Source: an optimization exercise on an open RTL-to-GDS flow (aim: small area). Production flows keep margins and buffers that such runs may drop. The RTL was checked by simulation tests, not by an equivalence proof against the original design. The series may have gaps, and a smaller design here may also do less where the tests do not look.

### Metal 1, run 1

Bar = 100 um.
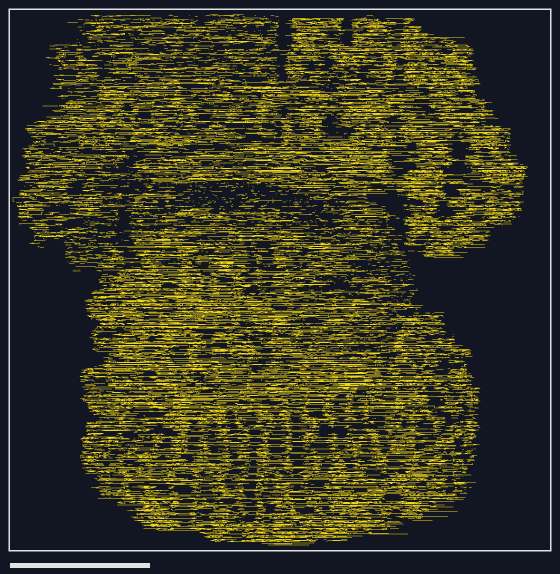
### Cell density map, run 1

The die is cut into 39 by 39 equal tiles; black is low, pale yellow is high, 0 to 100% covered.
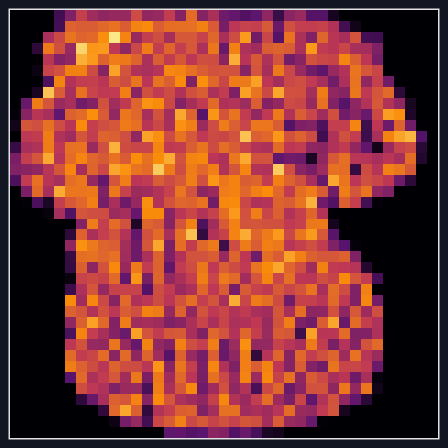
### Wire density map, run 1

Bar = 100 um. The die is cut into 39 by 39 equal tiles; black is low, pale yellow is high, scaled to the fullest tile. Values are wire area over tile area, all layers added.
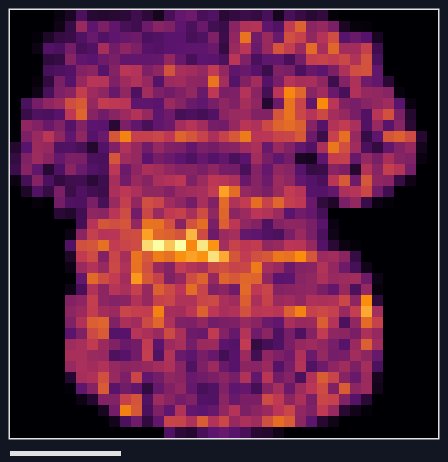
`design.v`:
```
`timescale 1ns / 1ps
module uart_rx(
    input clk,
    input rst,
    input bit_in,
    output reg received,
    output reg [7:0] data_out
    );
    reg last_bit;
    reg receiving;
    reg [7:0] count;
    always@(posedge clk) begin
        if (rst) begin
            receiving <= 0;
            received <= 1;
            count <= 0;
            last_bit <= 1;
        end else begin
        if (~receiving & last_bit & ~bit_in) begin
            receiving <= 1;
            received <= 0;
            count <= 0;
        end
        last_bit <= bit_in;
        count <= (receiving) ? count+1 : 0;
        case (count)
            8'd24:  data_out[0] <= bit_in;
            8'd40:  data_out[1] <= bit_in;
            8'd56:  data_out[2] <= bit_in;
            8'd72:  data_out[3] <= bit_in;
            8'd88:  data_out[4] <= bit_in;
            8'd104: data_out[5] <= bit_in;
            8'd120: data_out[6] <= bit_in;
            8'd136: data_out[7] <= bit_in;
            8'd152: begin received <= 1; receiving <= 0; end
        endcase
        end
    end
endmodule
`timescale 1ns / 1ps
module uart_tx(
    input clk,
    input rst,
    input [7:0] data_transmit,
    input ena,
    output reg sent,
    output reg bit_out
    );
    reg last_ena;
    reg sending;
    reg [7:0] count;
    reg [7:0] temp;
    always@(posedge clk) begin
        if (rst) begin
            sending <= 0; sent <= 1; count <= 0; bit_out <= 1; last_ena <= 0;
        end else begin
        if (~sending & ~last_ena & ena) begin
            temp <= data_transmit;
            sending <= 1; sent <= 0; count <= 0;
        end
        last_ena <= ena;
        if (sending)    count <= count + 1;                      
        else            begin count <= 0; bit_out <= 1; end      
        case (count)
            8'd8: bit_out <= 0;
            8'd24: bit_out <= temp[0];  
            8'd40: bit_out <= temp[1];
            8'd56: bit_out <= temp[2];
            8'd72: bit_out <= temp[3];
            8'd88: bit_out <= temp[4];
            8'd104: bit_out <= temp[5];
            8'd120: bit_out <= temp[6];
            8'd136: bit_out <= temp[7];
            8'd152: begin sent <= 1; sending <= 0; end
        endcase
        end
    end
endmodule
`timescale 1ns / 1ps
`timescale 1ns / 1ps
module strToInt(input [31:0] buffer, output [31:0] val);
    wire    [31:0]  val1;
    strToInt2 s2f1(buffer[31:0],val1);
    assign val = val1;
endmodule
module strToInt2(input [31:0] buffer, output [31:0] val);
    wire    [3:0]   a1,a2,a3,a4;
    wire    [7:0]   i1,i2,i3,i4;
    assign {i1,i2,i3,i4} = buffer;
    charToInt c1(i1, a1);
    charToInt c2(i2, a2);
    charToInt c3(i3, a3);
    charToInt c4(i4, a4);
    wire    [19:0]  v1,v2,v3,v4,v5,v6;
    assign v1 = a1*1000;
    assign v2 = a2*100;
    assign v3 = a3*10;
    assign v4 = a4;
    assign val = v1+v2+v3+v4;
endmodule
module charToInt(input wire [7:0] c, output reg [3:0] i);
    always @(c)
        case(c)
            default: i=0;
            8'h30: i=0;
            8'h31: i=1;
            8'h32: i=2;
            8'h33: i=3;
            8'h34: i=4;
            8'h35: i=5;
            8'h36: i=6;
            8'h37: i=7;
            8'h38: i=8;
            8'h39: i=9;
        endcase
endmodule
`timescale 1ns / 1ps
module intToStr(
    input signed [31:0]  float,
    output       [7:0]   signbuffer,
    output       [31:0]  outputValBuffer,
    output reg           validout
    );
    reg signed  [31:0]  f;
    reg signed  [7:0]   a1,a2;
    wire        [15:0]  o1,o2;
    wire                negative;
    assign negative         = float[31];
    assign signbuffer       = (negative)? 8'h2D: 8'h2B;
    assign outputValBuffer  = {o1,o2};
    intToChar2 i2c1(a1, o1);
    intToChar2 i2c2(a2, o2);
    always @(float) begin
        f = float;
        if(negative) f = -float;
        a1 = f/100; f = f-a1*100;
        a2 = f;
        if(float>=10000 || float<=-10000) validout = 0;
        else validout = 1;
    end
endmodule
module intToChar2(input [7:0] i, output [15:0] c);
    reg [7:0] a;
    reg [3:0] i1,i2;
    intToChar i2c1(i1, c[15:8]);
    intToChar i2c2(i2, c[7:0]);
    always @(i) begin
        a = i;
        i1 = a/10;
        i2 = a-i1*10;
    end
endmodule
module intToChar(input [3:0] f, output reg [7:0] c);
    always @(f)
        case(f)
            default: c = 8'h30;
            0: c = 8'h30;
            1: c = 8'h31;
            2: c = 8'h32;
            3: c = 8'h33;
            4: c = 8'h34;
            5: c = 8'h35;
            6: c = 8'h36;
            7: c = 8'h37;
            8: c = 8'h38;
            9: c = 8'h39;
        endcase
endmodule
`timescale 1ns / 1ps
module calculator(
    input clk, input reset,input isvalid,
    input wire signed [31:0]   inputval,
    input wire        [2:0]    op,
    input wire                 en,
    output reg signed [31:0]   outputval
    );
    reg  signed [31:0] currentval;      
    wire signed [31:0] aluval;
    alu alu1(currentval, inputval, op, aluval);
    reg state;
    always @(posedge clk) begin
        if(reset)       begin currentval = 0; outputval <=0;   state = 0; end
        case(state)
            0: if(en)   begin currentval = aluval;      state = 1; end
            1: if(~en)  begin outputval <= currentval;   state = 0; end
        endcase
        if ((~isvalid || ((op == 3) && (inputval == 0))) && ~reset) begin outputval <= 14'd10000; state=0; end
    end
endmodule
module alu(
    input       signed  [31:0]  A,
    input       signed  [31:0]  B,
    input               [2:0]   op,
    output reg  signed  [31:0]  S
    );
    always@(A or B or op)
        case(op)
            0: S = A+B;
            1: S = A-B;
            2: S = (A*B);
            3: S = (A)/B;
            default: S = 0;
        endcase
endmodule
`timescale 1ns / 1ps
module system(output wire RsTx, input wire RsRx,input clk, input btnC);
    wire    [7:0]       data_out;        
    wire                received;        
    reg                 last_rec;        
    wire                new_input;
    assign new_input = ~last_rec & received;
    uart_rx receiver(clk, reset, RsRx, received, data_out);
    reg     [7:0]       data_in;         
    wire                sent;            
    reg                 wr_en;           
    uart_tx transmitter(clk, reset, data_in, wr_en, sent, RsTx);
    wire                reset;
    assign reset = btnC;
    reg     [111:0]     writebuffer;     
    reg     [31:0]      readbuffer;   
    reg     [31:0]      inputbuffer;
    wire    [31:0]      inputval;
    strToInt inputCast(inputbuffer, inputval);
    wire    [111:0]     outputbuffer;
    wire    [31:0]      outputval;
    wire                validOutput;     
    wire    [7:0]       signbuffer;
    wire    [31:0]      outputValBuffer;
    assign outputbuffer = {16'h0D0A,signbuffer,16'h2820,outputValBuffer,40'h2029203A20};
    intToStr outputCast(outputval, signbuffer, outputValBuffer, validOutput);
    reg     [2:0]       op;              
    reg                 enterkey;
    reg                 calculate;
    calculator cal(clk, reset, validOutput, inputval, op, calculate, outputval);
    reg     [2:0]       state;
    parameter GET_OPERATOR        = 3'd0;
    parameter GET_OPERAND    	  = 3'd1;
    parameter SENDMORE    	      = 3'd2;
    parameter DELAY               = 3'd3;
    parameter RECIEVED_ENTERKEY   = 3'd4;
    parameter CALCULATE           = 3'd5;
    reg     [7:0]       sendlen;         
    reg     [7:0]       counter;         
    reg operand;                  
    reg operator;                        
    always @(posedge clk) begin
        wr_en <= 0;
        if(reset) begin
            sendlen = 0; counter = 0; enterkey = 1; op <= 4; operand = 1; operator = 1;
            readbuffer   = 32'h30303030;
            inputbuffer <= 32'h30303030;
            writebuffer     = {40'h0D0A2B2820,readbuffer,40'h2029203A20};
            state = RECIEVED_ENTERKEY;
        end
        case(state)
            GET_OPERATOR:
                if(new_input) begin
                    case(data_out)
                        8'h2F: op <= 3;  
                        8'h2A: op <= 2;  
                        8'h2D: op <= 1;  
                        default: op <= 0;  
                    endcase
                    if(data_out == 13) begin enterkey = 1; inputbuffer <= {readbuffer}; end
                    else if(data_out == 8'h08) ;
                    else begin
                        if(data_out >= 8'h30 && data_out <=8'h39) begin
                            readbuffer[31:8] = readbuffer[23:0];
                            readbuffer[7:0] = data_out;
                        end
                        sendlen = 1;
                        writebuffer[111:104] = data_out;
                    end
                    operator = 0;
                    state = RECIEVED_ENTERKEY;
                end
            GET_OPERAND:
                if(new_input) begin
                    case(data_out)
                        13: begin enterkey = 1; inputbuffer <= {readbuffer}; end
                        default: 
                            if(data_out >= 8'h30 && data_out <=8'h39) begin  
                                readbuffer[31:8] = readbuffer[23:0];
                                readbuffer[7:0]  = data_out;
                                writebuffer[111:104]= data_out;
                                sendlen             = 1;
                            end
                    endcase
                    state = RECIEVED_ENTERKEY;
                end
            RECIEVED_ENTERKEY: begin
                if(enterkey) begin
                    readbuffer   = 32'h30303030;
                    enterkey        = 0;
                    calculate      <= 1;
                    state = CALCULATE;
                end
                else state = SENDMORE;
            end
            CALCULATE: begin
                calculate      <= 0;
                if(counter < 32) counter = counter+1;
                else begin 
                    if(validOutput) writebuffer = outputbuffer;
                    else writebuffer = 112'h0D0A4E2F4E_20202020_20203A20;
                    sendlen = 14;
                    operand = 1; operator = 1;
                    state = SENDMORE;
                    counter = 0;
                end
            end
            SENDMORE: begin
                if(sent & sendlen != 0) begin
                    wr_en      <= 1;
                    data_in    <= writebuffer[111:104];
                    writebuffer = writebuffer << 8;
                    sendlen     = sendlen - 1;
                    state       = DELAY;
                end
                else if(sendlen == 0) begin
                    if(operator)            state = GET_OPERATOR;
                    else if(operand)    state = GET_OPERAND;
                end
            end
            DELAY: begin
                if(counter < 20) counter = counter+1;
                else begin state = SENDMORE; counter = 0; end
            end
        endcase
        last_rec = received;
    end
endmodule
```
`constraint.sdc`:
```
create_clock -name core_clock -period 150.0 [get_ports {clk}]
set_input_delay 30.0000 -clock core_clock [delete_from_list [all_inputs] [get_ports {clk}]]
set_output_delay 30.0000 -clock core_clock [all_outputs]
set_load 0.01 [all_outputs]
```
`run.sh`:
```
#!/bin/bash
# synth_recipe.tcl (not shown) runs the flow's synth.tcl, then flattens the netlist and writes it again
# the make line also repeats each setting of config.mk as NAME=value (left out here)
make -C /OpenROAD-flow-scripts/flow DESIGN_CONFIG=/design/flow/config.mk WORK_HOME=/design/flow/orfs CLKGATE_MAP_FILE= SYNTH_SCRIPT=/design/flow/synth_recipe.tcl finish
```
`config.mk`:
```
export PLATFORM = sky130hd
export DESIGN_NAME = system
export DESIGN_NICKNAME = system
export VERILOG_FILES = /design/flow/design.v
export SDC_FILE = /design/flow/constraint.sdc
export NUM_CORES = 4
export LEC_CHECK = 0
export CAP_MARGIN = 20
export CORE_MARGIN = 2
export CORE_UTILIZATION = 40
export SLEW_MARGIN = 20
```
==> impl_metrics.yaml, run 1 <==
outcome:
  outcome: "no timing/DRC/antenna violations"
cells_and_area:
  register_area_um2: 6580
  nFillCells: 14700
  final_nets: 8456
  final_cell_mix: "973 x nand2_1, 586 x inv_1, 574 x ha_1"
  final_common_cell: "nand2_1"
setup_path:
  slowest_delay_ps: 880
  crit_type: "reg2reg"
  cp-startpoint: "inputbuffer[28]$_DFF_P_"
  timing.critical_path.mode_cell: "o21a_1"
  cpMaxStageDelayCell: "nor3_1"
  endpoint_kind: "flip-flop"
  arrival_ps: 123380
  crit_fanout: 33
timing:
  fmax_ghz: 0.00813
  relSlewSlack_pct: 23.7
  hold_slack_ps: 385
min_path:
  whs_endpoint: "last_rec$_DFF_P_"
  min_from: "receiver.received$_SDFFE_PP1P_"
  min_path_type: "reg2reg"
grt:
  antenna_found_initial: 0
  grt.overflow.total: 0
synthesis:
  synth_edf_count: 25
  synth_cells: 7779
  synth.cell_area_um2: 58400
  synth.avg_cell_area_um2: 7.50
clocking:
  numClockSinks: 316
  htree_levels: 2
  path_clk_slew_ps: 60
  cts_tree: "done"
  ctsResizeCount: 0
die:
  die-area_um2: 149000
  ios: 4
place:
  place_area_um2: 60100
run:
  maxCapViolCount: 0
route:
  wl_per_cell_um: 18.5
Notes on 'Metal 1' above:
share of all routed wire: 47%
longest straight run: 123 um
main direction: horizontal
wire length on this layer: 83.1 mm
DR vias: 56800
GR Util met1: 32.7%
drt total wl: 176000 um

Notes on 'Cell density map' above:
fullest tile: 95%
mean over tiles: 40%
tiles over 75% full: 4.1%
nearly empty tiles: 24%
Initial Util: 40.2%
Util after Layout: 42.3%

Notes on 'Wire density map' above:
fullest tile: 0.66
nearly empty tiles: 24%
tiles over half the peak: 16%
densest ninth of the die: middle

-- run 1: metrics by stage --
stage | instances | setup slack [ps]
global placement | 9446 | 32710
global route | 9511 | 17310
CTS | 9511 | 28070
finish | 9512 | 27030
detailed placement | 9446 | 28400
floorplan | 7779 | 33780
-- run 1: Yosys cell counts, types with 262 or more instances --
cell,count
a21oi_1,468
clkbuf_1,262
dfxtp_1,291
fa_1,311
ha_1,574
inv_1,586
nand2_1,975
nor2_1,543
nor3_1,413
o21a_1,311
o21ai_0,296
xnor2_1,266
-- run 1: routing by layer --
metal  global-route usage, %  wire [um]  vias up
li1                        -          -    27600
met1                    32.7      83100    27300
met2                    37.3      79400     1643
met3                    1.90       9690      241
met4                    5.00       3540        0
met5                       0          0        -
-- run 1: flip-flops by register name (all words and copies together), names as in the netlist, 32 cells and up --
name and flops:
cal.currentval 32, inputbuffer 32, writebuffer 112, cal.outputval 32, readbuffer 32
-- run 1: cell families after synthesis --
| family | count (synthesis) | share of synthesized area [%] |
|---|---|---|
| flops | 316 | 11.3 |
| mux | 192 | 3.59 |
| simple gates | 2897 | 24.0 |
| xor+xnor | 359 | 5.46 |
| buf+inv | 955 | 6.75 |
| compound gates | 2168 | 25.9 |
| fa+ha+maj | 892 | 23.1 |
-- run 1: layout make-up --
type / count / area share (%)
multi-input cells: 6508 / 78.3
flip-flops and latches: 316 / 10.7
well taps: 1917 / 3.91
inverters: 590 / 3.62
clock buffers: 52 / 1.76
repair buffers: 115 / 1.42
clock inverters: 13 / 0.287
diodes: 1 / 0.00408
### Layout detail, run 1

Region (181, 258) to (206, 283) um. Cells in grey, sequential cells in the stronger grey; small squares are vias.
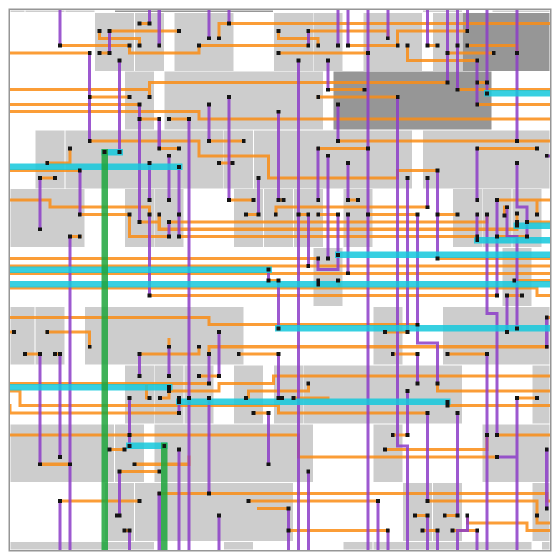

==> run 2: a larger rewrite; changed files in full <==
==> design.v <==
`timescale 1ns / 1ps
module system(output wire RsTx, input wire RsRx, input clk, input btnC);
    wire reset = btnC;
    reg  [7:0] rv;
    reg        lastb;
    reg  [7:0] rxd;
    wire new_input = (rv == 8'd161);
    wire rx_idle   = (rv == 8'd0) | new_input;
    wire rx_samp   = (rv[3:0] == 4'd0) & (rv[7:5] != 3'd0) & ~(rv[7] & rv[5]);
    always @(posedge clk) begin
        if (reset) begin
            rv <= 8'd0; lastb <= 1'b1;
        end else begin
            lastb <= RsRx;
            if (rx_idle & lastb & ~RsRx) rv <= 8'd8;
            else if (new_input)          rv <= 8'd0;
            else if (rv != 8'd0)         rv <= rv + 8'd1;
            if (rx_samp) rxd <= {RsRx, rxd[7:1]};
        end
    end
    reg  [7:0] u;
    reg  [7:0] txb;
    reg        txo;
    assign RsTx = txo;
    wire sent = (u == 8'd0);
    wire issue;
    wire [7:0] ch;
    always @(posedge clk) begin
        if (reset) begin
            u <= 8'd0; txo <= 1'b1;
        end else begin
            if (issue)          u <= 8'd102;
            else if (u != 8'd0) u <= u + 8'd1;
            if (issue) txb <= ch;
            if (u == 8'd0) txo <= 1'b1;
            else if (u[3:0] == 4'hF) begin
                case (u[7:4])
                    4'd6:  txo <= 1'b0;
                    4'd7:  txo <= txb[0];
                    4'd8:  txo <= txb[1];
                    4'd9:  txo <= txb[2];
                    4'd10: txo <= txb[3];
                    4'd11: txo <= txb[4];
                    4'd12: txo <= txb[5];
                    4'd13: txo <= txb[6];
                    4'd14: txo <= txb[7];
                    default: ;
                endcase
            end
        end
    end
    localparam GETR = 3'd0, GETD = 3'd1, REN = 3'd2, CALC = 3'd3, SEND = 3'd4, DLY = 3'd5;
    reg  [2:0]  st;
    reg  [5:0]  cnt;      
    reg  [1:0]  op;       
    reg  [7:0]  E;        
    reg  [15:0] A, B, R;  
    reg         s, err, pz;
    wire inget  = (st == GETR) | (st == GETD);
    wire got    = inget & new_input;
    wire is_cr  = (rxd == 8'h0D);
    wire is_bs  = (rxd == 8'h08);
    wire is_dig = (rxd[7:4] == 4'h3) & (rxd[3:0] <= 4'd9);
    wire echo   = (st == GETR) ? ~is_bs : is_dig;
    assign issue = (st == SEND) & (cnt[3:0] != 4'd0) & sent;
    wire pshift = issue & (cnt[5:4] == 2'd0) & (cnt[3:0] >= 4'd2) & (cnt[3:0] <= 4'd9);
    wire neg = s & (R != 16'd0);
    reg [7:0] lc;
    always @* begin
        case (cnt[3:0])
            4'd14: lc = err ? 8'h00 : 8'h0D;
            4'd13: lc = err ? 8'h0D : 8'h0A;
            4'd12: lc = err ? 8'h0A : (neg ? 8'h2D : 8'h2B);
            4'd11: lc = err ? 8'h4E : 8'h28;
            4'd10: lc = err ? 8'h2F : 8'h20;
            4'd9:  lc = err ? 8'h4E : {4'h3, R[15:12]};
            4'd8, 4'd7, 4'd6: lc = err ? 8'h20 : {4'h3, R[15:12]};
            4'd4:  lc = err ? 8'h20 : 8'h29;
            4'd2:  lc = 8'h3A;
            default: lc = 8'h20;
        endcase
    end
    assign ch = cnt[4] ? E : lc;
    always @(posedge clk) begin
        if (reset) begin
            st <= CALC; cnt <= 6'd46;
        end else begin
            case (st)
                GETR, GETD: if (new_input) begin
                    if (is_cr) begin st <= CALC; cnt <= 6'd47; end
                    else begin st <= REN; cnt <= echo ? 6'd17 : 6'd16; end
                end
                REN:  st <= SEND;
                CALC: if (cnt == 6'd14) st <= SEND; else cnt <= cnt - 6'd1;
                SEND: if (cnt[3:0] == 4'd0) st <= cnt[4] ? GETD : GETR;
                      else if (sent) begin st <= DLY; cnt <= cnt - 6'd1; end
                DLY:  if (u == 8'd122) st <= SEND;
                default: st <= GETR;
            endcase
        end
        if (got & (st == GETR)) op <= (rxd == 8'h2F) ? 2'd3 : (rxd == 8'h2A) ? 2'd2 : (rxd == 8'h2D) ? 2'd1 : 2'd0;
        if (got & echo) E <= rxd;
    end
    function [3:0] n9(input [3:0] d);
        n9 = 4'd9 - d;
    endfunction
    reg xc, yc;
    reg [15:0] sum;
    reg        cy;
    reg [4:0]  t;
    reg [3:0]  xd, yd;
    integer k;
    always @* begin
        cy = xc | yc;
        for (k = 0; k < 4; k = k + 1) begin
            xd = xc ? n9(R[4*k +: 4]) : R[4*k +: 4];
            yd = yc ? n9(B[4*k +: 4]) : B[4*k +: 4];
            t  = xd + yd + cy;
            if (t > 5'd9) begin sum[4*k +: 4] = t[3:0] + 4'd6; cy = 1'b1; end
            else          begin sum[4*k +: 4] = t[3:0];        cy = 1'b0; end
        end
    end
    localparam AI = 3'd0, AR = 3'd1, AP = 3'd2, AL = 3'd3, AZ = 3'd4;
    reg [2:0] as;
    reg [1:0] dc;
    wire enter_d = got & (st == GETD) & is_cr;
    wire enter_r = got & (st == GETR) & is_cr;
    wire Bz      = (B == 16'd0);
    wire magadd  = ~(op[0] ^ s);
    wire isdiv   = op[0];
    wire [15:0] Rrot = {R[11:0], A[15:12]};
    always @* begin
        xc = (as == AR);
        yc = (as == AL) ? isdiv : (as == AR) ? 1'b0 : ~magadd;
    end
    always @(posedge clk) begin
        if (reset) begin
            A <= 16'd0; B <= 16'd0; R <= 16'd0; s <= 1'b0; err <= 1'b0; pz <= 1'b1;
            as <= AI; dc <= 2'd0;
        end else begin
            if ((got & is_dig) | pshift) B <= {B[11:0], got ? rxd[3:0] : 4'd0};
            if (pshift) begin R <= Rrot; A <= {A[11:0], R[15:12]}; end
            if (enter_r) pz <= 1'b1;
            if (enter_d) begin
                pz <= Bz;
                if (~err) begin
                    if (~op[1]) begin
                        if (magadd) begin R <= sum; if (cy) err <= 1'b1; end
                        else if (cy) R <= sum;
                        else as <= AR;
                    end else if (isdiv & (pz | Bz)) err <= 1'b1;
                    else as <= AP;
                end
            end
            case (as)
                AR: begin R <= sum; s <= ~s; as <= AI; end
                AP: begin
                    R <= Rrot; A <= {A[11:0], R[15:12]};
                    if (cnt == (isdiv ? 6'd43 : 6'd44)) begin as <= AL; dc <= 2'd0; end
                end
                AL: begin
                    if (isdiv ? cy : (A[15:12] != 4'd0)) begin
                        R <= sum;
                        if (isdiv) A[3:0] <= A[3:0] + 4'd1;
                        else begin A[15:12] <= A[15:12] - 4'd1; if (cy) err <= 1'b1; end
                    end else if (dc == 2'd3) begin
                        as <= isdiv ? AZ : AI; dc <= 2'd0;
                    end else begin
                        R <= Rrot; A <= {A[11:0], R[15:12]}; dc <= dc + 2'd1;
                        if (R[15:12] != 4'd0) err <= 1'b1;
                    end
                end
                AZ: begin
                    R <= Rrot; A <= {A[11:0], 4'd0}; dc <= dc + 2'd1;
                    if (dc == 2'd3) as <= AI;
                end
                default: ;
            endcase
        end
    end
endmodule
### Layout detail, run 2

Region (59, 88) to (84, 113) um. Cells in grey, sequential cells in the stronger grey; small squares are vias.
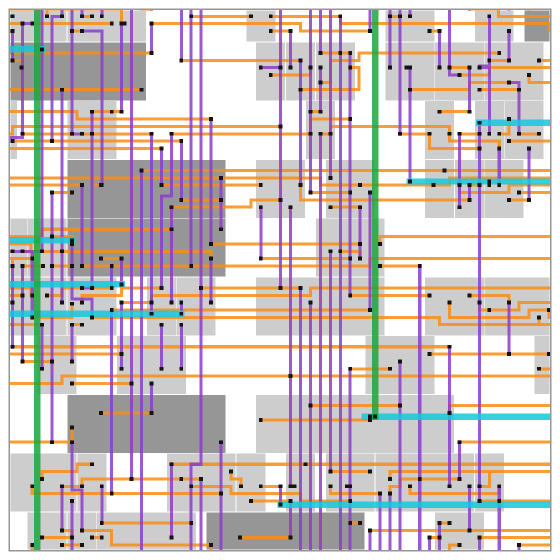
legend:
  green:
    layer: met4
  purple:
    layer: met2
  cyan:
    layer: met3
  orange:
    layer: met1
cells with their middle in the window: 51
netlist names of flops here include: R (4), s (1)
most frequent: nand2_1 (8), dfxtp_1 (5)
sequential cells in the window: 5

==> run 2 against run 1 <==
  * Hold slack better by 76 ps
  * Design area shrank 87%
  * First-iteration DRC count decreased by 86%
  * Critical path depth fell by 551
  * Critical endpoint is now R[10]$_SDFF_PP0_
==> impl_metrics.yaml, run 2 <==
synthesis:
  synth_edf_count: 26
  async_flop_share_pct: 0
  synth_commonest_cells: "124 x nand2_1, 93 x nor2_1, 86 x a21oi_1"
  synth.cell_area_um2: 7810
  yosysMostFrequentCell: "nand2_1"
  synth.avg_cell_area_um2: 7.91
clocking:
  cts_tree: "done"
  path_clk_slew_ps: 80
  htree_levels: 3
  ctsResizeCount: 0
  cts.root.buffer_cell: "clkbuf_16"
  numClockSinks: 109
outcome:
  outcome: "no timing/DRC/antenna violations"
grt:
  grt.busiest_layer: "met2"
  grt_util_met1_pct: 30.4
  grtUsageMet3_pct: 2.40
  grt.overflow.total: 0
  met2_usage_pct: 30.8
min_path:
  min_path_type: "reg2reg"
  whs_path_depth: 2
  min_from: "dc[1]$_SDFFE_PP0P_"
  whs_endpoint: "dc[1]$_SDFFE_PP0P_"
run:
  maxCapViolCount: 0
route:
  detail_route.first_pass.iterations: 5
  drt_wl_total_um: 20700
  wl_per_cell_um: 17.0
  vias: 7034
  remaining_drc_errors: 0
cells_and_area:
  final_common_cell: "nand2_1"
  nFillCells: 1949
  reg_top3: "A: 16 flops, B: 16 flops, R: 16 flops"
  final_cell_mix: "124 x nand2_1, 93 x nor2_1, 86 x a21oi_1"
die:
  die-area_um2: 20700
  ios: 4
setup_path:
  crit_type: "in2reg"
  slowest_delay_ps: 530
  arrival_ps: 31940
  crit_fanout: 45
  cpMaxStageDelayCell: "buf_4"
  worstPathCellList: "buf_2 -> buf_4 -> inv_1 -> and2_1 -> a32o_1"
timing:
  hold_slack_ps: 461
  relSlewSlack_pct: 22.1
  fmax_ghz: 0.0316
  finalCritPeriodShare_pct: 21.1
place:
  place.gp.congestion: 0.888
### Cell density map, run 2

The die is cut into 14 by 14 equal tiles; black is low, pale yellow is high, 0 to 100% covered.
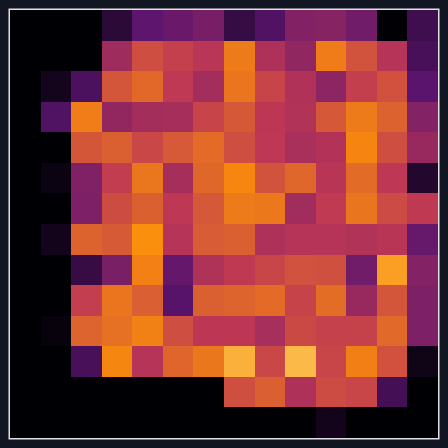
mean over tiles: 38%
densest ninth of the die: middle
fullest tile: 85%
Util after Layout: 42.7%
Core Area: 19300 um^2
Initial Util: 40.4%

==> run 2: cell count changes in the layout (fill, tap and decap cells not counted), moves of 303 or more <==
cell	change
fa_1	-303
ha_1	-537
nor3_1	-380
o21a_1	-303
a21oi_1	-380
nor2_1	-447
nand2_1	-849
inv_1	-542
==> run 2: kinds of logic after synthesis <==
group / share of synthesized area, %
AO/OA/AOI/OAI: 24.6
XOR/XNOR: 4.47
adder cells (fa/ha/maj): 7.97
buffers and inverters: 5.32
flip-flops: 31.3
multiplexers: 4.72
AND/OR/NAND/NOR: 21.7
==> run 2: worst max-delay path by stage <==
stage / cells past startpoint / startpoint / to
after floorplan: 3 / btnC / rxd[0]$_DFFE_PP_
after global routing: 5 / btnC / R[2]$_SDFF_PP0_
final: 5 / btnC / R[10]$_SDFF_PP0_
after CTS: 5 / btnC / R[2]$_SDFF_PP0_
after detailed placement: 5 / btnC / R[2]$_SDFF_PP0_
after global placement: 5 / btnC / R[2]$_SDFF_PP0_
==> run 2: tightest hold or removal path, stage by stage, from the launching register on <==
cell and delay, ps:
dfxtp_1 320, nand2_1 50, a21oi_1 50
==> run 2: cell type report <==
cell class,instances,area [um^2],share of cell area (%)
multi-input cells,776,4960,60.1
flip-flops and latches,109,2440,29.6
well taps,265,332,4.01
clock buffers,10,229,2.77
inverters,45,169,2.04
repair buffers,9,67.6,0.818
clock inverters,6,57.6,0.696
diodes,1,2.50,0.0303
==> run 2: routing by layer <==
layer,vias to the layer above,routed length (um)
met5,-,0
met4,0,526
met3,29,1120
li1,3493,-
met2,217,8970
met1,3295,10100
==> run 2: through the flow <==
| step | std cells | cell area (um^2) | setup WS, ps |
|---|---|---|---|
| final | 1221 | 8260 | 118330 |
| after CTS | 1220 | 8260 | 118340 |
| after global placement | 1202 | 7960 | 118000 |
| after floorplan | 988 | 7820 | 117800 |
| after detailed placement | 1204 | 7970 | 117950 |
| after global routing | 1221 | 8260 | 118200 |
### Metal 1, run 2

Bar = 50 um.
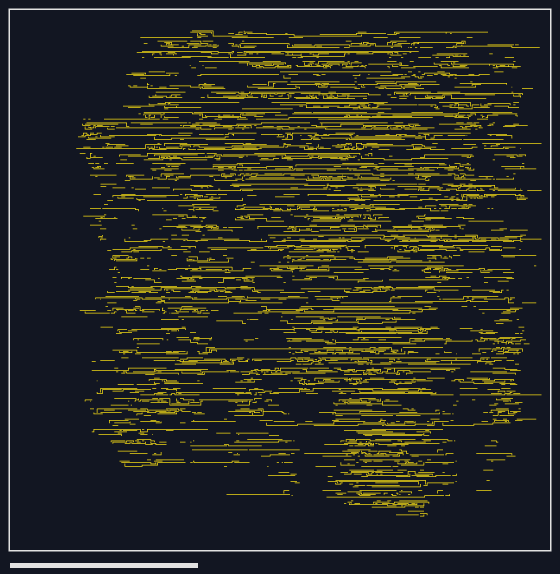

==> run 2 -> run 3 <==
--- a/design.v
+++ b/design.v
@@ -20,7 +20,8 @@
     end
     reg  [7:0] u;
     reg  [7:0] txb;
-    reg        txo;
+    reg        txo, tsp;
+    wire [7:0] tb = tsp ? 8'h20 : txb;
     assign RsTx = txo;
     wire sent = (u == 8'd0);
     wire issue;
@@ -31,19 +32,20 @@
         end else begin
             if (issue)          u <= 8'd102;
             else if (u != 8'd0) u <= u + 8'd1;
-            if (issue) txb <= ch;
+            if (issue) begin txb <= ch; tsp <= (cnt == 6'd1); end
+            else if (got & (st == GETR)) txb <= rxd;
             if (u == 8'd0) txo <= 1'b1;
             else if (u[3:0] == 4'hF) begin
                 case (u[7:4])
                     4'd6:  txo <= 1'b0;
-                    4'd7:  txo <= txb[0];
-                    4'd8:  txo <= txb[1];
-                    4'd9:  txo <= txb[2];
-                    4'd10: txo <= txb[3];
-                    4'd11: txo <= txb[4];
-                    4'd12: txo <= txb[5];
-                    4'd13: txo <= txb[6];
-                    4'd14: txo <= txb[7];
+                    4'd7: txo <= tb[0];
+                    4'd8: txo <= tb[1];
+                    4'd9: txo <= tb[2];
+                    4'd10: txo <= tb[3];
+                    4'd11: txo <= tb[4];
+                    4'd12: txo <= tb[5];
+                    4'd13: txo <= tb[6];
+                    4'd14: txo <= tb[7];
                     default: ;
                 endcase
             end
@@ -53,7 +55,6 @@
     reg  [2:0]  st;
     reg  [5:0]  cnt;      
     reg  [1:0]  op;       
-    reg  [7:0]  E;        
     reg  [15:0] A, B, R;  
     reg         s, err, pz;
     wire inget  = (st == GETR) | (st == GETD);
@@ -80,7 +81,7 @@
             default: lc = 8'h20;
         endcase
     end
-    assign ch = cnt[4] ? E : lc;
+    assign ch = cnt[4] ? (cnt[5] ? {4'h3, B[3:0]} : txb) : lc;
     always @(posedge clk) begin
         if (reset) begin
             st <= CALC; cnt <= 6'd46;
@@ -88,7 +89,7 @@
             case (st)
                 GETR, GETD: if (new_input) begin
                     if (is_cr) begin st <= CALC; cnt <= 6'd47; end
-                    else begin st <= REN; cnt <= echo ? 6'd17 : 6'd16; end
+                    else begin st <= REN; cnt <= ~echo ? 6'd16 : (st == GETD) ? 6'd49 : 6'd17; end
                 end
                 REN:  st <= SEND;
                 CALC: if (cnt == 6'd14) st <= SEND; else cnt <= cnt - 6'd1;
@@ -99,7 +100,6 @@
             endcase
         end
         if (got & (st == GETR)) op <= (rxd == 8'h2F) ? 2'd3 : (rxd == 8'h2A) ? 2'd2 : (rxd == 8'h2D) ? 2'd1 : 2'd0;
-        if (got & echo) E <= rxd;
     end
     function [3:0] n9(input [3:0] d);
         n9 = 4'd9 - d;
==> flow/run.sh (new file) <==
#!/bin/bash
set -euo pipefail
cd "$(dirname "$0")/.."
W=$PWD
sed "s|$W/synth_recipe.tcl|$W/flow/synth_area.tcl|g" standard.sh > flow/my_standard.sh
grep -q synth_area.tcl flow/my_standard.sh
bash flow/my_standard.sh finish > flow/make.log 2>&1
==> flow/abc_area.script (new file) <==
&get -n
&st
&syn2
&dch -f
&nf -a -R 1000
&put
==> flow/synth_area.tcl (new file) <==
# The standard flow's synthesis (synth_recipe.tcl) with ABC mapping for area instead of delay
set ::area_dir [file dirname [file normalize [info script]]]
proc abc {args} {
  set j [lsearch -exact $args -script]
  if {$j >= 0} { set args [lreplace $args [expr {$j+1}] [expr {$j+1}] [file join $::area_dir abc_area.script]] }
  yosys abc {*}$args
}
source [file join [file dirname $::area_dir] synth_recipe.tcl]
==> standard.sh (new file) <==
#!/bin/bash
# synth_recipe.tcl (not shown) runs the flow's synth.tcl, then flattens the netlist and writes it again
# the make line also repeats each setting of config.mk as NAME=value (left out here)
make -C /OpenROAD-flow-scripts/flow DESIGN_CONFIG=/design/flow/config.mk WORK_HOME=/design/flow/orfs CLKGATE_MAP_FILE= SYNTH_SCRIPT=/design/flow/synth_recipe.tcl "${@:-finish}"
--- a/config.mk
+++ b/config.mk
@@ -8,4 +8,5 @@
 export CAP_MARGIN = 20
 export CORE_MARGIN = 2
 export CORE_UTILIZATION = 40
+export CTS_BUF_LIST = sky130_fd_sc_hd__clkbuf_8
 export SLEW_MARGIN = 20
removed: run.sh
### Metal 1, run 3

Bar = 50 um.
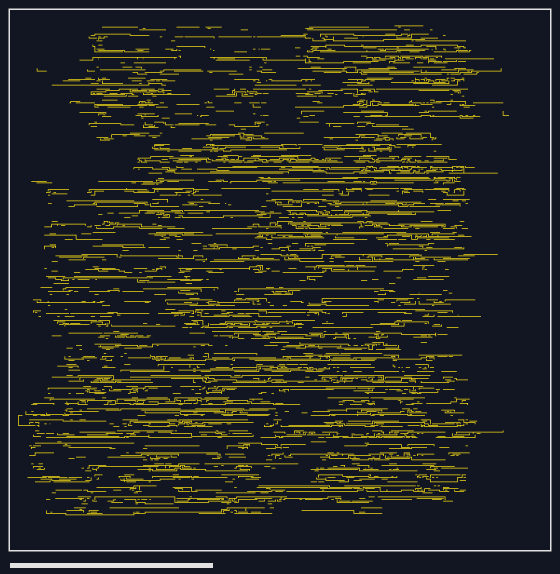
nets with wire on the layer: 888
share of all routed wire: 50%
wire length on this layer: 8690 um
longest straight run: 56.6 um
main direction: horizontal
drt total wl: 17500 um
DR vias: 6285
GR Util met1: 29.2%

### Layout detail, run 3

Region (54, 81) to (79, 106) um. Cells in grey, sequential cells in the stronger grey; small squares are vias.
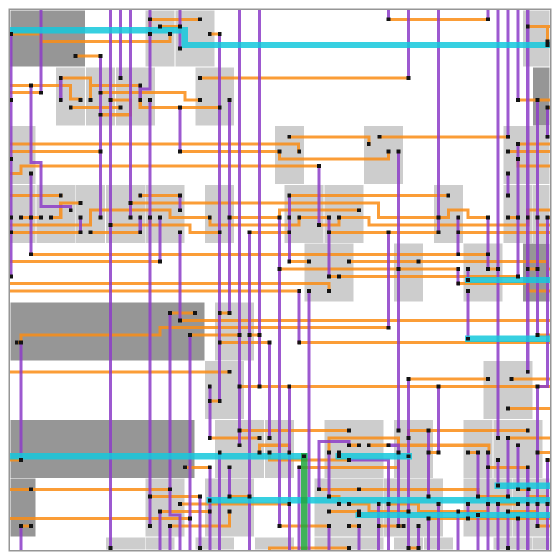
legend:
  orange:
    layer: met1
  purple:
    layer: met2
  cyan:
    layer: met3
  green:
    layer: met4
netlist names of flops here include: op (2)
sequential cells in the window: 2
most frequent: a21oi_1 (9), nor2_1 (8), nor3_1 (3)
cells with their middle in the window: 39

==> run 3 against run 2 <==
  * Sequential share of layout area is 1.3 points higher
  * Register-to-register slack got worse by 1600 ps
  * Non-clock buffer count is 1 higher
  * Final cell count fell by 8.8%
  * First-iteration DRC count fell by 8.5%
  * Critical endpoint is now RsTx
  * Largest cell class unchanged
  * Highest routed layer unchanged
==> impl_metrics.yaml, run 3 <==
synthesis:
  synth_seq_cells: 102
  synth_top_area_cell: "dfxtp_1"
  syn-num-nets: 915
  synth_cells: 867
  yosysMostFrequentCell: "nor2_1"
  synth_xor_xnor_area_share_pct: 5.24
  synth_top_family_by_area: "simple AND/OR/NAND/NOR gates"
  synth_edf_count: 19
  synth_compound_area_share_pct: 22.4
  async_flop_share_pct: 0
  yosys.area_share.simple_pct: 26.0
  synth_commonest_cells: "138 x nor2_1, 124 x nand2_1, 90 x a21oi_1"
  synth.cell_area_um2: 6680
  netlist_top_cells_area: "dfxtp_1 25%, edfxtp_1 8.5%, nor2_1 7.7%"
  synth-seq-area-share_pct: 33.4
  synth.avg_cell_area_um2: 7.71
  synth_cell_type_count: 50
  synth.area.mux_share_pct: 1.37
  ys.flop_type: "dfxtp_1"
  synthAdderAreaFrac_pct: 9.32
  synth_top_area_share_pct: 24.9
  yosys_warnings: 1
route:
  detail_route.first_pass.iterations: 5
  drt_first_iter_violations: 558
  remaining_drc_errors: 0
  antenna_left: 0
  wl_per_cell_um: 15.7
  viasPerCell: 5.65
die:
  die_width_um: 133
  die_h_um: 133
  ios: 4
  die-area_um2: 17800
  rows: 47
  core_region_area_um2: 16500
  initial_core_util_pct: 40.6
setup_path:
  arrival_ps: 1270
  worstPathCellList: "clkdlybuf4s50_1"
  path_buf_inv: 1
  start_kind: "flip-flop"
  r2r_start: "as[0]$_SDFF_PP0_"
  rrSetupSlack_ps: 138430
  regToRegEndpoint: "R[10]$_SDFF_PP0_"
  critPathTopFamily: "buffers and inverters"
  slowest_delay_ps: 530
  cpMaxStageDelayCell: "clkdlybuf4s50_1"
  endpoint_kind: "output port"
  reg2reg_depth: 39
  cp-startpoint: "txo$_SDFFE_PP1P_"
  crit_type: "reg2out"
  crit_fanout: 2
  required_ps: 120000
cells_and_area:
  area_growth_pct: 8.24
  drive_above_1_share_pct: 2.91
  diodes: 0
  final_cell_mix: "138 x nor2_1, 124 x nand2_1, 90 x a21oi_1"
  final_common_cell: "nor2_1"
  final_nets: 936
  fin_area_um2: 7230
  nFillCells: 1723
  reg_top3: "A: 16 flops, B: 16 flops, R: 16 flops"
place:
  numPortBuffers: 3
  place_area_um2: 7050
  hpwlAfterDp_um: 12300
  place.gp.congestion: 0.830
clocking:
  cts_buffer_depth: 2
  htree_levels: 3
  cts_tree: "done"
  cts_made_buffers: 9
  postCtsHoldBufs: 0
  ctsResizeCount: 0
  path_clk_slew_ps: 110
  cts_setup_buffers: 0
  cts.root.buffer_cell: "clkbuf_8"
  clk_latency_ps: 400
  numClockSinks: 102
grt:
  grtUsageTotal_pct: 20.1
  antenna_found_initial: 0
  first_global_vias: 5510
  grt_start_max_net_pins: 78
  grt_pass1_wl_um: 28900
  grt.overflow.total: 0
min_path:
  whs_endpoint: "A[7]$_SDFF_PP0_"
  whs_path_depth: 2
  min_path_type: "reg2reg"
  min_from: "A[7]$_SDFF_PP0_"
timing:
  hold_viol: 0
  fmax_ghz: 0.0320
  layout_min_cycle_time_ps: 31270
  relSlewSlack_pct: 33.7
  finalCritPeriodShare_pct: 20.8
  finalSetupTns_ps: 0
  fin_skew_ps: 17.9
  slew_violations: 0
  tightestPinTransition_ps: 994
  setup_viol: 0
  grt_setup_unrepaired: "no"
run:
  maxCapViolCount: 0
outcome:
  outcome: "no timing/DRC/antenna violations"
run 3: cell types whose count changed after synthesis, moves of 12 or more:
cell,previous run,this run
nor2_1,93,138
inv_1,44,0
clkbuf_1,42,0
clkinv_1,0,41
o21ai_0,76,53
a221oi_1,3,22
mux2_2,13,0
mux2i_1,20,8
run 3: layout make-up:
class / instances / area, um^2 / share of cell area, %
Timing Repair Buffer: 10 / 77.6 / 1.07
Tap cell: 220 / 275 / 3.80
Sequential cell: 102 / 2230 / 30.9
Inverter: 41 / 154 / 2.13
Clock inverter: 7 / 65.1 / 0.899
Multi-Input combinational cell: 724 / 4310 / 59.5
Clock buffer: 9 / 124 / 1.71
run 3: worst max path at each step:
| stage | endpoint | depth (start not counted) | slack (ps) |
|---|---|---|---|
| after floorplan | rxd[0]$_DFFE_PP_ | 1 | 118680 |
| after global placement | txb[1]$_DFFE_PP_ | 4 | 118350 |
| after detailed placement | txb[1]$_DFFE_PP_ | 4 | 118340 |
| after CTS | RsTx | 1 | 118700 |
| after global routing | txb[0]$_DFFE_PP_ | 4 | 118630 |
| final | RsTx | 1 | 118730 |
run 3: stage by stage:
| stage | util [%] | setup slack [ps] | hold WS [ps] | instances |
|---|---|---|---|---|
| 2_1_floorplan | - | 118680 | 426 | 867 |
| 3_3_place_gp | 42.8 | 118350 | 439 | 1097 |
| 3_5_place_dp | 42.8 | 118340 | 450 | 1097 |
| 4_1_cts | 43.9 | 118700 | 467 | 1113 |
| 5_1_grt | 43.9 | 118630 | 488 | 1113 |
| 6_report | 43.9 | 118730 | 464 | 1113 |
run 3: logic make-up (layout without fill, tap and decap cells):
kind of cell | after synthesis | after routing
mux | 9 | 9
buf+inv | 41 | 67
fa+ha+maj | 45 | 45
xor+xnor | 40 | 40
flops | 102 | 102
compound gates | 241 | 241
simple gates | 389 | 389
run 3: routing by layer:
metal	part of all wire, %	vias up	GRT usage (%)
met2	45	125	31.4
met4	1.1	0	4.55
met5	0	-	0
li1	-	3203	-
met3	4.4	13	3.16
met1	50	2944	29.2
### Cell density map, run 3

The die is cut into 13 by 13 equal tiles; black is low, pale yellow is high, 0 to 100% covered.
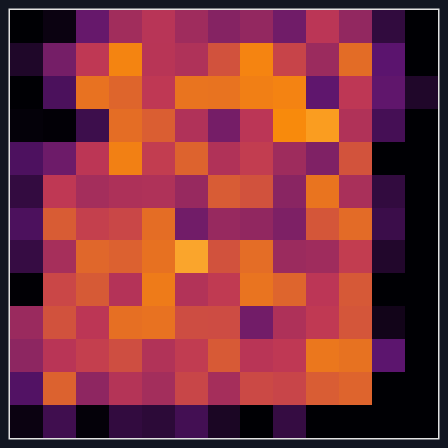

==> run 3 -> run 4 <==
==> flow/run.sh (replaced) <==
#!/bin/bash
set -euo pipefail
cd "$(dirname "$0")/.."
W=$PWD
sed "s|$W/synth_recipe.tcl|$W/flow/synth_area.tcl|g" standard.sh > flow/my_standard.sh
grep -q synth_area.tcl flow/my_standard.sh
export CTS_ARGS="-sink_clustering_enable -repair_clock_nets -buf_list sky130_fd_sc_hd__clkbuf_8 -dont_use_dummy_load"
bash flow/my_standard.sh finish > "$W/flow_make.log" 2>&1
==> flow/abc_area.script (replaced) <==
&get -n
&st
&syn2
&dch -f
&nf -a -R 1000
&put
mfs3 -ae
### Cell density map, run 4

The die is cut into 13 by 13 equal tiles; black is low, pale yellow is high, 0 to 100% covered.
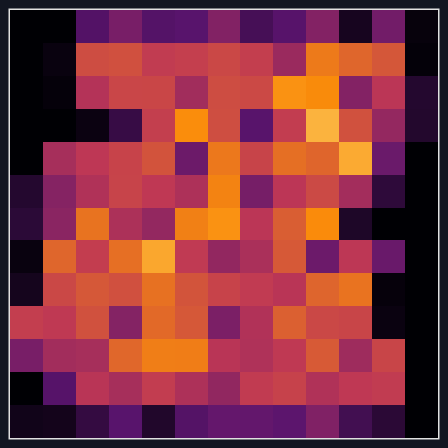
tiles over 75% full: 3.6%
nearly empty tiles: 13%
fullest tile: 83%
Core Area: 15900 um^2
Initial Util: 41.1%
Util after Layout: 44.2%

### Clock nets, run 4

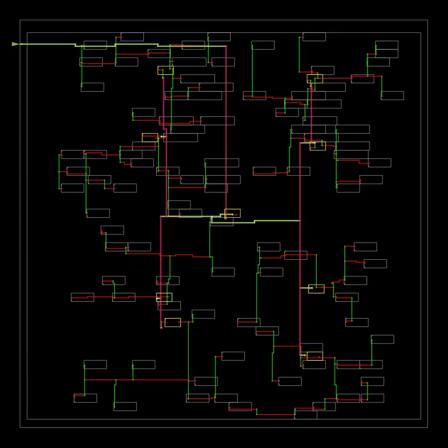
clk sinks: 102
FFs & Latches: 102
Worst Skew: 30.6 ps

==> run 4 against run 3 <==
  * Worst setup slack better by 8.0 ps
  * Critical path type unchanged
  * Register-to-register slack worse by 390 ps
  * Critical endpoint unchanged
  * Sequential cell count unchanged
  * Count of clock-buffer cells in the layout unchanged
==> impl_metrics.yaml, run 4 <==
synthesis:
  synth.avg_cell_area_um2: 7.86
  synth_xor_xnor_area_share_pct: 5.22
  async_flop_share_pct: 0
  synth_commonest_cells: "145 x nor2_1, 102 x nand2_1, 83 x dfxtp_1"
  synth_top_family_by_area: "simple AND/OR/NAND/NOR gates"
  synth.cell_area_um2: 6550
  synth_top_area_share_pct: 25.4
  yosys.area_share.simple_pct: 24.6
  synth.area.mux_share_pct: 2.94
  yosysMostFrequentCell: "nor2_1"
  netlist_top_cells_area: "dfxtp_1 25%, edfxtp_1 8.7%, nor2_1 8.3%"
  synth_edf_count: 19
  synth_top_area_cell: "dfxtp_1"
  ys.flop_type: "dfxtp_1"
  synth_cell_type_count: 50
cells_and_area:
  final_common_cell: "nor2_1"
  drive_above_1_share_pct: 2.57
  final_cell_mix: "145 x nor2_1, 102 x nand2_1, 83 x dfxtp_1"
  final_nets: 906
  diodes: 0
  area_growth_pct: 7.74
  reg_top3: "A: 16 flops, B: 16 flops, R: 16 flops"
outcome:
  outcome: "no timing/DRC/antenna violations"
place:
  numPortBuffers: 3
  hpwlAfterDp_um: 12000
clocking:
  cts_buffer_depth: 2
  clk_latency_ps: 400
  postCtsHoldBufs: 0
  htree_levels: 3
  cts_tree: "done"
  cts_made_buffers: 9
  path_clk_slew_ps: 100
  cts_setup_buffers: 0
  cts.root.buffer_cell: "clkbuf_8"
grt:
  grt.overflow.total: 0
  grt_start_max_net_pins: 56
  first_global_vias: 5530
  antenna_found_initial: 0
  grt_pass1_wl_um: 28200
route:
  detail_route.first_pass.iterations: 4
  wl_per_cell_um: 15.8
  viasPerCell: 5.60
  remaining_drc_errors: 0
  drt_first_iter_violations: 453
  drt_wl_total_um: 16900
die:
  rows: 46
  die-area_um2: 17400
  die_h_um: 132
  ios: 4
setup_path:
  critPathTopFamily: "buffers and inverters"
  worstPathCellList: "clkdlybuf4s50_1"
  crit_fanout: 2
  slowest_delay_ps: 530
  endpoint_kind: "output port"
  start_kind: "flip-flop"
  arrival_ps: 1270
  required_ps: 120000
  cpMaxStageDelayCell: "clkdlybuf4s50_1"
timing:
  relSlewSlack_pct: 43.9
  slew_violations: 0
  hold_viol: 0
  finalSetupTns_ps: 0
  layout_min_cycle_time_ps: 31270
run:
  maxCapViolCount: 0
min_path:
  min_path_type: "reg2reg"
## run 4: cell type report
type                    instances  area [um^2]
clock buffers                   9          124
fillers                      1679         8890
inverters                      48          180
multi-input cells             683         4140
flip-flops and latches        102         2230
well taps                     216          270
repair buffers                 14          108
## run 4: cells by family (layout without fill, tap and decap cells)
kind of cell             after synthesis  count (layout)
adder cells (fa/ha/maj)               45              45
buffers and inverters                 48              71
AND/OR/NAND/NOR                      363             363
XOR/XNOR                              39              39
multiplexers                          19              19
flip-flops                           102             102
AO/OA/AOI/OAI                        217             217
## run 4: path summary, 6_finish.rpt
| path | start | end | slack [ps] | cells after the start |
|---|---|---|---|---|
| min | A[6]$_SDFF_PP0_ | A[10]$_SDFF_PP0_ | 520 | 2 |
| min reg2reg | A[6]$_SDFF_PP0_ | A[10]$_SDFF_PP0_ | 520 | 2 |
| max | txo$_SDFFE_PP1P_ | RsTx | 118730 | 1 |
| max reg2reg | as[2]$_SDFF_PP0_ | R[14]$_SDFF_PP0_ | 138040 | 43 |
## run 4: per-layer routing
layer,global-route usage (%),vias to the layer above,part of all wire (%)
met1,28.6,2823,51
met3,2.23,24,3.1
met5,0,-,0
met2,30.1,102,44
li1,-,3054,-
met4,7.73,0,2.3
## run 4: metrics by stage
step | hold WS, ps | setup slack (ps) | cells | area, um^2
5_1_grt | 546 | 118690 | 1072 | 7050
3_5_place_dp | 502 | 118520 | 1063 | 6930
3_3_place_gp | 481 | 118520 | 1063 | 6930
4_1_cts | 523 | 118710 | 1072 | 7050
6_report | 516 | 118730 | 1072 | 7050
2_1_floorplan | 459 | 118680 | 833 | 6550
### Metal 1, run 4

Bar = 50 um.
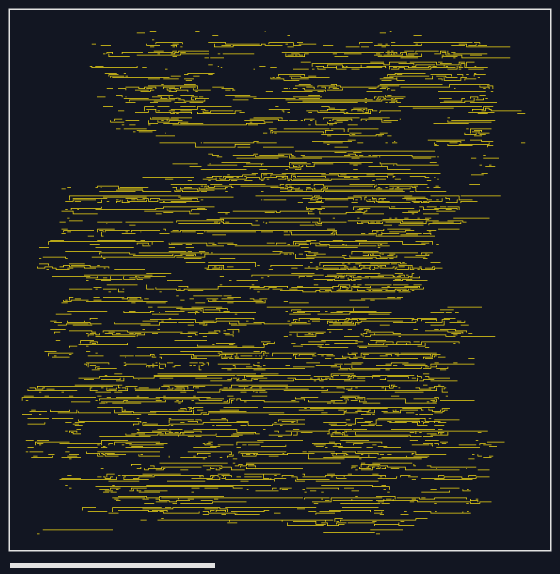

==> run 4 -> run 5 <==
--- a/config.mk
+++ b/config.mk
@@ -9,4 +9,6 @@
 export CORE_MARGIN = 2
 export CORE_UTILIZATION = 40
 export CTS_BUF_LIST = sky130_fd_sc_hd__clkbuf_8
+export GPL_ROUTABILITY_DRIVEN = 0
+export GPL_TIMING_DRIVEN = 0
 export SLEW_MARGIN = 20
### Metal 1, run 5

Bar = 50 um.
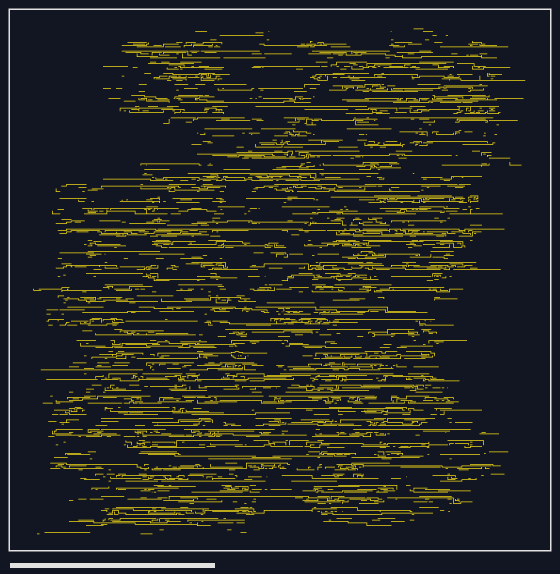
DR vias: 5843
GR Util met1: 27.6%
drt total wl: 16400 um

### Wire density map, run 5

Bar = 50 um. The die is cut into 26 by 26 equal tiles; black is low, pale yellow is high, scaled to the fullest tile. Values are wire area over tile area, all layers added.
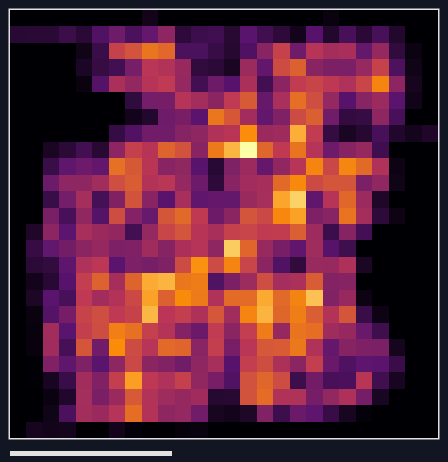
tiles over half the peak: 21%
fullest tile: 0.50
densest ninth of the die: middle
nearly empty tiles: 24%
mean over tiles: 0.14
emptiest ninth of the die: top left
Avg WL per Cell: 15.4 um
GRT Util Overall: 19.7%

==> run 5 against run 4 <==
  * Non-clock buffer count shrank 8
  * Maximum frequency is essentially flat
  * Synthesized cell count unchanged
  * Critical path depth is the same
  * Die area unchanged
  * Critical path type unchanged
==> impl_metrics.yaml, run 5 <==
synthesis:
  synth_edf_count: 19
  synth.cell_area_um2: 6550
  synth.avg_cell_area_um2: 7.86
  async_flop_share_pct: 0
  synth_cell_type_count: 50
  synth_top_area_cell: "dfxtp_1"
  synth_top_area_share_pct: 25.4
  netlist_top_cells_area: "dfxtp_1 25%, edfxtp_1 8.7%, nor2_1 8.3%"
  yosysMostFrequentCell: "nor2_1"
place:
  dpl.cell_count: 1055
  numPortBuffers: 3
  hpwlAfterDp_um: 11800
setup_path:
  reg2reg_depth: 40
  regToRegEndpoint: "R[6]$_SDFF_PP0_"
  critPathTopFamily: "buffers and inverters"
  start_kind: "flip-flop"
  crit_fanout: 2
  endpoint_kind: "output port"
  rrSetupSlack_ps: 137370
  worstPathCellList: "clkdlybuf4s50_1"
  required_ps: 120000
  path_buf_inv: 1
  r2r_start: "as[2]$_SDFF_PP0_"
  arrival_ps: 1250
  slowest_delay_ps: 530
timing:
  setup_viol: 0
  hold_viol: 0
  hold_slack_ps: 512
  slew_violations: 0
  relSlewSlack_pct: 38.8
  finalSetupTns_ps: 0
  fin_skew_ps: 37.0
  layout_min_cycle_time_ps: 31250
cells_and_area:
  reg_top3: "A: 16 flops, B: 16 flops, R: 16 flops"
  diodes: 0
  final_cell_mix: "144 x nor2_1, 102 x nand2_1, 83 x dfxtp_1"
  multi_input_area_um2: 4160
  area_growth_pct: 7.44
  final_common_cell: "nor2_1"
  register_area_um2: 2230
  fin_cells: 1064
  final_nets: 898
  nFillCells: 1642
grt:
  first_global_vias: 5607
  grt_start_max_net_pins: 48
  grt.overflow.total: 0
  antenna_found_initial: 0
clocking:
  numClockSinks: 102
  path_clk_slew_ps: 100
  cts_buffer_depth: 2
  cts_setup_buffers: 0
  cts_tree: "done"
  cts.root.buffer_cell: "clkbuf_8"
  htree_levels: 3
  cts_made_buffers: 9
  postCtsHoldBufs: 0
  clk_latency_ps: 400
die:
  die_h_um: 132
  initial_core_util_pct: 41.1
  ios: 4
  core_region_area_um2: 15900
  die-area_um2: 17400
  rows: 46
run:
  maxCapViolCount: 0
min_path:
  min_from: "B[6]$_SDFFE_PP0P_"
  whs_endpoint: "B[10]$_SDFFE_PP0P_"
  min_path_type: "reg2reg"
  whs_path_depth: 2
route:
  drt_first_iter_violations: 381
  detail_route.first_pass.iterations: 5
  remaining_drc_errors: 0
  viasPerCell: 5.49
outcome:
  outcome: "no timing/DRC/antenna violations"
## run 5: cell count changes in the layout (fill, tap and decap cells not counted), sizes merged
cell / change
buf: -8
## run 5: logic make-up (layout without fill, tap and decap cells)
kind of cell,count (synthesis),after routing,synth area share [%]
compound gates,217,217,20.9
xor+xnor,39,39,5.22
flops,102,102,34.1
simple gates,363,363,24.6
buf+inv,48,63,2.75
fa+ha+maj,45,45,9.52
mux,19,19,2.94
## run 5: worst max-delay path by stage
| stage | startpoint | endpoint | slack [ps] | cells past startpoint |
|---|---|---|---|---|
| after floorplan | btnC | rxd[0]$_DFFE_PP_ | 118680 | 1 |
| after global placement | btnC | rxd[6]$_DFFE_PP_ | 115760 | 2 |
| after detailed placement | RsRx | rv[6]$_SDFFE_PP0N_ | 118520 | 5 |
| after CTS | txo$_SDFFE_PP1P_ | RsTx | 118730 | 1 |
| after global routing | txo$_SDFFE_PP1P_ | RsTx | 118690 | 1 |
| final | txo$_SDFFE_PP1P_ | RsTx | 118750 | 1 |
## run 5: area by class of cell
class / count / share of cell area [%]
multi-input combinational: 683 / 59.1
sequential: 102 / 31.7
tap: 216 / 3.84
inverter: 48 / 2.56
clock buffer: 9 / 1.76
timing repair buffer: 6 / 0.943
## run 5: per-stage QoR
step	setup slack [ps]	utilization, %	area [um^2]
global route	118690	44.1	7030
detailed placement	118520	43.3	6910
global placement	115760	42.9	6850
CTS	118730	44.1	7030
finish	118750	44.1	7030
floorplan	118680	-	6550
## run 5: metal layers
layer  track usage, %  vias to the layer above  share of wire (%)
met5                0                        -                  0
met1             27.6                     2729                 51
li1                 -                     3020                  -
met3             3.00                       14                2.7
met2             31.4                       80                 45
met4             5.50                        0                1.3
### Clock nets, run 5

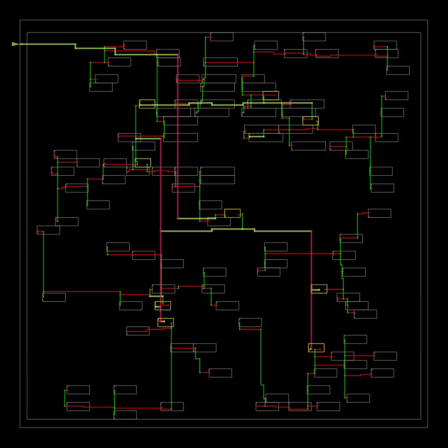

==> run 5 -> run 6 <==
--- a/config.mk
+++ b/config.mk
@@ -5,10 +5,10 @@
 export SDC_FILE = /design/flow/constraint.sdc
 export NUM_CORES = 4
 export LEC_CHECK = 0
-export CAP_MARGIN = 20
+export CAP_MARGIN = 0
 export CORE_MARGIN = 2
 export CORE_UTILIZATION = 40
 export CTS_BUF_LIST = sky130_fd_sc_hd__clkbuf_8
 export GPL_ROUTABILITY_DRIVEN = 0
 export GPL_TIMING_DRIVEN = 0
-export SLEW_MARGIN = 20
+export SLEW_MARGIN = 0
### Clock nets, run 6

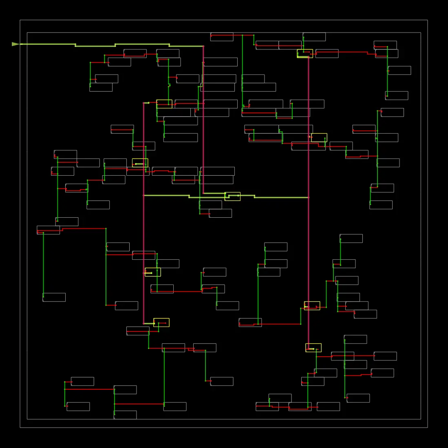
Skew-Pair Late Insertion Delay: 390 ps

==> run 6 against run 5 <==
  * Sequential share of layout area grew 0.13 points
  * Via count grew 1.2%
  * Global-route usage shrank 0.43 points
  * Synthesized cell count is the same
  * Die area is the same
  * Utilization shrank 0.18 points
  * Clock skew shrank 13 ps
  * Area after synthesis is the same
  * Hold slack lost 1.4 ps
  * Critical endpoint is now txb[0]$_DFFE_PP_
==> impl_metrics.yaml, run 6 <==
outcome:
  outcome: "no timing/DRC/antenna violations"
clocking:
  htree_levels: 3
  numClockSinks: 102
  cts_tree: "done"
  postCtsHoldBufs: 0
  cts_setup_buffers: 0
  cts_buffer_depth: 2
  path_clk_slew_ps: 80
  cts_made_buffers: 9
cells_and_area:
  diodes: 0
  area_growth_pct: 7.00
  nFillCells: 1644
  fin_util_pct: 43.9
  final_nets: 897
  final_common_cell: "nor2_1"
  reg_top3: "A: 16 flops, B: 16 flops, R: 16 flops"
  final_cell_mix: "144 x nor2_1, 102 x nand2_1, 83 x dfxtp_1"
place:
  numPortBuffers: 3
  hpwlAfterDp_um: 11600
setup_path:
  crit_cells: 3
  slowest_delay_ps: 640
  arrival_ps: 31350
  worstPathCellList: "buf_4 -> nor2_1 -> a22o_1"
  reg2reg_depth: 40
  start_kind: "primary input"
  endpoint_kind: "flip-flop"
  rrSetupSlack_ps: 137340
  path_buf_inv: 1
  crit_end: "txb[0]$_DFFE_PP_"
  regToRegEndpoint: "R[5]$_SDFF_PP0_"
die:
  die_h_um: 132
  ios: 4
  die_width_um: 132
  core_region_area_um2: 15900
  initial_core_util_pct: 41.1
timing:
  relSlewSlack_pct: 9.54
  finalSetupTns_ps: 0
  layout_min_cycle_time_ps: 31250
  setup_viol: 0
  grt_setup_unrepaired: "no"
  slew_violations: 0
route:
  vias: 5911
  wl_per_cell_um: 15.4
  remaining_drc_errors: 0
  detail_route.first_pass.iterations: 5
grt:
  grt.overflow.total: 0
  antenna_found_initial: 0
  first_global_vias: 5401
  grt_start_max_net_pins: 78
synthesis:
  synth.avg_cell_area_um2: 7.86
  async_flop_share_pct: 0
  synth.cell_area_um2: 6550
  yosysMostFrequentCell: "nor2_1"
  netlist_top_cells_area: "dfxtp_1 25%, edfxtp_1 8.7%, nor2_1 8.3%"
  synth_edf_count: 19
  synth_top_area_cell: "dfxtp_1"
run:
  maxCapViolCount: 0
### Wire density map, run 6

Bar = 50 um. The die is cut into 26 by 26 equal tiles; black is low, pale yellow is high, scaled to the fullest tile. Values are wire area over tile area, all layers added.
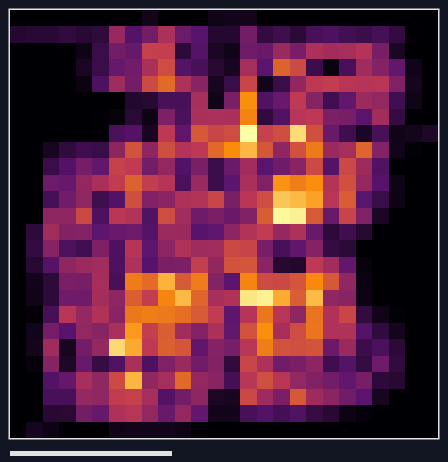
GRT Util Overall: 19.2%
drt total wl: 16400 um

==> run 6: cell counts after synthesis <==
Identical to the previous run, type by type.
==> run 6: metal layers <==
metal | part of all wire, % | global-route usage (%) | vias up | routed length, um
met5 | 0 | 0 | - | 0
met4 | 1.7 | 6.70 | 0 | 279
met3 | 3.1 | 2.31 | 18 | 502
met2 | 45 | 30.2 | 94 | 7340
met1 | 51 | 27.3 | 2775 | 8290
li1 | - | - | 3024 | -
==> run 6: area by class of cell <==
type | count | area [um^2] | area share, %
clock buffers | 9 | 124 | 1.77
well taps | 216 | 270 | 3.86
repair buffers | 5 | 46.3 | 0.661
flip-flops and latches | 102 | 2230 | 31.9
inverters | 48 | 180 | 2.57
multi-input cells | 683 | 4150 | 59.3
==> run 6: per-stage QoR <==
step / instance area [um^2] / setup WS, ps / instances
6_report: 7000 / 118750 / 1063
5_1_grt: 7000 / 118620 / 1063
4_1_cts: 6990 / 118380 / 1063
3_5_place_dp: 6870 / 117950 / 1054
3_3_place_gp: 6850 / 115760 / 1052
2_1_floorplan: 6550 / 118680 / 833
==> run 6: cell families after synthesis <==
logic type	count (synthesis)	share of synthesized area [%]
AOI/OAI and AO/OA	217	20.9
xor gates and xnor gates	39	5.22
adders and majority gates	45	9.52
buffers and inverters	48	2.75
DFF	102	34.1
muxes	19	2.94
and+or+nand+nor	363	24.6
==> run 6: worst reg2reg max path: cells and delay by family, from the launching register on <==
family / cells / cell delay, ps
and+or+nand+nor: 13 / 3070
buffers and inverters: 7 / 900
AOI/OAI and AO/OA: 7 / 3830
xor gates and xnor gates: 5 / 1530
adders and majority gates: 8 / 2830
DFF: 1 / 370
==> run 6: worst min path at each step <==
| stage | from | end | cells past startpoint |
|---|---|---|---|
| finish | A[4]$_SDFF_PP0_ | A[4]$_SDFF_PP0_ | 2 |
| global route | dc[1]$_SDFFE_PP0P_ | dc[1]$_SDFFE_PP0P_ | 2 |
| CTS | u[0]$_SDFFE_PP0N_ | u[0]$_SDFFE_PP0N_ | 1 |
| detailed placement | u[0]$_SDFFE_PP0N_ | u[0]$_SDFFE_PP0N_ | 1 |
| global placement | u[0]$_SDFFE_PP0N_ | u[0]$_SDFFE_PP0N_ | 1 |
| floorplan | u[0]$_SDFFE_PP0N_ | u[0]$_SDFFE_PP0N_ | 1 |

==> screenshots <==
Wire density map.
image #1
Bar = 50 um. The die is cut into 29 by 29 equal tiles; black is low, pale yellow is high, scaled to the fullest tile. Values are wire area over tile area, all layers added.
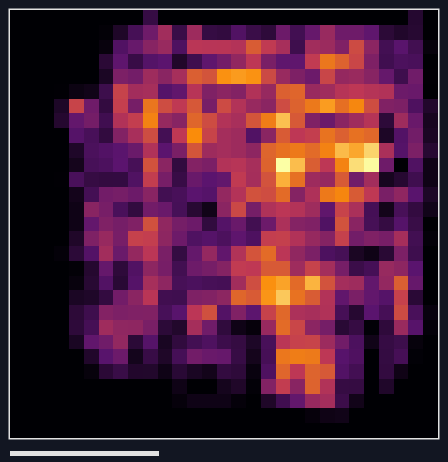
image #2
Bar = 50 um. The die is cut into 26 by 26 equal tiles; black is low, pale yellow is high, scaled to the fullest tile. Values are wire area over tile area, all layers added.
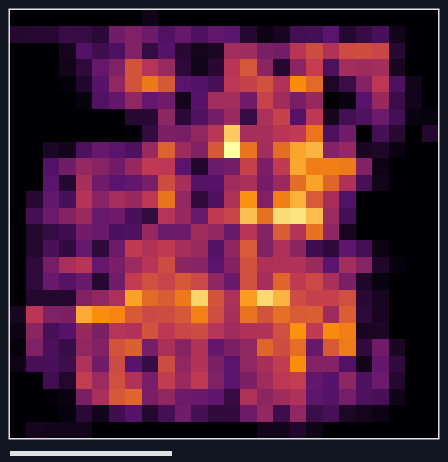
image #3
Bar = 50 um. The die is cut into 27 by 27 equal tiles; black is low, pale yellow is high, scaled to the fullest tile. Values are wire area over tile area, all layers added.
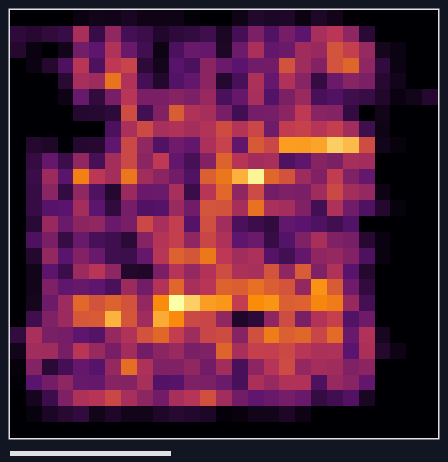
- largest die: image #1
run 4: image #2
run 2: image #1
run 3: image #3

Key to image #3:
tiles over half the peak: 15%
nearly empty tiles: 22%
densest ninth of the die: middle
mean over tiles: 0.15


## Gallery

Clock nets.
shot_01.png
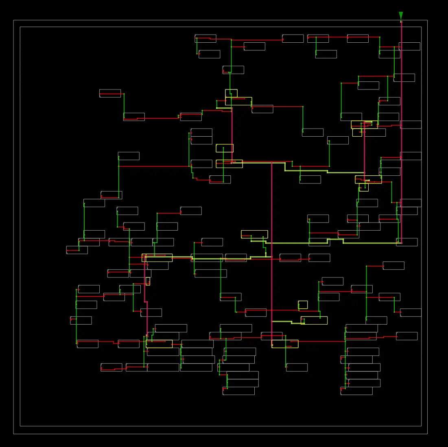
shot_02.png
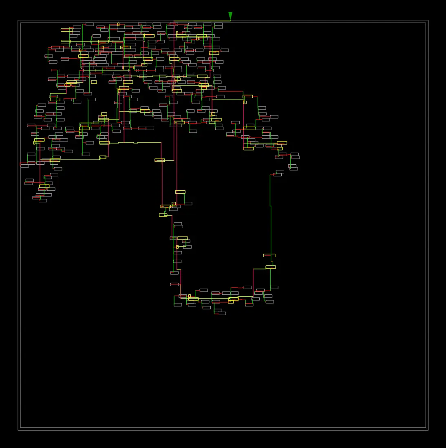
shot_03.png
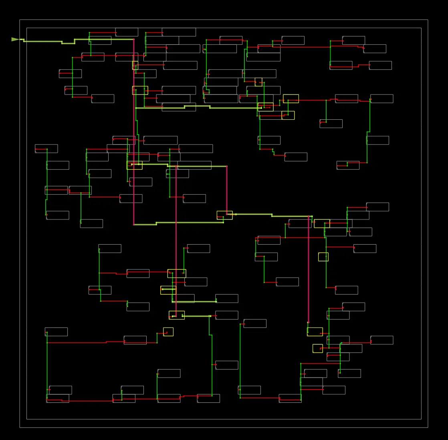
The one with the most clock buffers is shot_02.png.
- shot_02.png = run 1
- shot_03.png = run 3
- shot_01.png = run 2

==> port drivers added, routing unchanged <==
In the flow no input, the clock included, has a driving cell. The finished layouts below were timed again as built, in two steps.
Step 1: set_driving_cell puts a clkbuf_16 on clk and a buf_2 on each other input, an assumption about the parent block.
Step 2 moves the port delays by t, midway between the first and last clock arrival at a register: inputs arrive t later, outputs are due t later. That takes back most of the time a late clock gives input paths.
Slacks: ideal ports / drivers / drivers and shift; pairs: ideal ports / drivers.
run	t, ns	setup slack, ns	worst hold slack (ns)
run 1	0.608	27.027 / 27.027 / 27.027	0.385 / 0.385 / 0.385
run 2	0.413	118.328 / 118.352 / 117.939	0.461 / 0.461 / 0.461
run 3	0.434	118.726 / 118.685 / 118.339	0.464 / 0.464 / 0.464
run 4	0.422	118.734 / 118.694 / 118.522	0.516 / 0.516 / 0.516
run 5	0.418	118.747 / 118.709 / 118.478	0.512 / 0.512 / 0.512
run 6	0.415	118.745 / 118.728 / 118.342	0.511 / 0.511 / 0.511
After both steps setup and hold are still met in every run listed. The setup slack of run 6, which loses most, moves by -0.017 ns with the drivers and by -0.403 ns with both steps.
